From an optimization exercise on the open Yosys and OpenROAD flow, aimed at small area; shortcuts taken in it are not production practice. In this exercise RTL edits were held to simulation tests only and were not proved equivalent to the original. Some runs may be left out. An edit can pass the tests and still lose a function that they never use. Power is estimated from default activity; no workload was simulated.

## design/flow/run.sh

```bash
#!/bin/bash
# synth_recipe.tcl (not shown) runs the flow's synth.tcl, then flattens the netlist and writes it again
# the make line also repeats each setting of config.mk as NAME=value (left out here)
make -C /OpenROAD-flow-scripts/flow DESIGN_CONFIG=/design/flow/config.mk WORK_HOME=/design/flow/orfs CLKGATE_MAP_FILE= SYNTH_SCRIPT=/design/flow/synth_recipe.tcl finish
```

## design/flow/config.mk

```make
export PLATFORM = sky130hd
export DESIGN_NAME = pedal
export DESIGN_NICKNAME = pedal
export VERILOG_FILES = /design/flow/design.v
export SDC_FILE = /design/flow/constraint.sdc
export NUM_CORES = 4
export LEC_CHECK = 0
export CAP_MARGIN = 20
export CORE_MARGIN = 2
export CORE_UTILIZATION = 40
export SLEW_MARGIN = 20
```

## design/flow/constraint.sdc

```tcl
create_clock -name core_clock -period 10.0 [get_ports {clk}]
set_input_delay 2.0000 -clock core_clock [delete_from_list [all_inputs] [get_ports {clk}]]
set_output_delay 2.0000 -clock core_clock [all_outputs]
set_load 0.01 [all_outputs]
```

## design/flow/design.v

```verilog
module clk_slow (
    input  logic clk_in,
    input  logic rst,
    output logic tick_380,
    output logic tick_190,
    output logic tick_95,
    output logic tick_48
);
logic [7:0] clk_cntr;
always_ff @(posedge clk_in) begin
    if (rst) begin
        clk_cntr <= 8'h00;
    end else begin
        clk_cntr <= clk_cntr + 1;
    end
end
assign tick_380 = ~rst & (clk_cntr[4:0] == 5'b01111);
assign tick_190 = ~rst & (clk_cntr[5:0] == 6'b011111);
assign tick_95  = ~rst & (clk_cntr[6:0] == 7'b0111111);
assign tick_48  = ~rst & (clk_cntr[7:0] == 8'b01111111);
endmodule
module distortion (
    input  logic [31:0] x,
    output logic [31:0] y,
    input  logic clk_48,
    input  logic rst,
    input  logic [3:0] options,
    input  logic [3:0] en
);
always_ff @(posedge clk_48) begin
    if (rst) begin
        y <= 32'h00000000;
    end else if (en[0] == 1'b1) begin
        case (options)
            4'b1000: begin  
                if (signed'(x[23:0]) >= 70000) begin
                    y <= 32'(signed'(70000));
                end else if (signed'(x[23:0]) <= -70000) begin
                    y <= 32'(signed'(-70000));
                end else begin
                    y <= x;
                end
            end
            4'b0100: begin  
                if (signed'(x[23:0]) >= 70000) begin
                    y <= 32'(signed'(90000));
                end else if (signed'(x[23:0]) <= -70000) begin
                    y <= 32'(signed'(-90000));
                end else begin
                    y <= x;
                end
            end
            4'b0010: begin  
                if (signed'(x[23:0]) >= 50000) begin
                    y <= 32'(signed'(50000));
                end else if (signed'(x[23:0]) <= -50000) begin
                    y <= 32'(signed'(-50000));
                end else begin
                    y <= x;
                end
            end
            4'b0001: begin  
                if (signed'(x[23:0]) >= 0 && signed'(x[23:0]) < 50) begin
                    y <= 32'(signed'(200));
                end else if (signed'(x[23:0]) >= 50 && signed'(x[23:0]) < 100) begin
                    y <= 32'(signed'(500));
                end else if (signed'(x[23:0]) >= 100 && signed'(x[23:0]) < 200) begin
                    y <= 32'(signed'(1000));
                end else if (signed'(x[23:0]) >= 200 && signed'(x[23:0]) < 500) begin
                    y <= 32'(signed'(2000));
                end else if (signed'(x[23:0]) >= 500 && signed'(x[23:0]) < 1000) begin
                    y <= 32'(signed'(3000));
                end else if (signed'(x[23:0]) >= 1000 && signed'(x[23:0]) < 2000) begin
                    y <= 32'(signed'(4000));
                end else if (signed'(x[23:0]) >= 2000 && signed'(x[23:0]) < 3000) begin
                    y <= 32'(signed'(5000));
                end else if (signed'(x[23:0]) >= 3000 && signed'(x[23:0]) < 4500) begin
                    y <= 32'(signed'(5500));
                end else if (signed'(x[23:0]) >= 4000 && signed'(x[23:0]) < 5000) begin
                    y <= 32'(signed'(6000));
                end else if (signed'(x[23:0]) >= 5000 && signed'(x[23:0]) < 5500) begin
                    y <= 32'(signed'(7000));
                end else if (signed'(x[23:0]) >= 5500 && signed'(x[23:0]) < 6000) begin
                    y <= 32'(signed'(8000));
                end else if (signed'(x[23:0]) >= 6000 && signed'(x[23:0]) < 6500) begin
                    y <= 32'(signed'(9000));
                end else if (signed'(x[23:0]) >= 6500 && signed'(x[23:0]) < 7000) begin
                    y <= 32'(signed'(10000));
                end else if (signed'(x[23:0]) >= 7000 && signed'(x[23:0]) < 7500) begin
                    y <= 32'(signed'(20000));
                end else if (signed'(x[23:0]) >= 7500 && signed'(x[23:0]) < 8000) begin
                    y <= 32'(signed'(30000));
                end else if (signed'(x[23:0]) >= 8000 && signed'(x[23:0]) < 8500) begin
                    y <= 32'(signed'(50000));
                end else if (signed'(x[23:0]) >= 8500 && signed'(x[23:0]) < 9000) begin
                    y <= 32'(signed'(70000));
                end else if (signed'(x[23:0]) >= 9000 && signed'(x[23:0]) < 9500) begin
                    y <= 32'(signed'(95000));
                end else if (signed'(x[23:0]) >= 9500 && signed'(x[23:0]) < 10000) begin
                    y <= 32'(signed'(105000));
                end else if (signed'(x[23:0]) >= 10000 && signed'(x[23:0]) < 15000) begin
                    y <= 32'(signed'(110000));
                end else if (signed'(x[23:0]) >= 15000 && signed'(x[23:0]) < 20000) begin
                    y <= 32'(signed'(115000));
                end else if (signed'(x[23:0]) >= 20000 && signed'(x[23:0]) < 25000) begin
                    y <= 32'(signed'(120000));
                end else if (signed'(x[23:0]) >= 25000 && signed'(x[23:0]) < 30000) begin
                    y <= 32'(signed'(125000));
                end else if (signed'(x[23:0]) >= 30000 && signed'(x[23:0]) < 35000) begin
                    y <= 32'(signed'(130000));
                end else if (signed'(x[23:0]) >= 35000 && signed'(x[23:0]) < 40000) begin
                    y <= 32'(signed'(135000));
                end else if (signed'(x[23:0]) >= 40000 && signed'(x[23:0]) < 45000) begin
                    y <= 32'(signed'(140000));
                end else if (signed'(x[23:0]) >= 45000 && signed'(x[23:0]) < 50000) begin
                    y <= 32'(signed'(145000));
                end else if (signed'(x[23:0]) >= 50000 && signed'(x[23:0]) < 60000) begin
                    y <= 32'(signed'(150000));
                end else if (signed'(x[23:0]) >= 60000 && signed'(x[23:0]) < 70000) begin
                    y <= 32'(signed'(160000));
                end else if (signed'(x[23:0]) >= 70000 && signed'(x[23:0]) < 80000) begin
                    y <= 32'(signed'(170000));
                end else if (signed'(x[23:0]) >= 80000 && signed'(x[23:0]) < 90000) begin
                    y <= 32'(signed'(180000));
                end else if (signed'(x[23:0]) >= 90000 && signed'(x[23:0]) < 100000) begin
                    y <= 32'(signed'(190000));
                end else if (signed'(x[23:0]) >= 100000 && signed'(x[23:0]) < 120000) begin
                    y <= 32'(signed'(200000));
                end else if (signed'(x[23:0]) >= 120000 && signed'(x[23:0]) < 140000) begin
                    y <= 32'(signed'(220000));
                end else if (signed'(x[23:0]) >= 140000 && signed'(x[23:0]) < 160000) begin
                    y <= 32'(signed'(240000));
                end else if (signed'(x[23:0]) >= 160000 && signed'(x[23:0]) < 170000) begin
                    y <= 32'(signed'(260000));
                end else if (signed'(x[23:0]) >= 170000 && signed'(x[23:0]) < 190000) begin
                    y <= 32'(signed'(270000));
                end else if (signed'(x[23:0]) >= 190000 && signed'(x[23:0]) < 200000) begin
                    y <= 32'(signed'(290000));
                end else if (signed'(x[23:0]) >= 200000 && signed'(x[23:0]) < 220000) begin
                    y <= 32'(signed'(300000));
                end else if (signed'(x[23:0]) >= 220000 && signed'(x[23:0]) < 240000) begin
                    y <= 32'(signed'(320000));
                end else if (signed'(x[23:0]) >= 240000 && signed'(x[23:0]) < 260000) begin
                    y <= 32'(signed'(340000));
                end else if (signed'(x[23:0]) >= 260000 && signed'(x[23:0]) < 280000) begin
                    y <= 32'(signed'(360000));
                end else if (signed'(x[23:0]) >= 280000 && signed'(x[23:0]) < 300000) begin
                    y <= 32'(signed'(380000));
                end else if (signed'(x[23:0]) >= 300000) begin
                    y <= 32'(signed'(400000));
                end else if (signed'(x[23:0]) <= 0 && signed'(x[23:0]) > -50) begin
                    y <= 32'(signed'(-200));
                end else if (signed'(x[23:0]) <= -50 && signed'(x[23:0]) > -100) begin
                    y <= 32'(signed'(-500));
                end else if (signed'(x[23:0]) <= -100 && signed'(x[23:0]) > -200) begin
                    y <= 32'(signed'(-1000));
                end else if (signed'(x[23:0]) <= -200 && signed'(x[23:0]) > -500) begin
                    y <= 32'(signed'(-2000));
                end else if (signed'(x[23:0]) <= -500 && signed'(x[23:0]) > -1000) begin
                    y <= 32'(signed'(-3000));
                end else if (signed'(x[23:0]) <= -1000 && signed'(x[23:0]) > -2000) begin
                    y <= 32'(signed'(-4000));
                end else if (signed'(x[23:0]) <= -2000 && signed'(x[23:0]) > -3000) begin
                    y <= 32'(signed'(-5000));
                end else if (signed'(x[23:0]) <= -3000 && signed'(x[23:0]) > -4500) begin
                    y <= 32'(signed'(-5500));
                end else if (signed'(x[23:0]) <= -4000 && signed'(x[23:0]) > -5000) begin
                    y <= 32'(signed'(-6000));
                end else if (signed'(x[23:0]) <= -5000 && signed'(x[23:0]) > -5500) begin
                    y <= 32'(signed'(-7000));
                end else if (signed'(x[23:0]) <= -5500 && signed'(x[23:0]) > -6000) begin
                    y <= 32'(signed'(-8000));
                end else if (signed'(x[23:0]) <= -6000 && signed'(x[23:0]) > -6500) begin
                    y <= 32'(signed'(-9000));
                end else if (signed'(x[23:0]) <= -6500 && signed'(x[23:0]) > -7000) begin
                    y <= 32'(signed'(-10000));
                end else if (signed'(x[23:0]) <= -7000 && signed'(x[23:0]) > -7500) begin
                    y <= 32'(signed'(-20000));
                end else if (signed'(x[23:0]) <= -7500 && signed'(x[23:0]) > -8000) begin
                    y <= 32'(signed'(-30000));
                end else if (signed'(x[23:0]) <= -8000 && signed'(x[23:0]) > -8500) begin
                    y <= 32'(signed'(-50000));
                end else if (signed'(x[23:0]) <= -8500 && signed'(x[23:0]) > -9000) begin
                    y <= 32'(signed'(-70000));
                end else if (signed'(x[23:0]) <= -9000 && signed'(x[23:0]) > -9500) begin
                    y <= 32'(signed'(-95000));
                end else if (signed'(x[23:0]) <= -9500 && signed'(x[23:0]) > -10000) begin
                    y <= 32'(signed'(-105000));
                end else if (signed'(x[23:0]) <= -10000 && signed'(x[23:0]) > -15000) begin
                    y <= 32'(signed'(-110000));
                end else if (signed'(x[23:0]) <= -15000 && signed'(x[23:0]) > -20000) begin
                    y <= 32'(signed'(-115000));
                end else if (signed'(x[23:0]) <= -20000 && signed'(x[23:0]) > -25000) begin
                    y <= 32'(signed'(-120000));
                end else if (signed'(x[23:0]) <= -25000 && signed'(x[23:0]) > -30000) begin
                    y <= 32'(signed'(-125000));
                end else if (signed'(x[23:0]) <= -30000 && signed'(x[23:0]) > -35000) begin
                    y <= 32'(signed'(-130000));
                end else if (signed'(x[23:0]) <= -35000 && signed'(x[23:0]) > -40000) begin
                    y <= 32'(signed'(-135000));
                end else if (signed'(x[23:0]) <= -40000 && signed'(x[23:0]) > -45000) begin
                    y <= 32'(signed'(-140000));
                end else if (signed'(x[23:0]) <= -45000 && signed'(x[23:0]) > -50000) begin
                    y <= 32'(signed'(-145000));
                end else if (signed'(x[23:0]) <= -50000 && signed'(x[23:0]) > -60000) begin
                    y <= 32'(signed'(-150000));
                end else if (signed'(x[23:0]) <= -60000 && signed'(x[23:0]) > -70000) begin
                    y <= 32'(signed'(-160000));
                end else if (signed'(x[23:0]) <= -70000 && signed'(x[23:0]) > -80000) begin
                    y <= 32'(signed'(-170000));
                end else if (signed'(x[23:0]) <= -80000 && signed'(x[23:0]) > -90000) begin
                    y <= 32'(signed'(-180000));
                end else if (signed'(x[23:0]) <= -90000 && signed'(x[23:0]) > -100000) begin
                    y <= 32'(signed'(-190000));
                end else if (signed'(x[23:0]) <= -100000 && signed'(x[23:0]) > -120000) begin
                    y <= 32'(signed'(-200000));
                end else if (signed'(x[23:0]) <= -120000 && signed'(x[23:0]) > -140000) begin
                    y <= 32'(signed'(-240000));
                end else if (signed'(x[23:0]) <= -140000 && signed'(x[23:0]) > -160000) begin
                    y <= 32'(signed'(-240000));
                end else if (signed'(x[23:0]) <= -160000 && signed'(x[23:0]) > -170000) begin
                    y <= 32'(signed'(-260000));
                end else if (signed'(x[23:0]) <= -170000 && signed'(x[23:0]) > -190000) begin
                    y <= 32'(signed'(-270000));
                end else if (signed'(x[23:0]) <= -190000 && signed'(x[23:0]) > -200000) begin
                    y <= 32'(signed'(-290000));
                end else if (signed'(x[23:0]) <= -200000 && signed'(x[23:0]) > -220000) begin
                    y <= 32'(signed'(-300000));
                end else if (signed'(x[23:0]) <= -220000 && signed'(x[23:0]) > -240000) begin
                    y <= 32'(signed'(-320000));
                end else if (signed'(x[23:0]) <= -240000 && signed'(x[23:0]) > -260000) begin
                    y <= 32'(signed'(-340000));
                end else if (signed'(x[23:0]) <= -260000 && signed'(x[23:0]) > -280000) begin
                    y <= 32'(signed'(-360000));
                end else if (signed'(x[23:0]) <= -280000 && signed'(x[23:0]) > -300000) begin
                    y <= 32'(signed'(-380000));
                end else if (signed'(x[23:0]) <= -300000) begin
                    y <= 32'(signed'(-400000));
                end else begin
                    y <= x;
                end
            end
            default: y <= x;
        endcase
    end else begin
        y <= x;
    end
end
endmodule
module trem (
    input  logic [31:0] x,
    output logic [31:0] y,
    input  logic clk_48,
    input  logic rst,
    input  logic clk_190,
    input  logic clk_380,
    input  logic clk_95,
    input  logic clk_48hz,
    input  logic [3:0] options,
    input  logic [3:0] en
);
logic [63:0] temp_vec_64;
int count_int;
int count_int2;
int count_int4;
int count_int6;
logic direction_q;
logic direction_s2_q;
logic direction_s4_q;
logic direction_s6_q;
logic direction;
logic direction_s2;
logic direction_s4;
logic direction_s6;
always_comb begin
    if (count_int == 30) begin
        direction = 1'b1;
    end else if (count_int == 1) begin
        direction = 1'b0;
    end else begin
        direction = direction_q;
    end
end
always_ff @(posedge clk_48) begin
    if (rst) begin
        count_int <= 0;
        direction_q <= 1'b0;
    end else if (clk_95) begin
        direction_q <= direction;
        if (direction == 1'b0) begin
            count_int <= count_int + 1;
        end else begin
            count_int <= count_int - 1;
        end
    end
end
always_comb begin
    if (count_int2 == 30) begin
        direction_s2 = 1'b1;
    end else if (count_int2 == 1) begin
        direction_s2 = 1'b0;
    end else begin
        direction_s2 = direction_s2_q;
    end
end
always_ff @(posedge clk_48) begin
    if (rst) begin
        count_int2 <= 0;
        direction_s2_q <= 1'b0;
    end else if (clk_190) begin
        direction_s2_q <= direction_s2;
        if (direction_s2 == 1'b0) begin
            count_int2 <= count_int2 + 1;
        end else begin
            count_int2 <= count_int2 - 1;
        end
    end
end
always_comb begin
    if (count_int4 == 30) begin
        direction_s4 = 1'b1;
    end else if (count_int4 == 1) begin
        direction_s4 = 1'b0;
    end else begin
        direction_s4 = direction_s4_q;
    end
end
always_ff @(posedge clk_48) begin
    if (rst) begin
        count_int4 <= 0;
        direction_s4_q <= 1'b0;
    end else if (clk_380) begin
        direction_s4_q <= direction_s4;
        if (direction_s4 == 1'b0) begin
            count_int4 <= count_int4 + 1;
        end else begin
            count_int4 <= count_int4 - 1;
        end
    end
end
always_comb begin
    if (count_int6 == 30) begin
        direction_s6 = 1'b1;
    end else if (count_int6 == 1) begin
        direction_s6 = 1'b0;
    end else begin
        direction_s6 = direction_s6_q;
    end
end
always_ff @(posedge clk_48) begin
    if (rst) begin
        count_int6 <= 0;
        direction_s6_q <= 1'b0;
    end else if (clk_48hz) begin
        direction_s6_q <= direction_s6;
        if (direction_s6 == 1'b0) begin
            count_int6 <= count_int6 + 1;
        end else begin
            count_int6 <= count_int6 - 1;
        end
    end
end
always_ff @(posedge clk_48) begin
    if (rst) begin
        temp_vec_64 <= 64'h0;
        y <= 32'h00000000;
    end else if (en[2] == 1'b1) begin
        case (options)
            4'b1000: begin  
                temp_vec_64 <= signed'(x) * count_int;
                y <= {8'h00, temp_vec_64[23:0] >>> 4};
            end
            4'b0100: begin  
                temp_vec_64 <= signed'(x) * count_int2;
                y <= {8'h00, temp_vec_64[23:0] >>> 4};
            end
            4'b0010: begin  
                temp_vec_64 <= signed'(x) * count_int4;
                y <= {8'h00, temp_vec_64[23:0] >>> 4};
            end
            4'b0001: begin  
                temp_vec_64 <= signed'(x) * count_int6;
                y <= {8'h00, temp_vec_64[23:0] >>> 4};
            end
            default: y <= x;
        endcase
    end else begin
        y <= x;
    end
end
endmodule
module pedal (
    input  logic        clk,
    input  logic        rst,
    input  logic [31:0] x,
    input  logic [1:0]  en,
    input  logic [3:0]  dist_options,
    input  logic [3:0]  trem_options,
    output logic [31:0] y
);
logic [31:0] y_dist;
logic tick_380, tick_190, tick_95, tick_48;
clk_slow u_clk_slow (
    .clk_in   (clk),
    .rst      (rst),
    .tick_380 (tick_380),
    .tick_190 (tick_190),
    .tick_95  (tick_95),
    .tick_48  (tick_48)
);
distortion u_distortion (
    .x       (x),
    .y       (y_dist),
    .clk_48  (clk),
    .rst     (rst),
    .options (dist_options),
    .en      ({3'b000, en[0]})
);
trem u_trem (
    .x        (y_dist),
    .y        (y),
    .clk_48   (clk),
    .rst      (rst),
    .clk_190  (tick_190),
    .clk_380  (tick_380),
    .clk_95   (tick_95),
    .clk_48hz (tick_48),
    .options  (trem_options),
    .en       ({1'b0, en[1], 2'b00})
);
endmodule
```

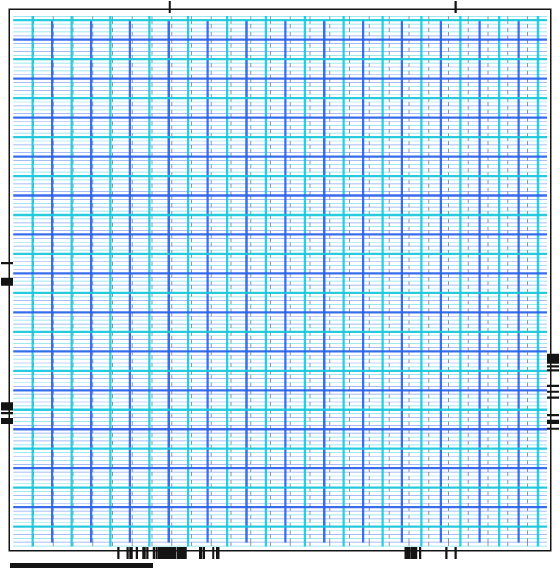
run_1/floorplan.png
The bar under the picture is 100 um long. Pins as bars on the die edge. Tap cells in grey.
Key: blue = VDD; cyan = VSS
1,794 tap cells. 27 straps on met5.

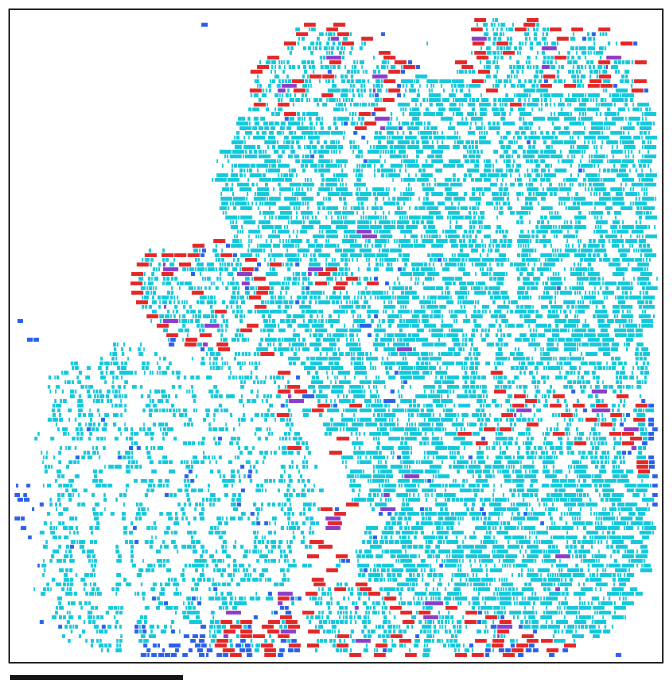
run_1/class_map.png
The bar under the picture is 100 um long.
Key: blue = remaining buffers and delay cells [cells 215, share of their area 3.2%]; purple = clock drivers and dummy loads [cells 52, share of their area 1.7%]; cyan = remaining logic cells [cells 6,259, share of their area 87%]; red = registers [cells 224, share of their area 8.0%]

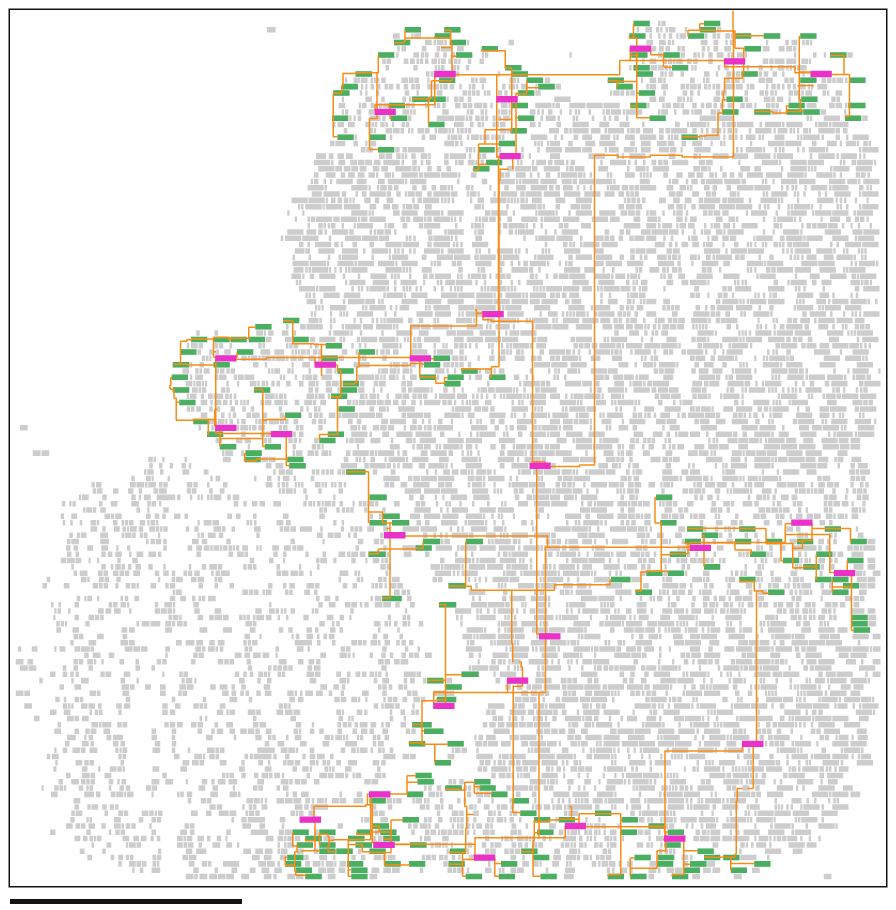
run_1/clock_wires.png
The bar under the picture is 100 um long.
Key: orange = clock wires [length 4,410 um]; green = flip-flops [count 224]; magenta = clock-net drivers [count 28]
There are 29 routed clock nets.

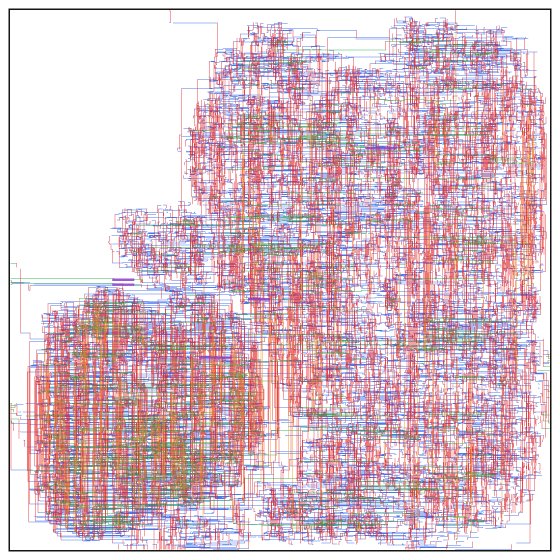
run_1/layers.png
Key: purple = M5 [wire length 82.8 um]; red = M2 [wire length 95.3 mm]; orange = M4 [wire length 10,900 um]; blue = M1 [wire length 85.8 mm]; green = M3 [wire length 15,600 um]
overall track demand over capacity in global routing: 29.2%
Routed wire per std cell: 24.3 um
routed via count: 50,095
total routed wirelength: 208,000 um

==> results.cfg, run 1 <==
[drt]
route.antenna.remaining_nets = 0
remaining_drc_errors = 0
vias_per_cell = 5.86
drt_iter0_markers = 4919

[floorplan]
fp.dieArea_um2 = 142000
floorplan.core_area_um2 = 138000
floorplan.rows = 136
initial_core_util_pct = 40.4
dieWidth_um = 377

[critical_path]
cp_slowest_stage_delay_ns = 0.77
endpoint_kind = flop
worst_reg2reg_path_depth = 21
list_of_cells_traversed_by_the_critical_path = buf_4 -> nand2_1 -> fa_1 -> inv_1 -> fa_1 -> fa_1 -> ha_1 -> inv_1 -> fa_1 -> fa_1 -> fa_1 -> inv_1 -> ha_1 -> or4_1 -> a221o_1 -> a311oi_1 -> o31ai_1 -> o22ai_1 -> xnor2_1 -> nand2_1 -> a41oi_1
critPathMostFrequentCell = sky130_fd_sc_hd__fa_1
cp_top_family = adder cells
cp_startpoint_kind = flop
crit_slowest_cell = sky130_fd_sc_hd__dfxtp_4
critical_path.reg2reg.endpoint = u_trem.temp_vec_64[23]
worstPathArrival_ns = 8.19
cp.buffers_inverters = 4
crit-reg2reg-launch = u_distortion.y[4]

[synth]
largest_family_of_logic_cells_by_synthesized_area = adder cells
ys_seq_area_share_pct = 8.06
synth.area.mux_share_pct = 0.166
syn_area_per_cell_um2 = 8.01
count_of_flip_flops_with_a_built_in_enable_after_synthesis = 0
synth_async_sr_flop_share_pct = 0
synth_top_cell_by_area = sky130_fd_sc_hd__fa_1
synth-adder-area-share_pct = 39.8
ys_warn_count = 3
synth_top_area_share_pct = 30.5
synth_compound_area_share_pct = 10.3
synth-simple-area-share_pct = 25.7
synthesis.nets = 8253
synth_xor_xnor_area_share_pct = 5.79
netlist_area_um2 = 55700
post_synth_main_area_contributors = sky130_fd_sc_hd__fa_1, sky130_fd_sc_hd__ha_1, sky130_fd_sc_hd__dfxtp_1, sky130_fd_sc_hd__inv_1, sky130_fd_sc_hd__and2_1
synth.distinct_cells = 109
synth_ff_type = sky130_fd_sc_hd__dfxtp_1

[cells_and_area]
nets = 8034
multiInputGateArea_um2 = 45600
syn_to_final_growth_pct = 5.85
layout-drive-gt1-share_pct = 4.74
mostFrequentLayoutCell = sky130_fd_sc_hd__inv_1
stdcell_count = 8552
final_cell_area_um2 = 58900
fin_util_pct = 42.8

[sta]
timing_hold_violations_final = 0
clock.fmax_mhz = 131
final.min_clock_period_ns = 7.64
timing.max_slew.rel_slack_pct = 21.8
report.final.setup_viol = 0
worst_hold_slack_ns = 0.448
finalWorstSetupSlack_ns = 2.36
max_slew.worst_pin.slew_ns = 1.17
setup_tns_ns = 0
final_max_slew_viol_count = 0
grt_setup_unrepaired = no
timing.clock.skew_ns = 0.0580
final.period_utilization_pct = 76.4

[global_route]
first_global_vias = 51026
antenna_violations_before_repair = 10
grt_max_degree = 68
grt-ovfl-total = 0
grt_pass1_wl_um = 318000

[pwr]
power_leakage_nw = 27.3
ir_worst_vdd_uv = 128
fin_total_pwr_mw = 2.72
power-per-cell-area_nw_per_um2 = 46.1

[placed_design]
dpl_worst_slack_ns = 2.44
place.port_buffers = 75
finalWeightedCongestion = 1.02
total_instance_count_after_detailed_placement = 8492
detailed_place.area_um2 = 57900
place_hpwl_um = 159000

[clocking]
holdBufCountCts = 0
htree_levels = 1
cts-root-to-sink-buffers = 3
clock_tree.root_cell = sky130_fd_sc_hd__clkbuf_16
sink_count_of_the_clock_tree = 224
clock_insertion_delay_worst_skew_ns = 0.64

[worst_hold_path]
type_of_the_tightest_min_delay_check = flop to flop
worst_hold_path_cell_count = 1
hold-path-endpoint = u_trem.y[30]
timing.hold.worst.start = u_distortion.y[30]

[run_status]
result_of_the_run = timing/DRC/antenna clean

[flow_run]
drv_cap = 0
-- run 1: layer usage --
| metal | global-route usage [%] | up-vias | part of all wire (%) |
|---|---|---|---|
| met2 | 47.7 | 2293 | 46 |
| met1 | 38.2 | 25194 | 41 |
| li1 | - | 22022 | - |
| met3 | 4.08 | 576 | 7.5 |
| met5 | 0 | - | 0.039 |
| met4 | 13.2 | 10 | 5.2 |
-- run 1: report_power, final --
part,switching [mW],total [mW],internal (mW)
logic,0.465,0.617,0.153
registers,0.0709,0.987,0.916
clock network,0.483,1.11,0.632
total,1.02,2.72,1.70
-- run 1: cell usage after synthesis (all sizes together), types with 41 or more instances --
master	count
inv	997
nand2	948
fa	848
and2	580
ha	414
clkbuf	372
nor2	352
xnor2	252
a21oi	235
dfxtp	224
o21ai	194
nor3	139
xor2	116
nand3	112
nor4	105
buf	92
nand4	87
or3	75
and3	58
or4	45
nand2b	41
-- run 1: worst max-delay path by stage --
stage	slack, ns	cells past startpoint	to	start
after global routing	1.94	23	u_trem.temp_vec_64[22]	u_distortion.y[9]
after global placement	2.54	23	u_trem.temp_vec_64[22]	u_distortion.y[9]
after floorplan	3.13	25	u_trem.temp_vec_64[22]	u_distortion.y[6]
after CTS	2.42	21	u_trem.temp_vec_64[23]	u_distortion.y[4]
final	2.36	21	u_trem.temp_vec_64[23]	u_distortion.y[4]
after detailed placement	2.44	21	u_trem.temp_vec_64[23]	u_distortion.y[4]
-- run 1: cells by family after synthesis --
family / count (synthesis)
AO/OA/AOI/OAI: 864
flip-flops: 224
buffers and inverters: 1462
adder cells (fa/ha/maj): 1262
AND/OR/NAND/NOR: 2759
multiplexers: 8
XOR/XNOR: 368
-- run 1: registers in the layout, summed over array words and instances, names as in the netlist --
register               flops
u_clk_slow.clk_cntr        8
u_distortion.y            32
u_trem.count_int          32
u_trem.count_int2         32
u_trem.count_int4         32
u_trem.count_int6         32
u_trem.direction_q         1
u_trem.direction_s2_q      1
u_trem.direction_s4_q      1
u_trem.direction_s6_q      1
u_trem.temp_vec_64        20
u_trem.y                  32
-- run 1: cell type report --
type	count	area share, %
multi-input combinational	5261	77.4
sequential	224	7.67
inverter	998	6.36
tap	1794	3.81
timing repair buffer	215	3.09
clock buffer	35	1.37
clock inverter	17	0.289
antenna	8	0.0340
run_1/placed.png
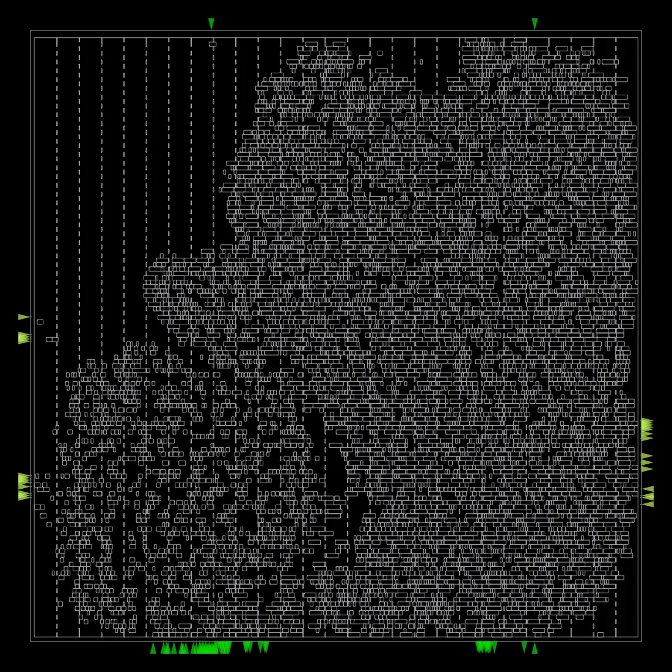

--- run 2 (changed files replaced; the others as in run 1) ---
==> design/flow/design.v <==
module clk_slow (
    input  logic clk_in,
    input  logic rst,
    output logic tick_380,
    output logic tick_190,
    output logic tick_95,
    output logic tick_48
);
logic [7:0] clk_cntr;
always_ff @(posedge clk_in) begin
    if (rst) clk_cntr <= 8'h00;
    else     clk_cntr <= clk_cntr + 8'd1;
end
assign tick_380 = (clk_cntr[4:0] == 5'b01111);
assign tick_190 = (clk_cntr[5:0] == 6'b011111);
assign tick_95  = (clk_cntr[6:0] == 7'b0111111);
assign tick_48  = (clk_cntr[7:0] == 8'b01111111);
endmodule
module distortion (
    input  logic [31:0] x,
    output logic [31:0] y,
    input  logic clk_48,
    input  logic rst,
    input  logic [3:0] options,
    input  logic en
);
function automatic logic [31:0] dist_table(input logic signed [23:0] s);
    logic [31:0] v;
    if (!s[23]) begin
        if      (s < 50)     v = 200;
        else if (s < 100)    v = 500;
        else if (s < 200)    v = 1000;
        else if (s < 500)    v = 2000;
        else if (s < 1000)   v = 3000;
        else if (s < 2000)   v = 4000;
        else if (s < 3000)   v = 5000;
        else if (s < 4500)   v = 5500;
        else if (s < 5000)   v = 6000;
        else if (s < 5500)   v = 7000;
        else if (s < 6000)   v = 8000;
        else if (s < 6500)   v = 9000;
        else if (s < 7000)   v = 10000;
        else if (s < 7500)   v = 20000;
        else if (s < 8000)   v = 30000;
        else if (s < 8500)   v = 50000;
        else if (s < 9000)   v = 70000;
        else if (s < 9500)   v = 95000;
        else if (s < 10000)  v = 105000;
        else if (s < 15000)  v = 110000;
        else if (s < 20000)  v = 115000;
        else if (s < 25000)  v = 120000;
        else if (s < 30000)  v = 125000;
        else if (s < 35000)  v = 130000;
        else if (s < 40000)  v = 135000;
        else if (s < 45000)  v = 140000;
        else if (s < 50000)  v = 145000;
        else if (s < 60000)  v = 150000;
        else if (s < 70000)  v = 160000;
        else if (s < 80000)  v = 170000;
        else if (s < 90000)  v = 180000;
        else if (s < 100000) v = 190000;
        else if (s < 120000) v = 200000;
        else if (s < 140000) v = 220000;
        else if (s < 160000) v = 240000;
        else if (s < 170000) v = 260000;
        else if (s < 190000) v = 270000;
        else if (s < 200000) v = 290000;
        else if (s < 220000) v = 300000;
        else if (s < 240000) v = 320000;
        else if (s < 260000) v = 340000;
        else if (s < 280000) v = 360000;
        else if (s < 300000) v = 380000;
        else                 v = 400000;
    end else begin
        if      (s > -50)     v = -200;
        else if (s > -100)    v = -500;
        else if (s > -200)    v = -1000;
        else if (s > -500)    v = -2000;
        else if (s > -1000)   v = -3000;
        else if (s > -2000)   v = -4000;
        else if (s > -3000)   v = -5000;
        else if (s > -4500)   v = -5500;
        else if (s > -5000)   v = -6000;
        else if (s > -5500)   v = -7000;
        else if (s > -6000)   v = -8000;
        else if (s > -6500)   v = -9000;
        else if (s > -7000)   v = -10000;
        else if (s > -7500)   v = -20000;
        else if (s > -8000)   v = -30000;
        else if (s > -8500)   v = -50000;
        else if (s > -9000)   v = -70000;
        else if (s > -9500)   v = -95000;
        else if (s > -10000)  v = -105000;
        else if (s > -15000)  v = -110000;
        else if (s > -20000)  v = -115000;
        else if (s > -25000)  v = -120000;
        else if (s > -30000)  v = -125000;
        else if (s > -35000)  v = -130000;
        else if (s > -40000)  v = -135000;
        else if (s > -45000)  v = -140000;
        else if (s > -50000)  v = -145000;
        else if (s > -60000)  v = -150000;
        else if (s > -70000)  v = -160000;
        else if (s > -80000)  v = -170000;
        else if (s > -90000)  v = -180000;
        else if (s > -100000) v = -190000;
        else if (s > -120000) v = -200000;
        else if (s > -140000) v = -240000;
        else if (s > -160000) v = -240000;
        else if (s > -170000) v = -260000;
        else if (s > -190000) v = -270000;
        else if (s > -200000) v = -290000;
        else if (s > -220000) v = -300000;
        else if (s > -240000) v = -320000;
        else if (s > -260000) v = -340000;
        else if (s > -280000) v = -360000;
        else if (s > -300000) v = -380000;
        else                  v = -400000;
    end
    dist_table = v;
endfunction
logic signed [23:0] s;
assign s = x[23:0];
always_ff @(posedge clk_48) begin
    if (rst) begin
        y <= 32'h00000000;
    end else if (en) begin
        case (options)
            4'b1000: y <= (s >= 70000) ? 32'd70000 : (s <= -70000) ? -32'sd70000 : x;
            4'b0100: y <= (s >= 70000) ? 32'd90000 : (s <= -70000) ? -32'sd90000 : x;
            4'b0010: y <= (s >= 50000) ? 32'd50000 : (s <= -50000) ? -32'sd50000 : x;
            4'b0001: y <= dist_table(s);
            default: y <= x;
        endcase
    end else begin
        y <= x;
    end
end
endmodule
module tri_osc (
    input  logic       clk,
    input  logic       rst,
    input  logic       tick,
    output logic [4:0] count
);
logic dir_q;
logic dir;
assign dir = (count == 5'd30) ? 1'b1 : (count == 5'd1) ? 1'b0 : dir_q;
always_ff @(posedge clk) begin
    if (rst) begin
        count <= 5'd0;
        dir_q <= 1'b0;
    end else if (tick) begin
        dir_q <= dir;
        count <= dir ? count - 5'd1 : count + 5'd1;
    end
end
endmodule
module trem (
    input  logic [31:0] x,
    output logic [31:0] y,
    input  logic clk_48,
    input  logic rst,
    input  logic clk_190,
    input  logic clk_380,
    input  logic clk_95,
    input  logic clk_48hz,
    input  logic [3:0] options,
    input  logic en
);
logic [4:0] count_int, count_int2, count_int4, count_int6;
tri_osc u_osc1 (.clk(clk_48), .rst(rst), .tick(clk_95),   .count(count_int));
tri_osc u_osc2 (.clk(clk_48), .rst(rst), .tick(clk_190),  .count(count_int2));
tri_osc u_osc4 (.clk(clk_48), .rst(rst), .tick(clk_380),  .count(count_int4));
tri_osc u_osc6 (.clk(clk_48), .rst(rst), .tick(clk_48hz), .count(count_int6));
logic [4:0]  c;
logic        active;
logic [23:0] prod;
logic [19:0] p;
always_comb begin
    active = en;
    c = 5'd0;
    case (options)
        4'b1000: c = count_int;
        4'b0100: c = count_int2;
        4'b0010: c = count_int4;
        4'b0001: c = count_int6;
        default: active = 1'b0;
    endcase
end
assign prod = x[23:0] * c;
always_ff @(posedge clk_48) begin
    if (rst) begin
        p <= 20'h0;
        y <= 32'h0;
    end else if (active) begin
        p <= prod[23:4];
        y <= {12'h000, p};
    end else begin
        y <= x;
    end
end
endmodule
module pedal (
    input  logic        clk,
    input  logic        rst,
    input  logic [31:0] x,
    input  logic [1:0]  en,
    input  logic [3:0]  dist_options,
    input  logic [3:0]  trem_options,
    output logic [31:0] y
);
logic [31:0] y_dist;
logic tick_380, tick_190, tick_95, tick_48;
clk_slow u_clk_slow (
    .clk_in   (clk),
    .rst      (rst),
    .tick_380 (tick_380),
    .tick_190 (tick_190),
    .tick_95  (tick_95),
    .tick_48  (tick_48)
);
distortion u_distortion (
    .x       (x),
    .y       (y_dist),
    .clk_48  (clk),
    .rst     (rst),
    .options (dist_options),
    .en      (en[0])
);
trem u_trem (
    .x        (y_dist),
    .y        (y),
    .clk_48   (clk),
    .rst      (rst),
    .clk_190  (tick_190),
    .clk_380  (tick_380),
    .clk_95   (tick_95),
    .clk_48hz (tick_48),
    .options  (trem_options),
    .en       (en[1])
);
endmodule
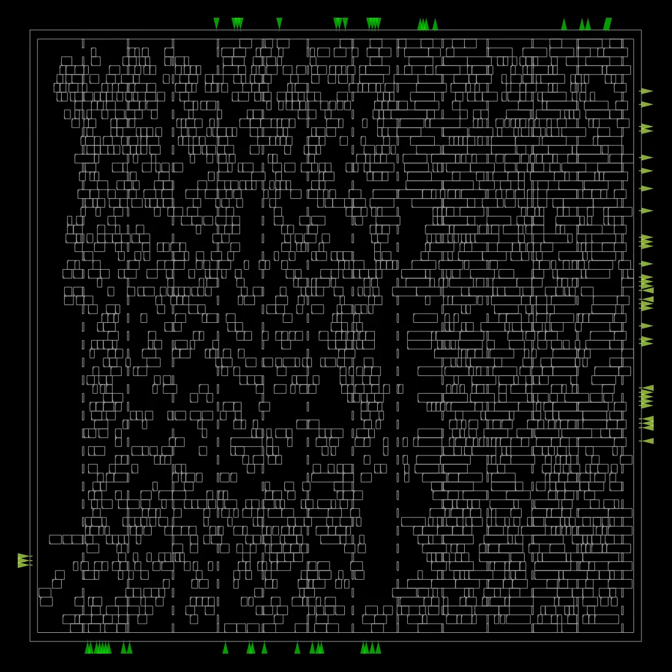
run_2/placed.png
utilization of the core after routing: 45.8%
number of flip-flops and latches: 116
Post-Layout Cell Count: 2,361
Filler cells: 3,517
row cnt: 67

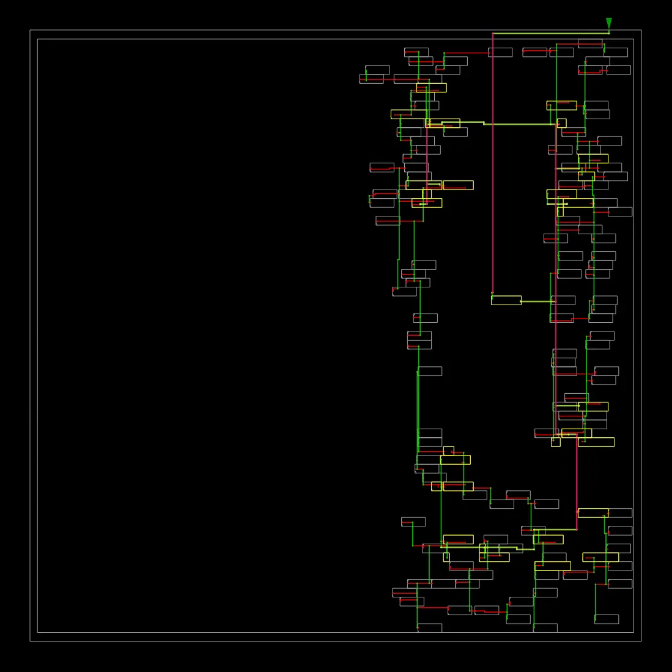
run_2/clock_nets.png
Power Clock: 0.667 mW
Clock Latency Late Sink: 0.42 ns
number of CTS-inserted buffers: 17

==> results.cfg, run 2 <==
[pwr]
fin_total_pwr_mw = 1.60
switching_share_pct = 33.5
power-per-cell-area_nw_per_um2 = 105
power_leakage_nw = 5.80
internal-power_mw = 1.07
power.clock.fraction_pct = 41.6
power_spent_charging_and_discharging_nets_mw = 0.536
p_seq_share_pct = 31.3
ir_worst_vdd_uv = 118

[critical_path]
cp_slowest_stage_delay_ns = 0.65
list_of_cells_traversed_by_the_critical_path = clkdlybuf4s50_1 -> nor3b_1 -> nand2_1 -> a31oi_2 -> buf_4 -> nand2_1 -> fa_1 -> inv_1 -> fa_1 -> fa_1 -> ha_1 -> a2111oi_0 -> buf_4 -> nand3_1 -> a41o_1 -> a21o_1 -> a31o_2 -> or2_2 -> a32o_1
crit-reg2reg-launch = u_trem.u_osc6.count[3]
worst_setup_path_endpoint = u_trem.p[14]
crit_slowest_cell = sky130_fd_sc_hd__clkdlybuf4s50_1
cp.buffers_inverters = 4
critical_path_depth = 19
critical_path.startpoint = trem_options[2]
endpoint_kind = flop
worst_reg2reg_path_depth = 18
worstPathArrival_ns = 7.98
cp_top_family = compound AO/OA/AOI/OAI gates
cp_startpoint_kind = input port
critical_path.reg2reg.endpoint = u_trem.p[14]
critPathMostFrequentCell = sky130_fd_sc_hd__fa_1

[global_route]
grt-ovfl-total = 0
use_met2_pct = 59.0
antenna_violations_before_repair = 1
grt_pass1_wl_um = 99100
grt_peak_use_layer = met2
gr_util_met3_pct = 7.65
grt_util_all_layers_pct = 36.8
use_met1_pct = 43.9

[run_status]
result_of_the_run = timing/DRC/antenna clean

[drt]
drt-total-wl_um = 65500
route.antenna.remaining_nets = 0
num_vias = 16065
drt-met1-wl_um = 24700
routed_wire_per_std_cell_um = 27.8
wl_met3_um = 6120
top_routing_layer_in_use = met5
remaining_drc_errors = 0
drt_iter0_markers = 1952
met2_wire_length_um = 29300

[floorplan]
fp.dieArea_um2 = 35300
floorplan.core_area_um2 = 33400
dieWidth_um = 188
initial_core_util_pct = 40.5

[placed_design]
place.port_buffers = 75
total_instance_count_after_detailed_placement = 2328
place_hpwl_um = 48000
detailed_place.area_um2 = 14600
finalWeightedCongestion = 1.07
dpl_worst_slack_ns = 1.92

[clocking]
clock_tree.root_cell = sky130_fd_sc_hd__clkbuf_16
htree_levels = 4
holdBufCountCts = 0
sink_count_of_the_clock_tree = 116
cts-root-to-sink-buffers = 2

[sta]
timing_hold_violations_final = 0
timing.max_slew.rel_slack_pct = 19.7
max_slew.worst_pin.slew_ns = 1.19
worst_hold_slack_ns = 0.450
final.min_clock_period_ns = 7.67
timing.clock.skew_ns = 0.00603
clock.fmax_mhz = 130
setup_tns_ns = 0
report.final.setup_viol = 0

[synth]
syn_area_per_cell_um2 = 7.09
ys_seq_elements = 116
post_synth_most_frequent_cells = sky130_fd_sc_hd__nand2_1, sky130_fd_sc_hd__nor2_1, sky130_fd_sc_hd__a21oi_1, sky130_fd_sc_hd__o21ai_0, sky130_fd_sc_hd__clkbuf_1
synth.distinct_cells = 83
synth_ff_type = sky130_fd_sc_hd__dfxtp_1
synth_top_area_share_pct = 17.2
ys_warn_count = 4
post_synth_main_area_contributors = sky130_fd_sc_hd__dfxtp_1, sky130_fd_sc_hd__fa_1, sky130_fd_sc_hd__nand2_1, sky130_fd_sc_hd__a21oi_1, sky130_fd_sc_hd__o21ai_0
ys_seq_area_share_pct = 17.2
synthesis.nets = 2050
synth_top_cell_by_area = sky130_fd_sc_hd__dfxtp_1
yosys.cell_count.top_type = sky130_fd_sc_hd__nand2_1
count_of_flip_flops_with_a_built_in_enable_after_synthesis = 0

[worst_hold_path]
type_of_the_tightest_min_delay_check = flop to flop

[cells_and_area]
reg.largest.list = u_distortion.y x32, u_trem.y x32, u_trem.p x20
layout-drive-gt1-share_pct = 6.38
mostFrequentLayoutCell = sky130_fd_sc_hd__nand2_1
syn_to_final_growth_pct = 13.2
n_antenna_cell = 0
multiInputGateArea_um2 = 10400
final_cell_area_um2 = 15300

[flow_run]
drv_cap = 0
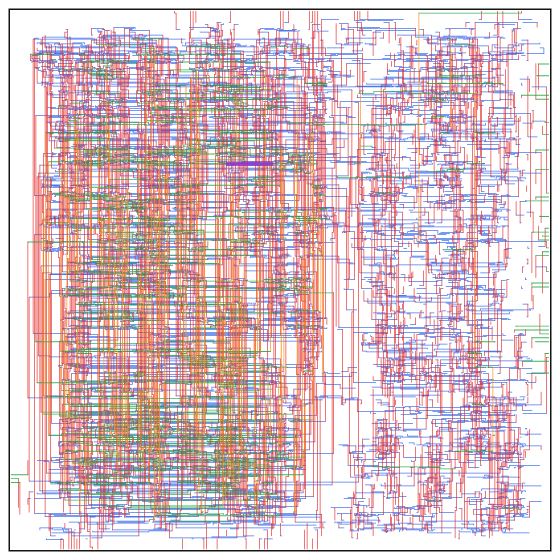
run_2/layers.png
Key: blue = M1 [wire length 24.7 mm]; orange = M4 [wire length 5,390 um]; red = M2 [wire length 29.3 mm]; purple = M5 [wire length 14.7 um]; green = M3 [wire length 6,120 um]

==> run 2: cell types whose count changed in the layout (fill, tap and decap cells not counted), moves of 96 or more <==
| cell | change |
|---|---|
| sky130_fd_sc_hd__and2_1 | -513 |
| sky130_fd_sc_hd__fa_1 | -790 |
| sky130_fd_sc_hd__ha_1 | -372 |
| sky130_fd_sc_hd__inv_1 | -925 |
| sky130_fd_sc_hd__nand2_1 | -722 |
| sky130_fd_sc_hd__nor2_1 | -187 |
| sky130_fd_sc_hd__xnor2_1 | -226 |
| sky130_fd_sc_hd__xor2_1 | -96 |
==> run 2: final cells by class <==
type | instances | area share, %
clock buffer | 19 | 2.90
sequential | 116 | 15.2
timing repair buffer | 120 | 7.04
inverter | 74 | 1.82
multi-input combinational | 1571 | 68.1
clock inverter | 13 | 1.34
tap | 448 | 3.67
==> run 2: power groups by stage <==
| stage | registers, mW | clock network [mW] | logic, mW |
|---|---|---|---|
| after floorplan | 0.506 | 0 | 0.249 |
| after CTS | 0.500 | 0.678 | 0.416 |
| after detailed placement | 0.510 | 0 | 0.414 |
| after global placement | 0.510 | 0 | 0.419 |
| final | 0.501 | 0.667 | 0.434 |
| after global routing | 0.503 | 0.700 | 0.457 |
==> run 2: logic make-up (layout without fill, tap and decap cells) <==
kind of cell | count (synthesis) | count (layout) | share of synthesized area [%]
fa+ha+maj | 100 | 100 | 12.5
simple gates | 794 | 794 | 29.9
mux | 5 | 5 | 0.380
compound gates | 626 | 626 | 30.9
flops | 116 | 116 | 17.2
buf+inv | 219 | 226 | 6.16
xor+xnor | 46 | 46 | 2.98
==> run 2: how the worst min path moves through the flow <==
stage | cells after the start | end | slack, ns | startpoint
after floorplan | 1 | u_clk_slow.clk_cntr[0] | 0.42 | u_clk_slow.clk_cntr[0]
after global placement | 1 | u_clk_slow.clk_cntr[0] | 0.43 | u_clk_slow.clk_cntr[0]
after detailed placement | 1 | u_clk_slow.clk_cntr[0] | 0.45 | u_clk_slow.clk_cntr[0]
after CTS | 2 | u_trem.p[11] | 0.45 | u_trem.p[11]
after global routing | 2 | u_trem.y[7] | 0.47 | u_trem.p[7]
final | 1 | u_clk_slow.clk_cntr[0] | 0.45 | u_clk_slow.clk_cntr[0]
run_2/class_map.png
The bar under the picture is 50 um long.
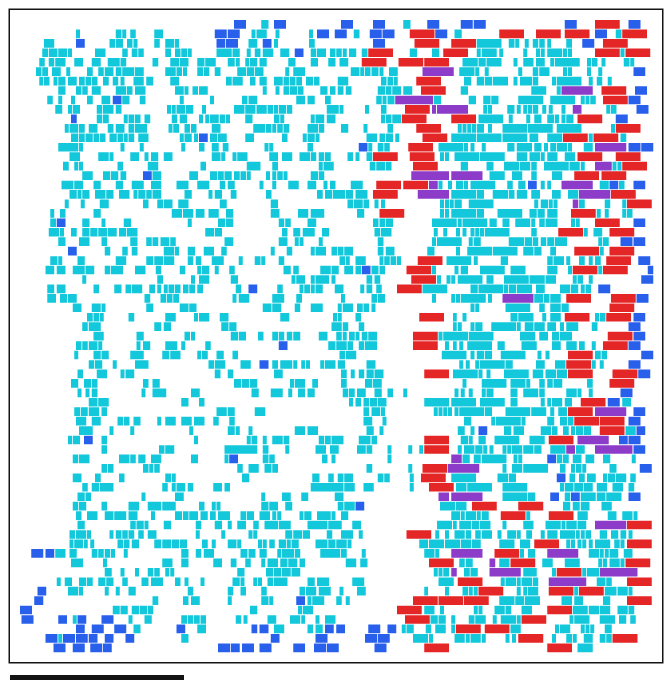

==> run 3: too many edits to list; what changed since run 2 <==
design/flow/design.v: 243 -> 1303 lines; modules unchanged: 1
  clk_slow: edited, 18 -> 52 lines
  distortion: edited, 121 -> 839 lines
  trem: edited, 45 -> 372 lines
  removed: tri_osc
==> module clk_slow as of run 3 <==
module clk_slow (
    input  logic clk_in,
    input  logic rst,
    output logic tick_380,
    output logic tick_190,
    output logic tick_95,
    output logic tick_48
);
logic [7:0] clk_cntr;
logic [7:0] cntr_n;
logic [3:0] tk;
logic dv_23, dv_24, dv_25, dv_27, dv_28, dv_29, dv_31, dv_32, dv_33, dv_35, dv_36, dv_37, dv_39, dv_40, dv_41, dv_43, dv_44, dv_45, dv_48, dv_49;
assign cntr_n[0] = ~rst & ~clk_cntr[0];
assign dv_23 = clk_cntr[0] & clk_cntr[1];
assign dv_24 = ~clk_cntr[0] & ~clk_cntr[1];
assign dv_25 = ~rst & ~dv_24;
assign cntr_n[1] = ~dv_23 & dv_25;
assign dv_27 = clk_cntr[2] & dv_23;
assign dv_28 = ~clk_cntr[2] & ~dv_23;
assign dv_29 = ~rst & ~dv_28;
assign cntr_n[2] = ~dv_27 & dv_29;
assign dv_31 = clk_cntr[3] & dv_27;
assign dv_32 = ~clk_cntr[3] & ~dv_27;
assign dv_33 = ~rst & ~dv_32;
assign cntr_n[3] = ~dv_31 & dv_33;
assign dv_35 = ~clk_cntr[4] & ~dv_31;
assign dv_36 = clk_cntr[4] & dv_31;
assign dv_37 = ~rst & ~dv_36;
assign cntr_n[4] = ~dv_35 & dv_37;
assign dv_39 = ~clk_cntr[5] & ~dv_36;
assign dv_40 = clk_cntr[5] & dv_36;
assign dv_41 = ~rst & ~dv_40;
assign cntr_n[5] = ~dv_39 & dv_41;
assign dv_43 = ~clk_cntr[6] & ~dv_40;
assign dv_44 = clk_cntr[6] & dv_40;
assign dv_45 = ~rst & ~dv_44;
assign cntr_n[6] = ~dv_43 & dv_45;
assign tk[3] = ~clk_cntr[7] & dv_44;
assign dv_48 = clk_cntr[7] & ~dv_44;
assign dv_49 = ~tk[3] & ~dv_48;
assign cntr_n[7] = ~rst & ~dv_49;
assign tk[0] = ~clk_cntr[4] & dv_31;
assign tk[1] = ~clk_cntr[5] & dv_36;
assign tk[2] = ~clk_cntr[6] & dv_40;
always_ff @(posedge clk_in) begin
    clk_cntr <= cntr_n;
end
assign tick_380 = tk[0];
assign tick_190 = tk[1];
assign tick_95  = tk[2];
assign tick_48  = tk[3];
endmodule
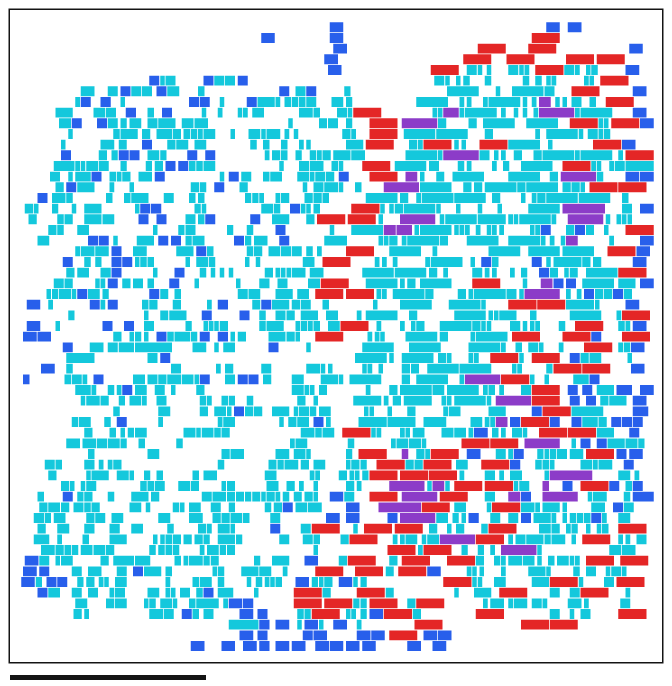
run_3/class_map.png
The bar under the picture is 50 um long.
Key: blue = remaining buffers and delay cells [cells 206, share of their area 14%]; purple = clock drivers and dummy loads [cells 32, share of their area 4.9%]; cyan = remaining logic cells [cells 1,120, share of their area 63%]; red = registers [cells 116, share of their area 18%]

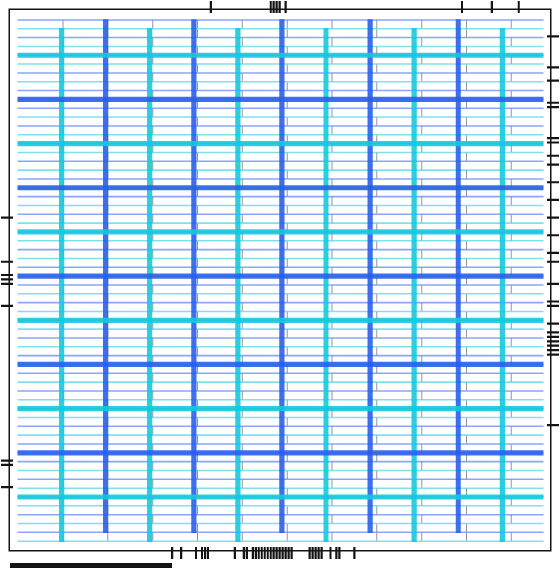
run_3/floorplan.png
The bar under the picture is 50 um long. Pins as bars on the die edge. Tap cells in grey.
Key: blue = VDD; cyan = VSS
335 tap cells. 76 signal pins sit on the boundary. 11 straps on met4. 11 straps on met5.
Horiz. Die Dim: 166 um
core area: 26,000 um2
die extent in y: 166 um
largest voltage drop on the vdd net: 127 uV

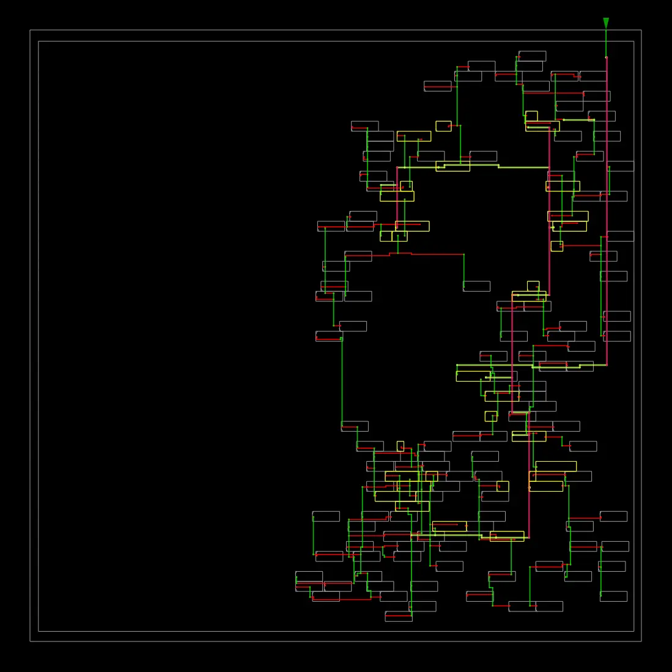
run_3/clock_nets.png
Power Clock: 0.641 mW
total of clock buffers placed in the layout: 17
maximum clock skew at final layout: 0.0133 ns

==> results.cfg, run 3 <==
[run_status]
result_of_the_run = complete, but fails checks
so_faults = setup timing

[worst_hold_path]
worst_hold_path_cell_count = 1
type_of_the_tightest_min_delay_check = flop to flop

[sta]
max_slew.worst_pin.slew_ns = 1.03
setup_tns_ns = -6.97
finalWorstSetupSlack_ns = -2.17
report.final.setup_viol = 6
final.min_clock_period_ns = 12.17
timing.max_slew.rel_slack_pct = 31.1
worst_hold_slack_ns = 0.426

[global_route]
antenna_violations_before_repair = 0
use_met1_pct = 33.0
use_met2_pct = 43.6
grt_pass1_wl_um = 56300
grt-ovfl-total = 0
gr_util_met3_pct = 2.43
grt_peak_use_layer = met2

[cells_and_area]
final_cell_area_um2 = 13100
fin_util_pct = 50.5
syn_to_final_growth_pct = 24.6
layout-drive-gt1-share_pct = 19.9
n_antenna_cell = 0
reg.largest.list = u_distortion.y x32, u_trem.y x32, u_trem.p x20
num-fill-cells = 2496
mostFrequentLayoutCell = sky130_fd_sc_hd__nand2_1

[synth]
synth_top_cell_by_area = sky130_fd_sc_hd__dfxtp_1
post_synth_most_frequent_cells = sky130_fd_sc_hd__nand2_1, sky130_fd_sc_hd__dfxtp_1, sky130_fd_sc_hd__nor2_1, sky130_fd_sc_hd__a21oi_1, sky130_fd_sc_hd__fa_1
synthesis.nets = 1480
ys_seq_area_share_pct = 22.1
ys_seq_elements = 116
count_of_flip_flops_with_a_built_in_enable_after_synthesis = 0
post_synth_main_area_contributors = sky130_fd_sc_hd__dfxtp_1, sky130_fd_sc_hd__fa_1, sky130_fd_sc_hd__nand2_1, sky130_fd_sc_hd__a21oi_1, sky130_fd_sc_hd__nor2_1
ys_warn_count = 3
synth_ff_type = sky130_fd_sc_hd__dfxtp_1

[drt]
remaining_drc_errors = 0
drt_iter0_markers = 933
num_vias = 10516
wl_met3_um = 1750
drt-met1-wl_um = 15100
top_routing_layer_in_use = met4
drt-total-wl_um = 35400
routed_wire_per_std_cell_um = 19.6

[clocking]
clock_tree.root_cell = sky130_fd_sc_hd__clkbuf_16
cts-root-to-sink-buffers = 2
htree_levels = 4
clock_insertion_delay_worst_skew_ns = 0.42

[placed_design]
dpl_worst_slack_ns = -3.51
detailed_place.area_um2 = 12400
place.port_buffers = 75
total_instance_count_after_detailed_placement = 1774
finalWeightedCongestion = 0.953

[flow_run]
drv_cap = 0

[pwr]
p_seq_share_pct = 35.1
power_spent_charging_and_discharging_nets_mw = 0.431
fin_total_pwr_mw = 1.43
power_leakage_nw = 4.97
internal-power_mw = 0.994
power.clock.fraction_pct = 45.0
power-per-cell-area_nw_per_um2 = 109
switching_share_pct = 30.2

[critical_path]
endpoint_kind = flop
cp_startpoint_kind = input port
cp_slowest_stage_delay_ns = 0.54
crit-reg2reg-launch = u_trem.count_int[0]
worstPathArrival_ns = 12.50
worst_reg2reg_path_depth = 35
critical_path.reg2reg.endpoint = u_trem.p[19]

[floorplan]
fp.dieArea_um2 = 27600
initial_core_util_pct = 40.5
floorplan.rows = 59
[run 3: changes by cell type after synthesis, moves of 26 or more]
cell	change
sky130_fd_sc_hd__a21oi_1	-70
sky130_fd_sc_hd__clkbuf_1	-62
sky130_fd_sc_hd__nand3_1	-26
sky130_fd_sc_hd__nor2_1	-52
sky130_fd_sc_hd__nor4_1	-34
sky130_fd_sc_hd__o21ai_0	-96
[run 3: repair_timing]
item / CTS / global route
endpoints found under the setup margin: 8 / 7
hold buffers: 0 / 0
gates resized for setup: 42 / 4
buffers inserted: 3 / 0
pin swaps: 28 / 11
[run 3: cell type report]
type	count	area (um2)	share of cell area, %
Clock buffer	17	425	3.24
Clock inverter	15	193	1.47
Inverter	72	273	2.08
Multi-Input combinational cell	1048	7760	59.1
Sequential cell	116	2320	17.7
Tap cell	335	419	3.19
Timing Repair Buffer	206	1730	13.2
[run 3: worst max path at each step]
stage | depth (start not counted) | endpoint | slack (ns) | start
2_1_floorplan | 37 | u_trem.p[19] | -2.73 | trem_options[1]
3_3_place_gp | 38 | u_trem.p[19] | -3.34 | trem_options[3]
3_5_place_dp | 38 | u_trem.p[19] | -3.51 | trem_options[3]
4_1_cts | 36 | u_trem.p[19] | -2.30 | trem_options[3]
5_1_grt | 36 | u_trem.p[19] | -2.42 | trem_options[0]
6_report | 36 | u_trem.p[19] | -2.17 | trem_options[1]
[run 3: power by group through the flow]
stage	clock [mW]	sequential, mW	combinational [mW]
after floorplan	0	0.509	0.163
after global placement	0	0.510	0.279
after detailed placement	0	0.511	0.276
after CTS	0.649	0.501	0.278
after global routing	0.674	0.503	0.305
final	0.641	0.500	0.284
[run 3: cell families (layout without fill, tap and decap cells)]
| kind of cell | count (synthesis) | after routing | share of synthesized area [%] |
|---|---|---|---|
| buf+inv | 168 | 310 | 6.51 |
| mux | 22 | 22 | 2.10 |
| flops | 116 | 116 | 22.1 |
| compound gates | 370 | 370 | 25.0 |
| xor+xnor | 28 | 28 | 2.33 |
| fa+ha+maj | 104 | 104 | 17.9 |
| simple gates | 524 | 524 | 24.1 |
[run 3: worst max-delay path, delay by kind of cell]
| kind | cells | cell delay, ns |
|---|---|---|
| compound gates | 2 | 0.21 |
| buf+inv | 3 | 0.19 |
| fa+ha+maj | 24 | 9.16 |
| xor+xnor | 4 | 0.60 |
| simple gates | 3 | 0.34 |
run_3/clock_wires.png
The bar under the picture is 50 um long.
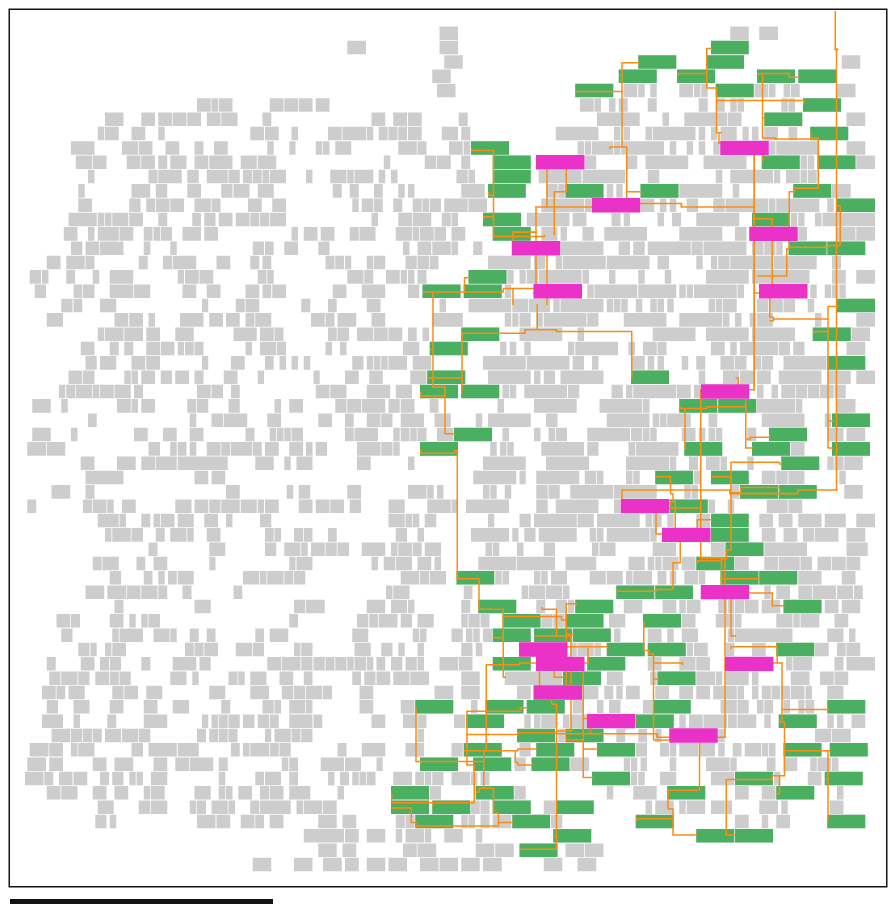

==> run 4: too many edits to list; what changed since run 3 <==
design/flow/design.v: 1303 -> 1320 lines; modules unchanged: 3
  trem: edited, 372 -> 389 lines
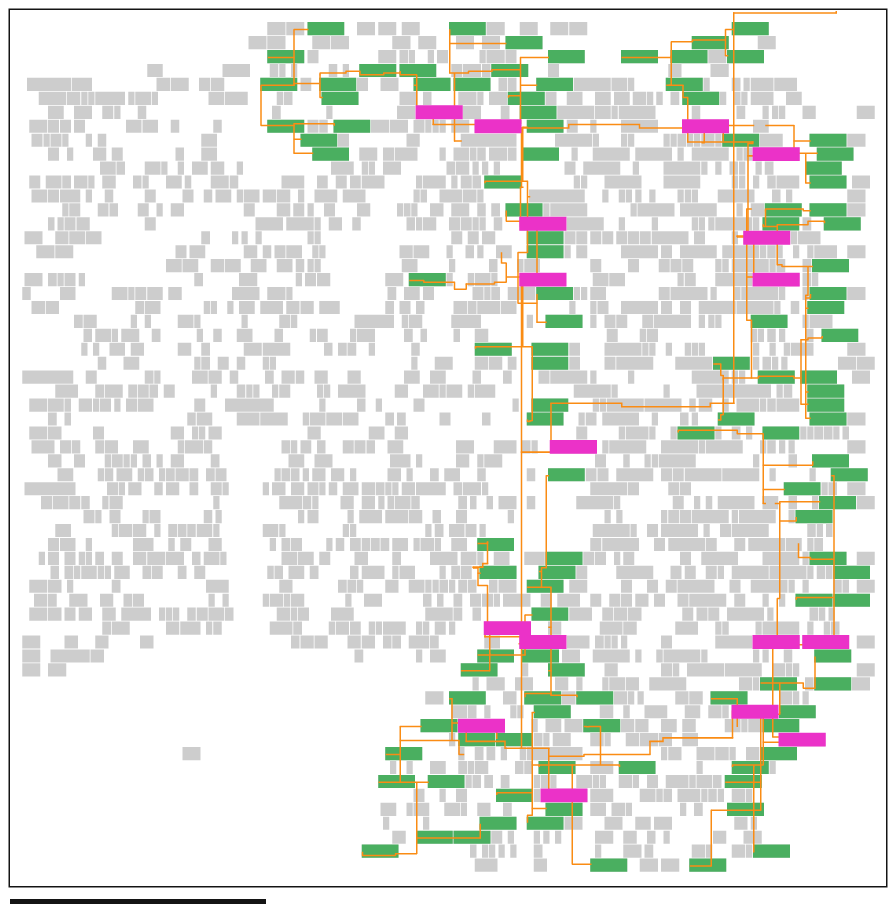
run_4/clock_wires.png
The bar under the picture is 50 um long.
Key: orange = clock wires [length 1,680 um]; magenta = clock-net drivers [count 17]; green = flip-flops [count 117]
There are 18 routed clock nets.

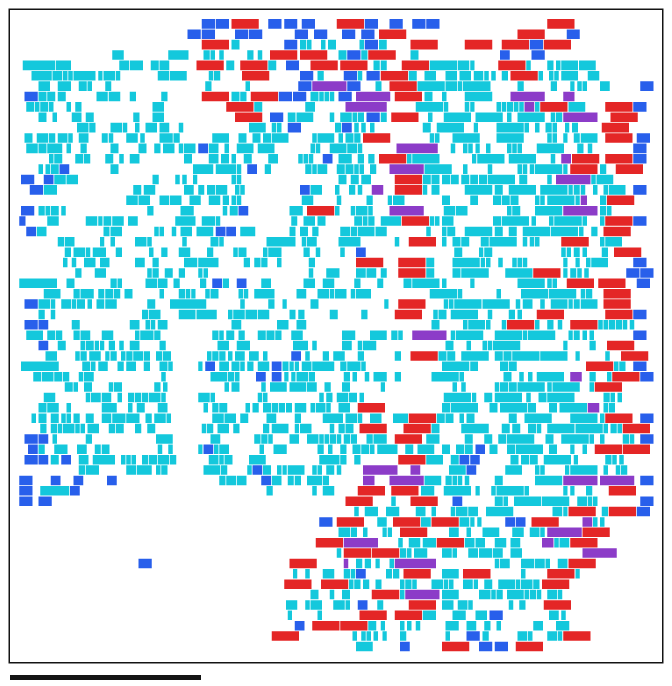
run_4/class_map.png
The bar under the picture is 50 um long.
Key: red = registers [cells 117, share of their area 19%]; cyan = remaining logic cells [cells 1,208, share of their area 68%]; purple = clock drivers and dummy loads [cells 32, share of their area 4.9%]; blue = remaining buffers and delay cells [cells 118, share of their area 8.6%]
core area: 27,600 um2
utilization of the core after routing: 46.4%
design area: 12,800 um2
sequential share of cell area: 18.3%

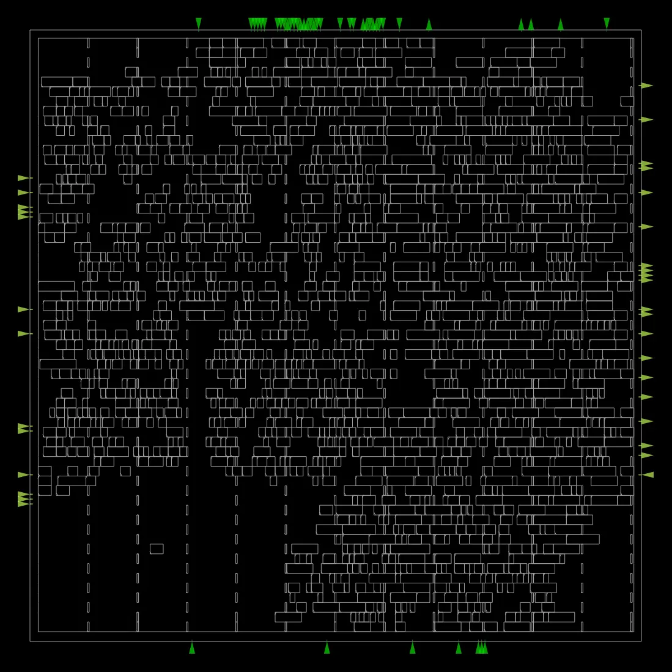
run_4/placed.png
Post-Layout Cell Count: 1,853
Tap Count: 378

==> results.cfg, run 4 <==
[flow_run]
drv_cap = 0

[drt]
remaining_drc_errors = 0
routed_wire_per_std_cell_um = 18.5
drt-total-wl_um = 34300
num_vias = 10509
drt_iter0_markers = 790

[pwr]
ir_worst_vdd_uv = 87.5
power-per-cell-area_nw_per_um2 = 109
switching_share_pct = 29.8
power_spent_charging_and_discharging_nets_mw = 0.415
p_seq_share_pct = 35.9
internal-power_mw = 0.977
power_leakage_nw = 5.08
power.clock.fraction_pct = 44.8

[critical_path]
critical_path.reg2reg.endpoint = u_trem.p_hi[11]
worst_setup_path_endpoint = u_trem.p_hi[11]
worstPathArrival_ns = 9.38
endpoint_kind = flop
cp_startpoint_kind = input port
cp_slowest_stage_delay_ns = 0.65
cp_data_required_time_ns = 10.33
crit-reg2reg-launch = u_trem.count_int[0]
worst_reg2reg_path_depth = 27
critical_path.startpoint = trem_options[1]

[clocking]
post-cts-setup-buffers = 0
post_cts_resized = 0
htree_levels = 4
holdBufCountCts = 0
clock_tree.root_cell = sky130_fd_sc_hd__clkbuf_16
clock_insertion_delay_worst_skew_ns = 0.42
cts-root-to-sink-buffers = 2

[synth]
synth_compound_area_share_pct = 24.8
synth-simple-area-share_pct = 24.4
ys_seq_area_share_pct = 21.0
ys_warn_count = 3
synth_xor_xnor_area_share_pct = 2.28
ys_seq_elements = 117
largest_family_of_logic_cells_by_synthesized_area = compound AO/OA/AOI/OAI gates
synth.area.mux_share_pct = 1.56
synth_top_area_share_pct = 21.0
synthesis.nets = 1585
count_of_flip_flops_with_a_built_in_enable_after_synthesis = 0
synth_ff_type = sky130_fd_sc_hd__dfxtp_1
synth.distinct_cells = 109
synth_top_cell_by_area = sky130_fd_sc_hd__dfxtp_1
post_synth_most_frequent_cells = sky130_fd_sc_hd__nand2_1, sky130_fd_sc_hd__nor2_1, sky130_fd_sc_hd__dfxtp_1, sky130_fd_sc_hd__a21oi_1, sky130_fd_sc_hd__inv_1
synth-adder-area-share_pct = 18.3
post_synth_main_area_contributors = sky130_fd_sc_hd__dfxtp_1, sky130_fd_sc_hd__fa_1, sky130_fd_sc_hd__nand2_1, sky130_fd_sc_hd__and2_1, sky130_fd_sc_hd__a21oi_1

[cells_and_area]
regArea_um2 = 2340
syn_to_final_growth_pct = 15.1
reg.largest.list = u_distortion.y x32, u_trem.y x32, u_trem.p_hi x12
layout-drive-gt1-share_pct = 8.88
n_antenna_cell = 0
mostFrequentLayoutCell = sky130_fd_sc_hd__nand2_1
num-fill-cells = 2775
multiInputGateArea_um2 = 7960

[floorplan]
initial_core_util_pct = 40.3
floorplan.rows = 61
dieWidth_um = 171
fp.dieH_um = 171
fp.dieArea_um2 = 29200

[sta]
worst_hold_slack_ns = 0.424
final.min_clock_period_ns = 9.05
setup_tns_ns = 0
timing.max_slew.rel_slack_pct = 35.3
max_slew.worst_pin.slew_ns = 0.966
report.final.setup_viol = 0
timing.clock.skew_ns = 0.00879

[placed_design]
place.port_buffers = 75
detailed_place.area_um2 = 12200
finalWeightedCongestion = 0.979
total_instance_count_after_detailed_placement = 1821

[worst_hold_path]
type_of_the_tightest_min_delay_check = flop to flop
worst_hold_path_cell_count = 1

[global_route]
grt_pass1_wl_um = 55000
grt-ovfl-total = 0
antenna_violations_before_repair = 0

[run_status]
result_of_the_run = timing/DRC/antenna clean
run 4: cell types whose count changed after synthesis, moves of 7 or more:
| cell | change |
|---|---|
| sky130_fd_sc_hd__nand2_1 | +9 |
| sky130_fd_sc_hd__ha_1 | +16 |
| sky130_fd_sc_hd__o21ai_1 | -8 |
| sky130_fd_sc_hd__nor2_1 | +11 |
| sky130_fd_sc_hd__nand4_1 | -8 |
| sky130_fd_sc_hd__and2_1 | +33 |
| sky130_fd_sc_hd__mux2i_1 | -7 |
| sky130_fd_sc_hd__inv_1 | +32 |
| sky130_fd_sc_hd__a211oi_1 | -9 |
| sky130_fd_sc_hd__a21oi_1 | +15 |
run 4: power groups by stage:
stage          combinational [mW]  clock [mW]  sequential, mW
5_1_grt                     0.290       0.656           0.502
6_report                    0.269       0.624           0.500
2_1_floorplan               0.168           0           0.506
3_3_place_gp                0.265           0           0.510
3_5_place_dp                0.263           0           0.510
4_1_cts                     0.265       0.637           0.500
run 4: area by class of cell:
cell class / instances / area share, %
clock inverter: 14 / 1.38
inverter: 104 / 3.04
tap: 378 / 3.69
sequential: 117 / 18.3
clock buffer: 18 / 3.34
multi-input combinational: 1104 / 62.0
timing repair buffer: 118 / 8.31
run 4: kinds of logic after synthesis:
| group | Yosys count |
|---|---|
| muxes | 17 |
| and+or+nand+nor | 563 |
| adders and majority gates | 118 |
| DFF | 117 |
| xor gates and xnor gates | 29 |
| AOI/OAI and AO/OA | 377 |
| buffers and inverters | 203 |
run 4: worst max-delay path, delay by kind of cell:
| family | cells | cell delay [ns] |
|---|---|---|
| xor gates and xnor gates | 4 | 0.58 |
| buffers and inverters | 6 | 1.09 |
| adders and majority gates | 14 | 5.02 |
| AOI/OAI and AO/OA | 2 | 0.37 |
| and+or+nand+nor | 2 | 0.30 |
run 4: per-stage QoR:
| step | total power, mW | setup slack [ns] |
|---|---|---|
| floorplan | 0.674 | 0.723 |
| finish | 1.39 | 0.952 |
| global route | 1.45 | 0.529 |
| global placement | 0.775 | 0.582 |
| CTS | 1.40 | 0.917 |
| detailed placement | 0.774 | 0.471 |
run 4: per-layer routing:
metal	GRT usage (%)	share of wire [%]	up-vias
li1	-	-	5026
met1	31.2	44	5049
met2	40.4	48	359
met3	3.17	5.3	75
met4	9.47	3.2	0
met5	0	0	-
run_4/floorplan.png
The bar under the picture is 50 um long. Pins as bars on the die edge. Tap cells in grey.
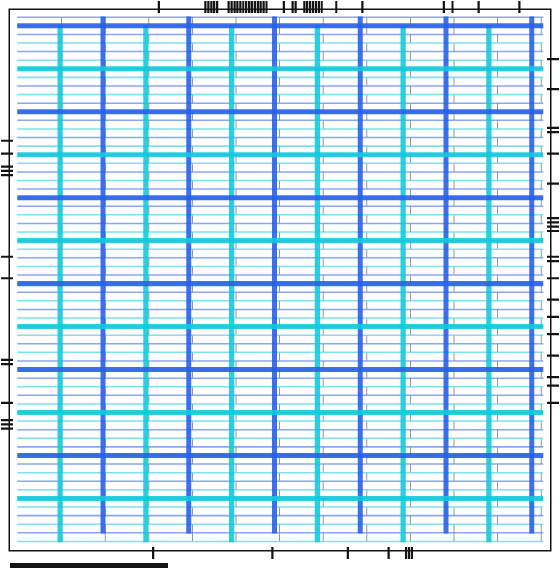

==> run 5: changes to the inputs <==
==> design/flow/flow/run.sh (new file) <==
#!/bin/bash
# The standard layout (standard synthesis unchanged), with the port
# buffers made of the smallest buffer cell. Tool output goes to standard.log.
set -euo pipefail
bash standard.sh "BUFFER_PORTS_ARGS=-buffer_cell sky130_fd_sc_hd__buf_1" finish > standard.log 2>&1
==> design/flow/standard.sh (new file) <==
#!/bin/bash
# synth_recipe.tcl (not shown) runs the flow's synth.tcl, then flattens the netlist and writes it again
# the make line also repeats each setting of config.mk as NAME=value (left out here)
make -C /OpenROAD-flow-scripts/flow DESIGN_CONFIG=/design/flow/config.mk WORK_HOME=/design/flow/orfs CLKGATE_MAP_FILE= SYNTH_SCRIPT=/design/flow/synth_recipe.tcl "${@:-finish}"
--- a/design/flow/config.mk
+++ b/design/flow/config.mk
@@ -6,6 +6,9 @@
 export NUM_CORES = 4
 export LEC_CHECK = 0
-export CAP_MARGIN = 20
+export ABC_AREA = 1
+export CAP_MARGIN = 0
 export CORE_MARGIN = 2
-export CORE_UTILIZATION = 40
-export SLEW_MARGIN = 20
+export CORE_UTILIZATION = 60
+export CTS_BUF_LIST = sky130_fd_sc_hd__clkbuf_8
+export CTS_CLUSTER_SIZE = 30
+export SLEW_MARGIN = 0
removed: design/flow/run.sh
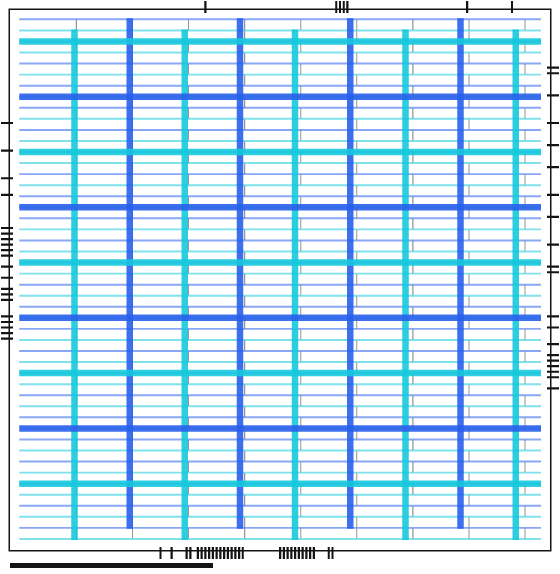
run_5/floorplan.png
The bar under the picture is 50 um long. Pins as bars on the die edge. Tap cells in grey.
Key: cyan = VSS; blue = VDD
48 met1 rails follow the rows. The core has 47 rows. 9 straps on met5. 9 straps on met4. 220 tap cells.

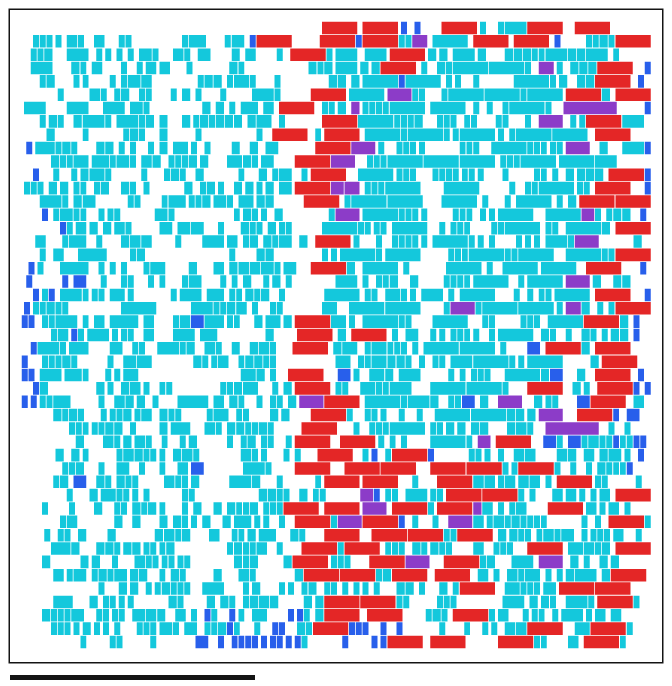
run_5/class_map.png
The bar under the picture is 50 um long.
Key: red = registers [cells 117, share of their area 22%]; blue = remaining buffers and delay cells [cells 88, share of their area 3.6%]; cyan = remaining logic cells [cells 1,285, share of their area 71%]; purple = clock drivers and dummy loads [cells 29, share of their area 3.5%]

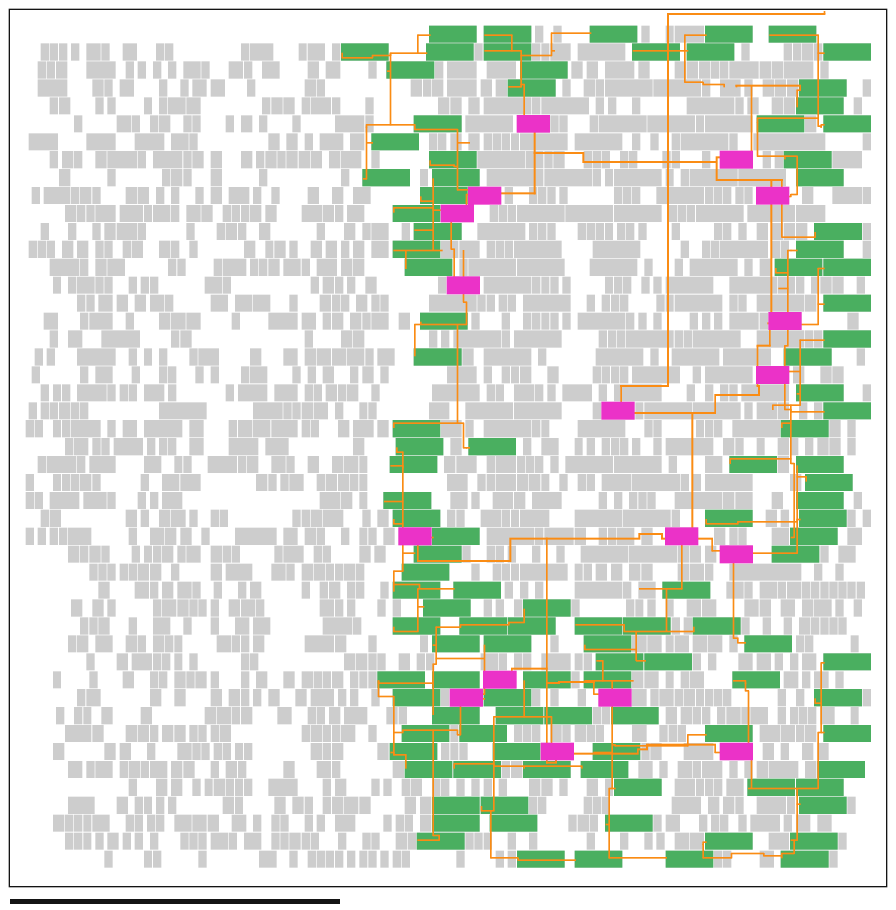
run_5/clock_wires.png
The bar under the picture is 50 um long.
Key: green = flip-flops [count 117]; orange = clock wires [length 1,370 um]; magenta = clock-net drivers [count 17]
There are 18 routed clock nets.
Clock Latency Late Sink: 0.44 ns
Power Clock: 0.409 mW
maximum clock skew at final layout: 0.00757 ns

==> results.cfg, run 5 <==
[synth]
synth_top_cell_by_area = sky130_fd_sc_hd__dfxtp_1
largest_family_of_logic_cells_by_synthesized_area = simple AND/OR/NAND/NOR gates
post_synth_most_frequent_cells = sky130_fd_sc_hd__inv_1, sky130_fd_sc_hd__nand2_1, sky130_fd_sc_hd__nor2_1, sky130_fd_sc_hd__dfxtp_1, sky130_fd_sc_hd__o21ai_0
synth.distinct_cells = 56
syn_area_per_cell_um2 = 6.92
ys_seq_elements = 117
synthesis.nets = 1601
count_of_flip_flops_with_a_built_in_enable_after_synthesis = 0
synth-simple-area-share_pct = 26.6
ys_warn_count = 3
synth-adder-area-share_pct = 20.3
synth_xor_xnor_area_share_pct = 1.32
synth_async_sr_flop_share_pct = 0
netlist_area_um2 = 9960
yosys.cell_count.top_type = sky130_fd_sc_hd__inv_1
ys_seq_area_share_pct = 23.5
synth_top_area_share_pct = 23.5
synth_compound_area_share_pct = 16.5
post_synth_inst_count = 1440
synth.area.mux_share_pct = 0.213
post_synth_main_area_contributors = sky130_fd_sc_hd__dfxtp_1, sky130_fd_sc_hd__fa_1, sky130_fd_sc_hd__inv_1, sky130_fd_sc_hd__nand2_1, sky130_fd_sc_hd__nor2_1
synth_ff_type = sky130_fd_sc_hd__dfxtp_1

[critical_path]
worstPathArrival_ns = 9.05
endpoint_kind = flop
cp_data_required_time_ns = 10.31
worst-path-max-fanout = 20
path_class = input port to flop
cp_slowest_stage_delay_ns = 0.46
cp_startpoint_kind = input port
critPathMostFrequentCell = sky130_fd_sc_hd__fa_1
setup.reg_to_reg.worst_slack_ns = 2.65
crit_slowest_cell = sky130_fd_sc_hd__fa_1

[floorplan]
fp.dieArea_um2 = 17700
floorplan.rows = 47
floorplan.core_area_um2 = 16400
ios = 76
initial_core_util_pct = 60.7
dieWidth_um = 133
fp.dieH_um = 133

[cells_and_area]
reg.largest.list = u_distortion.y x32, u_trem.y x32, u_trem.p_hi x12
multiInputGateArea_um2 = 6480
layout-drive-gt1-share_pct = 7.83
n_antenna_cell = 0
syn_to_final_growth_pct = 8.54
regArea_um2 = 2340
final_cell_area_um2 = 10800
top_library_cells_by_usage_in_the_layout_fill_and_taps_aside = sky130_fd_sc_hd__inv_1, sky130_fd_sc_hd__nand2_1, sky130_fd_sc_hd__nor2_1, sky130_fd_sc_hd__dfxtp_1, sky130_fd_sc_hd__o21ai_0
nets = 1670
mostFrequentLayoutCell = sky130_fd_sc_hd__inv_1
num-fill-cells = 1526

[clocking]
sink_count_of_the_clock_tree = 117
post_cts_resized = 0
clock_tree.root_cell = sky130_fd_sc_hd__clkbuf_8
clk_pin_slew_worst_setup_hold_paths_ns = 0.07
cts_inserted_buffers = 17
htree_levels = 4
clock_tree_from_tritoncts = done
post-cts-setup-buffers = 0
cts-root-to-sink-buffers = 2
holdBufCountCts = 0

[drt]
drt_iter0_markers = 992
remaining_drc_errors = 0
first_pass_iters = 6
num_vias = 9975
routed_wire_per_std_cell_um = 17.1
route.antenna.remaining_nets = 0
drt-total-wl_um = 29700
vias_per_cell = 5.74

[pwr]
power_spent_charging_and_discharging_nets_mw = 0.375
ir_worst_vdd_uv = 77.1
internal-power_mw = 0.772
power_leakage_nw = 4.99
p_seq_share_pct = 43.7
power-per-cell-area_nw_per_um2 = 106
power.clock.fraction_pct = 35.6
comb_power_share_pct = 20.7
switching_share_pct = 32.7

[sta]
worst_hold_slack_ns = 0.407
grt_setup_unrepaired = no
max_slew.worst_pin.slew_ns = 0.751
clock.fmax_mhz = 114
timing.max_slew.rel_slack_pct = 49.9
setup_tns_ns = 0
final.period_utilization_pct = 87.4
report.final.setup_viol = 0
final_max_slew_viol_count = 0
final.min_clock_period_ns = 8.74
timing_hold_violations_final = 0

[placed_design]
finalWeightedCongestion = 1.06
detailed_place.area_um2 = 10400
place.port_buffers = 75
place_hpwl_um = 23300

[worst_hold_path]
type_of_the_tightest_min_delay_check = flop to flop

[global_route]
grt-ovfl-total = 0
grt_pass1_wl_um = 47700
grt_max_degree = 73
grt_util_all_layers_pct = 34.1
first_global_vias = 9449
antenna_violations_before_repair = 0

[run_status]
result_of_the_run = timing/DRC/antenna clean

[flow_run]
drv_cap = 0
-- run 5: cell count changes in the layout (fill, tap and decap cells not counted), sizes merged, moves of 18 or more --
cell,change
nor3,-18
inv,+153
a211oi,-29
a21oi,-28
buf,+43
nor2,+115
clkdlybuf4s50,-73
nand3,+66
nand2,+48
xnor2,-19
o21ai,+55
and2,-92
o22ai,+22
-- run 5: power by group through the flow --
stage               logic, mW  clock network [mW]  registers [mW]
global route            0.260               0.435           0.503
detailed placement      0.228                   0           0.512
global placement        0.230                   0           0.511
finish                  0.237               0.409           0.502
CTS                     0.231               0.415           0.502
floorplan               0.153                   0           0.513
-- run 5: critical path, delay by kind of cell --
| family | cells | cell delay, ns |
|---|---|---|
| AO/OA/AOI/OAI | 2 | 0.18 |
| AND/OR/NAND/NOR | 2 | 0.35 |
| adder cells (fa/ha/maj) | 14 | 4.94 |
| buffers and inverters | 7 | 0.82 |
| XOR/XNOR | 4 | 0.74 |
-- run 5: worst paths after layout --
| path | startpoint | endpoint | cells past startpoint |
|---|---|---|---|
| setup / recovery | trem_options[0] | u_trem.p_hi[11] | 29 |
| hold / removal | u_distortion.y[27] | u_trem.y[27] | 2 |
| setup reg to reg | u_trem.count_int6[0] | u_trem.p_hi[11] | 28 |
| hold reg to reg | u_distortion.y[27] | u_trem.y[27] | 2 |
-- run 5: layer usage --
layer | global-route usage [%] | wire [um] | vias to the layer above
met2 | 57.1 | 14000 | 517
met3 | 4.48 | 2110 | 134
li1 | - | - | 4726
met5 | 0 | 0 | -
met1 | 42.7 | 11800 | 4598
met4 | 19.1 | 1770 | 0
-- run 5: area by class of cell --
type                       instances  share of cell area (%)
timing repair buffer              88                    3.51
sequential                       117                    21.7
tap                              220                    2.55
clock buffer                      17                    2.16
inverter                         259                    8.99
clock inverter                    12                    1.25
multi-input combinational       1026                    59.9
-- run 5: per-stage QoR --
step                      worst slack, ns  power, mW  instances  util, %
final                                1.26       1.15       1739     65.9
after global routing                0.880       1.20       1739     65.9
after CTS                            1.31       1.15       1739     65.9
after detailed placement            0.859      0.740       1710     63.7
after global placement              0.966      0.741       1710     63.7
after floorplan                     0.920      0.666       1440        -
run_5/clock_nets.png
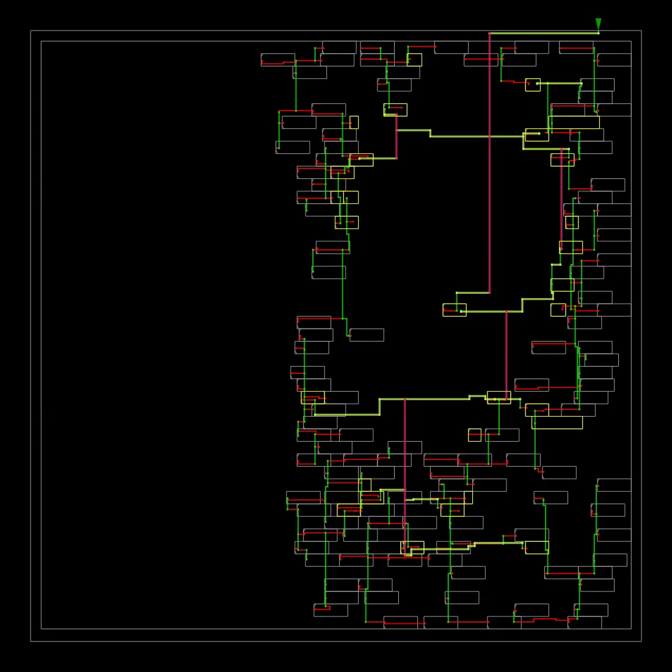

==> run 6: changes to the inputs <==
==> design/flow/flow/run.sh (replaced) <==
#!/bin/bash
# The standard layout (standard synthesis unchanged), with the port
# buffers made of the smallest buffer cell and a clock tree of clkbuf_4 with
# no dummy loads. Tool output goes to standard.log.
set -euo pipefail
bash standard.sh "BUFFER_PORTS_ARGS=-buffer_cell sky130_fd_sc_hd__buf_1" \
  "CTS_ARGS=-sink_clustering_enable -repair_clock_nets -buf_list sky130_fd_sc_hd__clkbuf_4 -dont_use_dummy_load" \
  finish > standard.log 2>&1
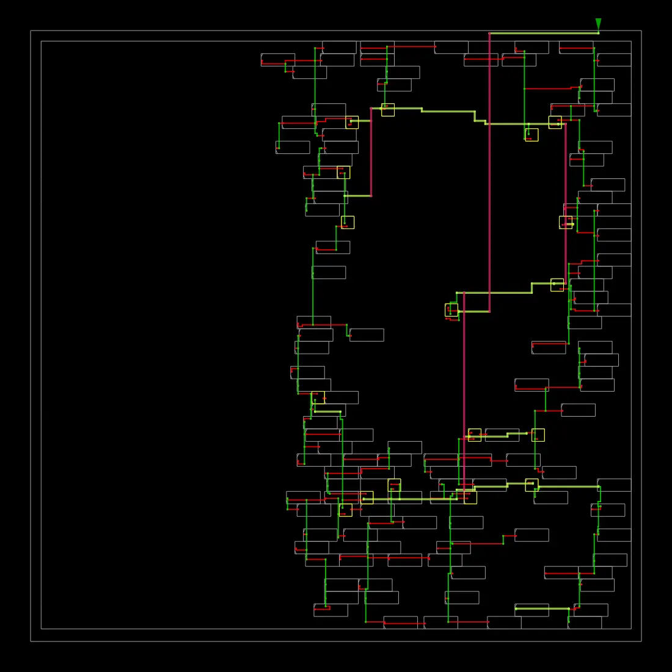
run_6/clock_nets.png
maximum clock skew at final layout: 0.0440 ns
sink count of the clock tree: 117
number of flip-flops and latches: 117
Power Clock: 0.217 mW
Clock Latency Late Sink: 0.53 ns

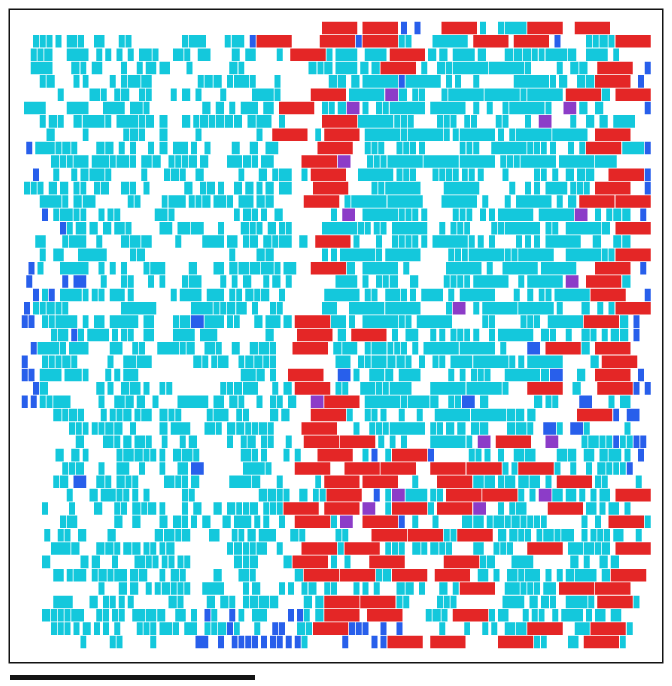
run_6/class_map.png
The bar under the picture is 50 um long.
Key: blue = remaining buffers and delay cells [cells 88, share of their area 3.7%]; cyan = remaining logic cells [cells 1,285, share of their area 72%]; red = registers [cells 117, share of their area 23%]; purple = clock-net drivers [cells 17, share of their area 1.2%]
core area: 16,400 um2
design area: 10,600 um2
utilization of the core after routing: 64.5%
sequential share of cell area: 22.1%
row cnt: 47

==> results.cfg, run 6 <==
[global_route]
grt_pass1_wl_um = 46900
grt_util_all_layers_pct = 33.6
grt_max_degree = 73
gr_util_met3_pct = 4.44
antenna_violations_before_repair = 1
use_met2_pct = 56.0
grt-ovfl-total = 0
use_met1_pct = 42.4
first_global_vias = 9310
grt_peak_use_layer = met2

[cells_and_area]
regArea_um2 = 2340
reg.largest.list = u_distortion.y x32, u_trem.y x32, u_trem.p_hi x12
top_library_cells_by_usage_in_the_layout_fill_and_taps_aside = sky130_fd_sc_hd__inv_1, sky130_fd_sc_hd__nand2_1, sky130_fd_sc_hd__nor2_1, sky130_fd_sc_hd__dfxtp_1, sky130_fd_sc_hd__o21ai_0
num-fill-cells = 1574
syn_to_final_growth_pct = 6.14
nets = 1670
mostFrequentLayoutCell = sky130_fd_sc_hd__inv_1
multiInputGateArea_um2 = 6480
layout-drive-gt1-share_pct = 7.10

[critical_path]
cp_data_required_time_ns = 10.36
crit_slowest_cell = sky130_fd_sc_hd__fa_1
cp_startpoint_kind = input port
cp_slowest_stage_delay_ns = 0.52
setup.reg_to_reg.worst_slack_ns = 2.64
path_class = input port to flop
worst-path-max-fanout = 20
endpoint_kind = flop
critPathMostFrequentCell = sky130_fd_sc_hd__fa_1
worstPathArrival_ns = 9.02

[pwr]
power_spent_charging_and_discharging_nets_mw = 0.322
ir_worst_vdd_uv = 61.9
p_seq_share_pct = 52.5
switching_share_pct = 33.8
comb_power_share_pct = 24.7
power_leakage_nw = 4.89
power-per-cell-area_nw_per_um2 = 90.3
internal-power_mw = 0.632

[sta]
final_max_slew_viol_count = 0
timing.max_slew.rel_slack_pct = 50.1
max_slew.worst_pin.slew_ns = 0.749
timing_hold_violations_final = 0
final.min_clock_period_ns = 8.66
setup_tns_ns = 0
worst_hold_slack_ns = 0.410
clock.fmax_mhz = 115
grt_setup_unrepaired = no
final.period_utilization_pct = 86.6
report.final.setup_viol = 0

[clocking]
post-cts-setup-buffers = 0
clock_tree_from_tritoncts = done
htree_levels = 4
holdBufCountCts = 0
clk_pin_slew_worst_setup_hold_paths_ns = 0.11
clock_tree.root_cell = sky130_fd_sc_hd__clkbuf_4
cts-root-to-sink-buffers = 2
cts_inserted_buffers = 17
post_cts_resized = 0

[synth]
syn_area_per_cell_um2 = 6.92
synth.distinct_cells = 56
ys_seq_area_share_pct = 23.5
ys_seq_elements = 117
synth_ff_type = sky130_fd_sc_hd__dfxtp_1
post_synth_inst_count = 1440
synth_async_sr_flop_share_pct = 0
post_synth_most_frequent_cells = sky130_fd_sc_hd__inv_1, sky130_fd_sc_hd__nand2_1, sky130_fd_sc_hd__nor2_1, sky130_fd_sc_hd__dfxtp_1, sky130_fd_sc_hd__o21ai_0
netlist_area_um2 = 9960
post_synth_main_area_contributors = sky130_fd_sc_hd__dfxtp_1, sky130_fd_sc_hd__fa_1, sky130_fd_sc_hd__inv_1, sky130_fd_sc_hd__nand2_1, sky130_fd_sc_hd__nor2_1
count_of_flip_flops_with_a_built_in_enable_after_synthesis = 0
synth_top_area_share_pct = 23.5
ys_warn_count = 3
synth_top_cell_by_area = sky130_fd_sc_hd__dfxtp_1
yosys.cell_count.top_type = sky130_fd_sc_hd__inv_1
synthesis.nets = 1601

[placed_design]
finalWeightedCongestion = 1.06
place.port_buffers = 75
place_hpwl_um = 23300

[drt]
route.antenna.remaining_nets = 0
num_vias = 9927
drt-total-wl_um = 29200
drt_iter0_markers = 1070
vias_per_cell = 5.74
remaining_drc_errors = 0
first_pass_iters = 6
routed_wire_per_std_cell_um = 16.9

[floorplan]
initial_core_util_pct = 60.7
ios = 76
fp.dieH_um = 133
fp.dieArea_um2 = 17700
dieWidth_um = 133

[flow_run]
drv_cap = 0

[run_status]
result_of_the_run = timing/DRC/antenna clean

[worst_hold_path]
type_of_the_tightest_min_delay_check = flop to flop
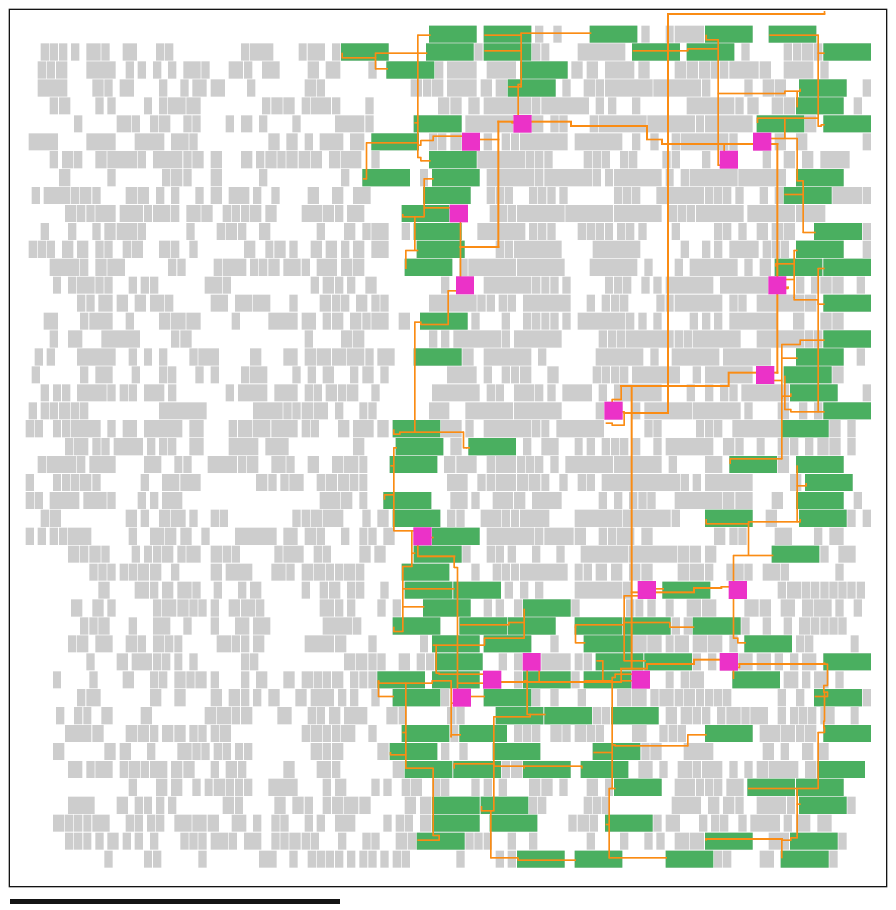
run_6/clock_wires.png
The bar under the picture is 50 um long.
Key: green = flip-flops [count 117]; orange = clock wires [length 1,250 um]; magenta = clock-net drivers [count 17]
There are 18 routed clock nets.
Clock Power Share: 22.8%

## run 6: worst max-delay path: cells and delay by family
| kind | cells | cell delay (ns) |
|---|---|---|
| buf+inv | 5 | 0.70 |
| simple gates | 2 | 0.36 |
| xor+xnor | 4 | 0.74 |
| compound gates | 2 | 0.18 |
| fa+ha+maj | 13 | 5.02 |
## run 6: path summary, 6_finish.rpt
kind                                            from               to  cells after the start
worst max-delay path                 trem_options[0]  u_trem.p_hi[11]                     26
worst min-delay path              u_distortion.y[27]     u_trem.y[27]                      2
worst max register to register  u_trem.count_int6[0]  u_trem.p_hi[11]                     25
worst min register to register    u_distortion.y[27]     u_trem.y[27]                      2
## run 6: logic make-up (layout without fill, tap and decap cells)
group | count (synthesis) | count (layout) | share of synthesized area (%)
other cells | 0 | 1 | 0
flops | 117 | 117 | 23.5
mux | 2 | 2 | 0.213
fa+ha+maj | 117 | 117 | 20.3
compound gates | 279 | 279 | 16.5
xor+xnor | 15 | 15 | 1.32
simple gates | 613 | 613 | 26.6
buf+inv | 297 | 364 | 11.5
## run 6: power groups by stage
stage	Clock (mW)	Sequential [mW]	Combinational, mW
4_1_cts	0.224	0.501	0.230
2_1_floorplan	0	0.513	0.153
3_3_place_gp	0	0.511	0.230
5_1_grt	0.242	0.503	0.259
6_report	0.217	0.501	0.236
3_5_place_dp	0	0.512	0.228
## run 6: per-stage QoR
stage	util (%)	cells	cell area, um2	setup slack [ns]	total power [mW]
2_1_floorplan	-	1440	9960	0.920	0.666
3_3_place_gp	63.7	1710	10400	0.966	0.741
3_5_place_dp	63.7	1710	10400	0.859	0.740
4_1_cts	64.4	1727	10600	1.38	0.954
5_1_grt	64.5	1728	10600	0.953	1.00
6_report	64.5	1728	10600	1.34	0.955
## run 6: per-layer routing
metal	vias to the layer above	wire length, um
li1	4718	-
met1	4590	11700
met2	507	13800
met3	112	2110
met4	0	1610
met5	-	0
## run 6: layout make-up
class | instances | share of cell area (%)
multi-input combinational | 1026 | 61.2
sequential | 117 | 22.1
inverter | 259 | 9.19
timing repair buffer | 88 | 3.58
tap | 220 | 2.60
clock buffer | 17 | 1.21
antenna | 1 | 0.0237
run_6/placed.png
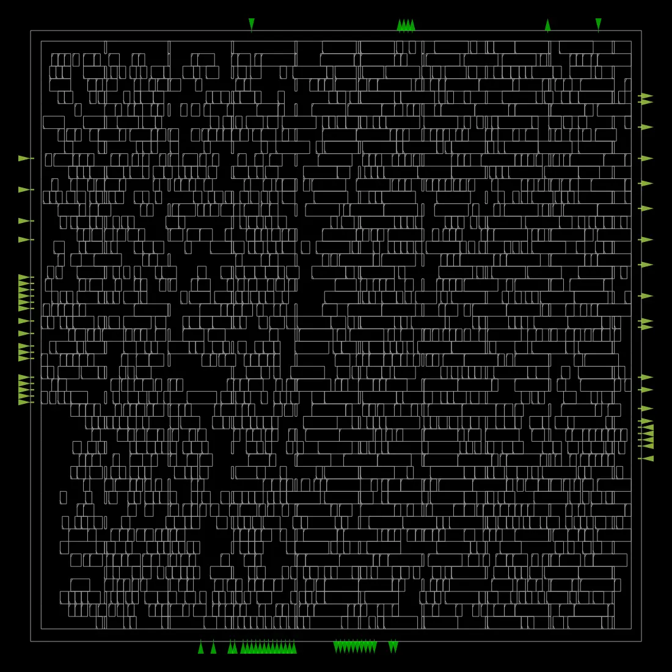

==> run 7: changes to the inputs <==
==> design/flow/flow/run.sh (replaced) <==
#!/bin/bash
# The standard layout with three changes, none to the synthesis:
#  - the port buffers are the smallest buffer cell (buf_1);
#  - the clock tree is built of clkbuf_4 with no dummy loads;
#  - between synthesis and floorplan, flow/fixinv2.py picks the polarity of
#    each full adder so that the netlist needs the fewest inverters (the logic
#    function and the registers are unchanged).
# Each tool's output goes to a log here.
set -euo pipefail
ARGS=("BUFFER_PORTS_ARGS=-buffer_cell sky130_fd_sc_hd__buf_1"
      "CTS_ARGS=-sink_clustering_enable -repair_clock_nets -buf_list sky130_fd_sc_hd__clkbuf_4 -dont_use_dummy_load")
R=orfs/results/sky130hd/pedal/base
bash standard.sh "${ARGS[@]}" synth > synth.log 2>&1
cp $R/1_2_yosys.v 1_2_yosys.synth.v
python3 flow/fixinv2.py 1_2_yosys.synth.v $R/1_2_yosys.v > fixinv.log 2>&1
rm -f $R/1_synth.odb
bash standard.sh "${ARGS[@]}" finish > standard.log 2>&1
==> design/flow/flow/fixinv2.py (new file) <==
#!/usr/bin/env python3
"""Chooses the polarity of every full adder in a gate-level netlist written by
yosys (write_verilog -noattr) so that the fewest inverters are needed.

A full adder with all three inputs inverted gives both outputs inverted, so
each adder may work on the true or the inverted signals. The netlist's
inverters are first folded into polarity marks on the pins they feed; then a
local search picks each adder's polarity; then one inverter is added for each
signal that some pin needs inverted. The logic function is unchanged. Signals
that touch a port or an assign are left as they are.

usage: fixinv2.py IN.v OUT.v"""
import re, sys, random

INV = {"sky130_fd_sc_hd__inv_1", "sky130_fd_sc_hd__inv_2", "sky130_fd_sc_hd__inv_4",
       "sky130_fd_sc_hd__inv_6", "sky130_fd_sc_hd__inv_8",
       "sky130_fd_sc_hd__clkinv_1", "sky130_fd_sc_hd__clkinv_2", "sky130_fd_sc_hd__clkinv_4"}
FA = {"sky130_fd_sc_hd__fa_1", "sky130_fd_sc_hd__fa_2", "sky130_fd_sc_hd__fa_4"}
OUTPINS = {"X", "Y", "Q", "Q_N", "SUM", "COUT"}

text = open(sys.argv[1]).read()
m = re.search(r'^module\s+(\S+)\s*\((.*?)\);', text, re.S | re.M)
head_end = m.end()
endm = text.rindex("endmodule")
body = text[head_end:endm]
inst_re = re.compile(r'^\s*(sky130_fd_sc_hd__\w+)\s+(\S+)\s*\((.*?)\);\s*$', re.S | re.M)
insts = []
for mm in inst_re.finditer(body):
    conns = {}
    for p, n in re.findall(r'\.(\w+)\(([^()]*)\)', mm.group(3)):
        conns[p] = n.strip()
    insts.append({"type": mm.group(1), "name": mm.group(2), "conns": conns})
decl = inst_re.sub("", body)
ports = set()
for kind in ("input", "output", "inout"):
    for mm in re.finditer(r'^\s*%s\s+(?:\[[^\]]*\]\s*)?(.*?);' % kind, decl, re.M):
        for n in mm.group(1).split(","):
            ports.add(n.strip())
assign_nets = set()
for l, r in re.findall(r'^\s*assign\s+(.*?)\s*=\s*(.*?);', decl, re.M):
    for tok in re.findall(r'(\\\S+|[A-Za-z_][\w$.]*)', l + " " + r):
        assign_nets.add(tok)
def base(n):
    return re.sub(r'\s*\[\d+\]$', '', n).strip()
def protected(n):
    return base(n) in ports or base(n) in assign_nets or base(n + " ") in assign_nets or "'" in n

drv = {}
for i in insts:
    for p, n in i["conns"].items():
        if p in OUTPINS:
            drv[n] = (i, p)
def is_inv(i):
    return i["type"] in INV

# fold inverter chains: net -> (root net, parity)
memo = {}
def root(n):
    if n in memo:
        return memo[n]
    d = drv.get(n)
    if d and is_inv(d[0]) and not protected(n):
        r, par = root(d[0]["conns"]["A"])
        memo[n] = (r, par ^ 1)
    else:
        memo[n] = (n, 0)
    return memo[n]

# every signal: consumers (inst, pin, parity needed relative to root)
cons = {}
for i in insts:
    if is_inv(i) and not protected(i["conns"]["Y"]):
        continue
    for p, n in i["conns"].items():
        if p in OUTPINS:
            continue
        r, par = root(n)
        cons.setdefault(r, []).append((i, p, par))
# frozen signals: any protected net in the fold (root protected, or inverter chain via protected)
frozen = set()
for n, (r, par) in list(memo.items()):
    if protected(n) or protected(r):
        frozen.add(r)
for r in cons:
    if protected(r):
        frozen.add(r)

fas = [i for i in insts if i["type"] in FA]
for idx, f in enumerate(fas):
    f["id"] = idx
fixed_fa = set()
for f in fas:
    for p, n in f["conns"].items():
        r = root(n)[0] if p not in OUTPINS else n
        if r in frozen:
            fixed_fa.add(f["id"])
# the signals each adder touches
sig_of = {f["id"]: set() for f in fas}
for r, lst in cons.items():
    for (i, p, par) in lst:
        if i["type"] in FA:
            sig_of[i["id"]].add(r)
src_fa = {}
for f in fas:
    for p in ("SUM", "COUT"):
        src_fa[f["conns"][p]] = f["id"]
        sig_of[f["id"]].add(f["conns"][p])

x = [0] * len(fas)
def cost(r):
    if r in frozen:
        return 0
    sp = x[src_fa[r]] if r in src_fa else 0
    for (i, p, par) in cons.get(r, []):
        need = par ^ (x[i["id"]] if i["type"] in FA else 0)
        if need != sp:
            return 1
    return 0
def total():
    return sum(cost(r) for r in set(cons) | set(src_fa))
best_x, best = list(x), total()
random.seed(1)
for restart in range(30):
    if restart:
        x = [random.randint(0, 1) if j not in fixed_fa else 0 for j in range(len(fas))]
    improved = True
    while improved:
        improved = False
        for j in range(len(fas)):
            if j in fixed_fa:
                continue
            sigs = sig_of[j]
            before = sum(cost(r) for r in sigs)
            x[j] ^= 1
            after = sum(cost(r) for r in sigs)
            if after < before:
                improved = True
            else:
                x[j] ^= 1
    t = total()
    if t < best:
        best, best_x = t, list(x)
x = best_x
init_x = [0] * len(fas)

# rebuild: one inverter per signal that some pin needs inverted
newcnt = [0]
wires = []
out_insts = []
inv_of = {}
def inverted(r, sp):
    # net carrying ~(polarity sp of r)
    key = r
    if key not in inv_of:
        newcnt[0] += 1
        y = "_pol_n%d_" % newcnt[0]
        wires.append(y)
        out_insts.append({"type": "sky130_fd_sc_hd__inv_1", "name": "_pol_i%d_" % newcnt[0],
                          "conns": {"A": r, "Y": y}})
        inv_of[key] = y
    return inv_of[key]
nflip = 0
for i in insts:
    if is_inv(i) and not protected(i["conns"]["Y"]):
        r, par = root(i["conns"]["Y"])
        if r in frozen:
            out_insts.append(i)
        continue
    c = dict(i["conns"])
    if i["type"] in FA and x[i["id"]]:
        nflip += 1
    for p, n in i["conns"].items():
        if p in OUTPINS:
            continue
        r, par = root(n)
        if r in frozen:
            continue
        sp = x[src_fa[r]] if r in src_fa else 0
        need = par ^ (x[i["id"]] if i["type"] in FA else 0)
        c[p] = r if need == sp else inverted(r, sp)
    i2 = dict(i); i2["conns"] = c
    out_insts.append(i2)
out = [text[:head_end], decl.rstrip("\n") + "\n"]
for w in wires:
    out.append("  wire %s;\n" % w)
fmt = lambda n: n + " " if n.startswith("\\") else n
for i in out_insts:
    out.append("  %s %s (\n%s\n  );\n" % (i["type"], i["name"],
               ",\n".join("    .%s(%s)" % (p, fmt(n)) for p, n in i["conns"].items())))
out.append(text[endm:])
open(sys.argv[2], "w").write("".join(out))
old = sum(1 for i in insts if is_inv(i))
new = sum(1 for i in out_insts if is_inv(i))
print("fixinv2: inverters %d -> %d, adders flipped %d of %d" % (old, new, nflip, len(fas)))
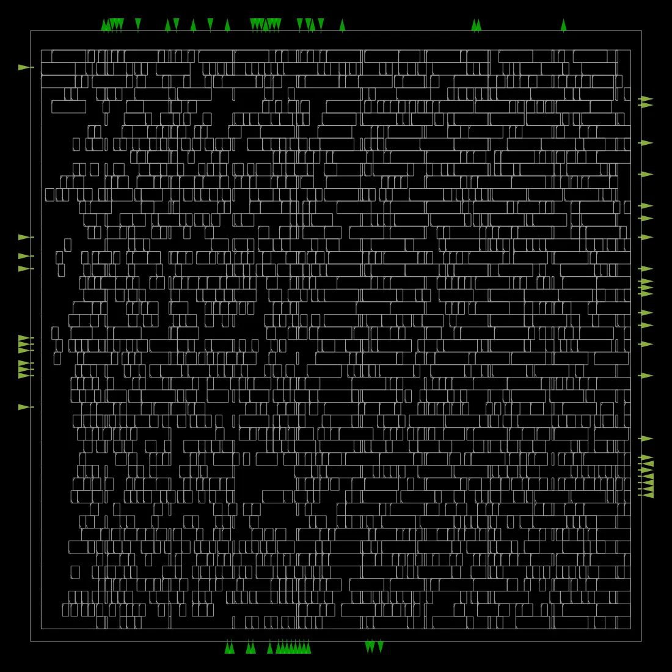
run_7/placed.png
Post-Layout Cell Count: 1,691
Tap Count: 216
utilization of the core after routing: 65.5%
core area: 15,900 um2

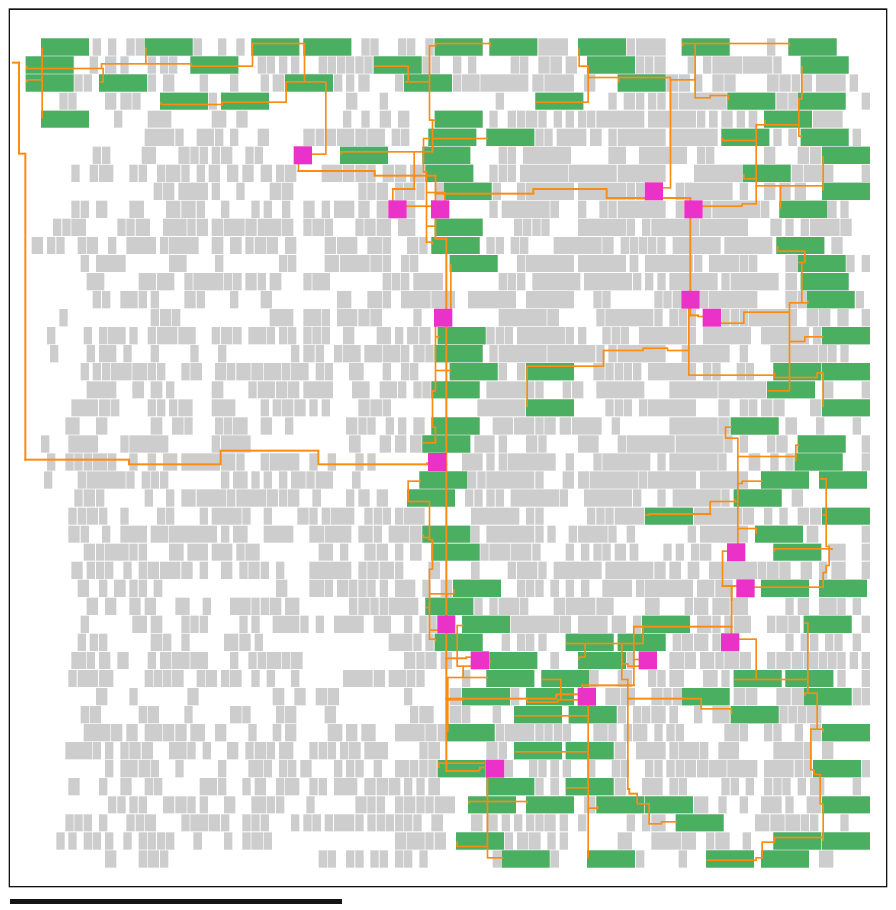
run_7/clock_wires.png
The bar under the picture is 50 um long.
Key: magenta = clock-net drivers [count 17]; orange = clock wires [length 1,350 um]; green = flip-flops [count 117]
There are 18 routed clock nets.

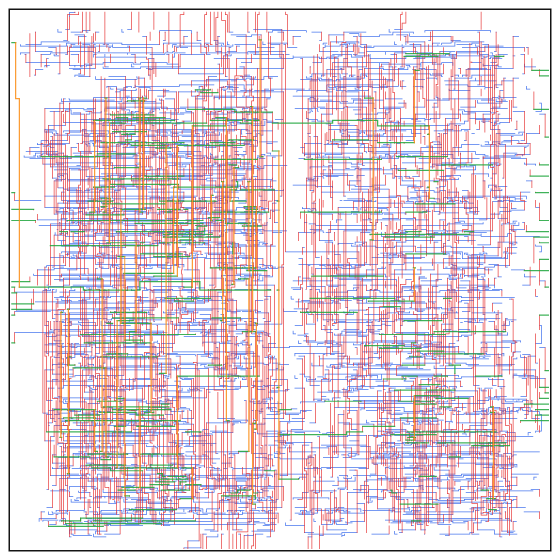
run_7/layers.png
Key: red = M2 [wire length 13,200 um]; orange = M4 [wire length 1,240 um]; blue = M1 [wire length 11,700 um]; green = M3 [wire length 1,970 um]

==> results.cfg, run 7 <==
[run_status]
result_of_the_run = timing/DRC/antenna clean

[sta]
final.min_clock_period_ns = 8.81
timing_hold_violations_final = 0
timing.max_slew.rel_slack_pct = 26.5
final_max_slew_viol_count = 0
report.final.setup_viol = 0
max_slew.worst_pin.slew_ns = 1.10
worst_hold_slack_ns = 0.417
final.period_utilization_pct = 88.1

[critical_path]
setup.reg_to_reg.worst_slack_ns = 2.50
cp_slowest_stage_delay_ns = 0.56
path_class = input port to flop
crit-reg2reg-launch = u_trem.count_int4[2]
endpoint_kind = flop
crit_slowest_cell = sky130_fd_sc_hd__fa_1
cp.buffers_inverters = 3
cp_data_required_time_ns = 10.35

[pwr]
power_spent_charging_and_discharging_nets_mw = 0.321
power-per-cell-area_nw_per_um2 = 91.3
power_leakage_nw = 5.17
p_seq_share_pct = 52.5
internal-power_mw = 0.632
comb_power_share_pct = 24.2

[drt]
top_routing_layer_in_use = met4
drt-total-wl_um = 28100
vias_per_cell = 5.76
routed_wire_per_std_cell_um = 16.6
met2_wire_length_um = 13200

[floorplan]
dieWidth_um = 132
fp.dieArea_um2 = 17400
fp.dieH_um = 132

[cells_and_area]
inverters = 226
syn_to_final_growth_pct = 6.17
final-nonclk-buf-share_pct = 3.63
n_multi_input_combinational_cell = 1026
proportion_of_cell_area_occupied_by_multi_input_gates_pct = 62.0
clockBufferCount = 17
final.signal_buffer_count = 88
dominant-cell-class = multi-input gates
nets = 1637
layout-drive-gt1-share_pct = 6.17

[clocking]
clock_tree_from_tritoncts = done
clock_tree.root_cell = sky130_fd_sc_hd__clkbuf_4
post-cts-setup-buffers = 0
cts_inserted_buffers = 17

[global_route]
antenna_violations_before_repair = 1
first_global_vias = 9480
grt-ovfl-total = 0
grt_util_all_layers_pct = 33.1

[synth]
syn_area_per_cell_um2 = 6.99
[run 7: power groups by stage]
stage	sequential, mW	combinational, mW	clock [mW]
floorplan	0.513	0.152	0
global placement	0.510	0.226	0
detailed placement	0.511	0.224	0
CTS	0.500	0.226	0.225
global route	0.503	0.256	0.243
finish	0.500	0.231	0.222
[run 7: worst reg2reg max path, cell delays in order, from the launching register on]
cell	delay, ns
sky130_fd_sc_hd__dfxtp_1	0.32
sky130_fd_sc_hd__inv_1	0.10
sky130_fd_sc_hd__o21ai_0	0.10
sky130_fd_sc_hd__nor2_1	0.43
sky130_fd_sc_hd__nor2_1	0.12
sky130_fd_sc_hd__fa_1	0.41
sky130_fd_sc_hd__fa_1	0.56
sky130_fd_sc_hd__fa_1	0.41
sky130_fd_sc_hd__ha_1	0.21
sky130_fd_sc_hd__fa_1	0.38
sky130_fd_sc_hd__fa_1	0.39
sky130_fd_sc_hd__fa_1	0.39
sky130_fd_sc_hd__fa_1	0.38
sky130_fd_sc_hd__fa_1	0.39
sky130_fd_sc_hd__fa_1	0.39
sky130_fd_sc_hd__fa_1	0.38
sky130_fd_sc_hd__fa_1	0.39
sky130_fd_sc_hd__fa_1	0.40
sky130_fd_sc_hd__fa_1	0.40
sky130_fd_sc_hd__xnor2_1	0.19
sky130_fd_sc_hd__xor2_1	0.19
sky130_fd_sc_hd__xor2_1	0.18
sky130_fd_sc_hd__xor2_1	0.16
sky130_fd_sc_hd__a21oi_1	0.07
[run 7: worst max path at each step]
stage,to,cells after the start,from,slack [ns]
3_3_place_gp,u_trem.p_hi[11],25,trem_options[0],0.78
5_1_grt,u_distortion.y[13],44,x[23],0.81
6_report,u_trem.p_hi[11],25,trem_options[3],1.19
4_1_cts,u_trem.p_hi[11],24,trem_options[2],1.23
2_1_floorplan,u_trem.p_hi[11],25,trem_options[2],0.74
3_5_place_dp,u_trem.p_hi[11],25,trem_options[3],0.67
[run 7: metal layers]
layer / up-vias / GRT usage, %
met1: 4488 / 42.0
li1: 4658 / -
met5: - / 0
met4: 0 / 15.3
met2: 507 / 56.0
met3: 94 / 4.58
[run 7: metrics by stage]
stage	area, um2	cells	setup slack, ns
final	10400	1691	1.19
after global routing	10400	1691	0.811
after global placement	10300	1673	0.776
after floorplan	9840	1407	0.739
after CTS	10400	1690	1.23
after detailed placement	10300	1673	0.671

==> notes/layouts.md <==
Pictures saved along the way, in no particular order.

The clock network.
(a)
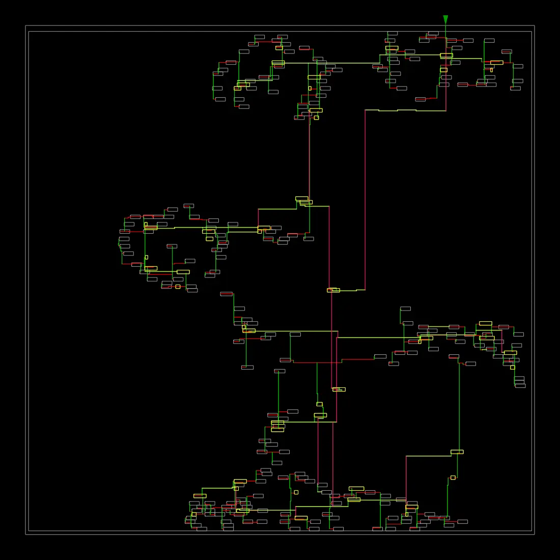
(b)
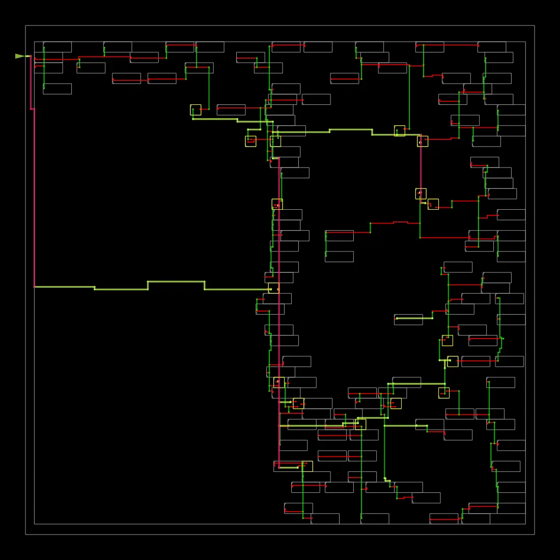
(c)
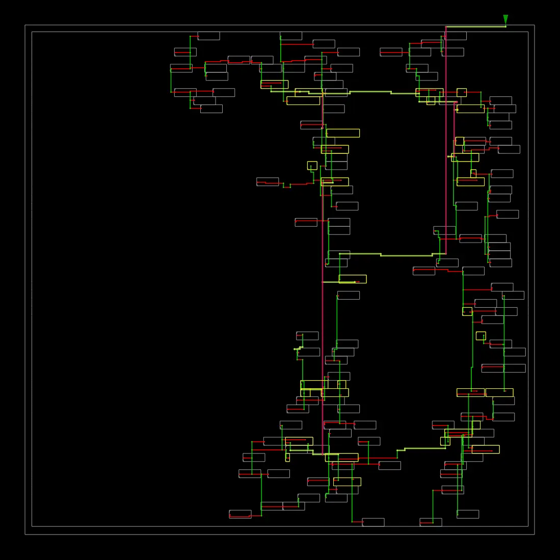
Of these, most sequential cells: (a)
- run 4 = (c)
- run 7 = (b)
- run 1 = (a)


==> screenshots <==
Signal wires by layer.
shot_01.png
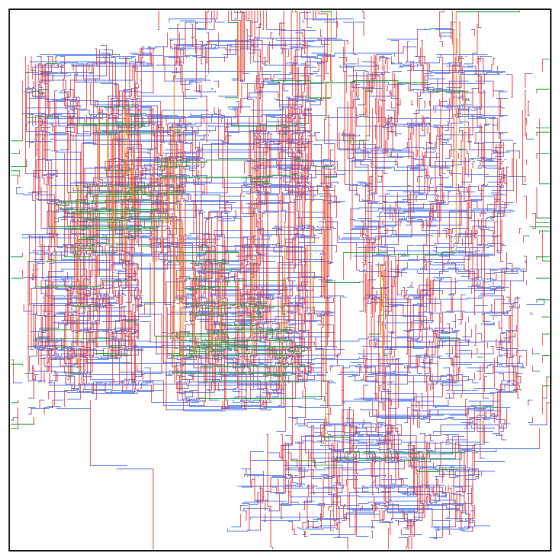
shot_02.png
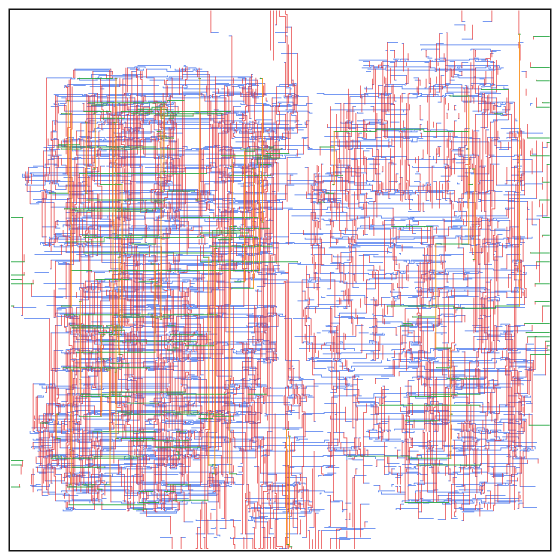
shot_03.png
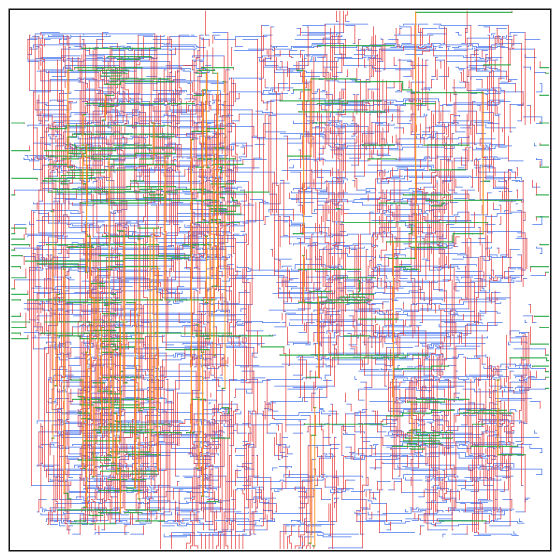
Of these, least wire: shot_03.png
run 6: shot_03.png
run 4: shot_01.png
run 3: shot_02.png

Key to shot_03.png:
Key: green = M3 [wire length 2,110 um]; blue = M1 [wire length 11,700 um]; red = M2 [wire length 13,800 um]; orange = M4 [wire length 1,610 um]

## separate check: timing with driven ports
How much do the figures lean on ideal ports? The routed layouts below were timed once more, with nothing changed but the port constraints.
Step 1, drivers: a clkbuf_16 drives clk and a buf_2 each remaining input, both assumed.
Step 2 also shifts input and output timing later by t, the mid clock arrival at the registers, as if the neighbouring blocks saw the same clock.
a / b / c = no drivers / after step 1 / after step 2; a / b = the first two.
run | t (ns) | setup slack, ns | hold WS [ns] | worst data-port slew with drivers (ns) | cell pins on the clock port's net
run 1 | 0.680 | 2.359 / 2.359 / 2.359 | 0.448 / 0.448 / 0.448 | 0.08 | 1
run 2 | 0.458 | 2.329 / 2.344 / 1.886 | 0.450 / 0.450 / 0.450 | 0.04 | 1
run 3 | 0.458 | -2.168 / -2.162 / -2.620 | 0.426 / 0.426 / 0.426 | 0.07 | 1
run 4 | 0.468 | 0.952 / 0.966 / 0.498 | 0.424 / 0.424 / 0.424 | 0.05 | 1
run 5 | 0.470 | 1.264 / 1.277 / 0.807 | 0.407 / 0.407 / 0.407 | 0.03 | 1
run 6 | 0.542 | 1.336 / 1.349 / 0.807 | 0.410 / 0.410 / 0.410 | 0.03 | 1
run 7 | 0.531 | 1.189 / 1.206 / 0.675 | 0.417 / 0.417 / 0.417 | 0.04 | 1
For run 6, which loses most, drivers alone change the setup slack by +0.013 ns; drivers and shift together by -0.529 ns.
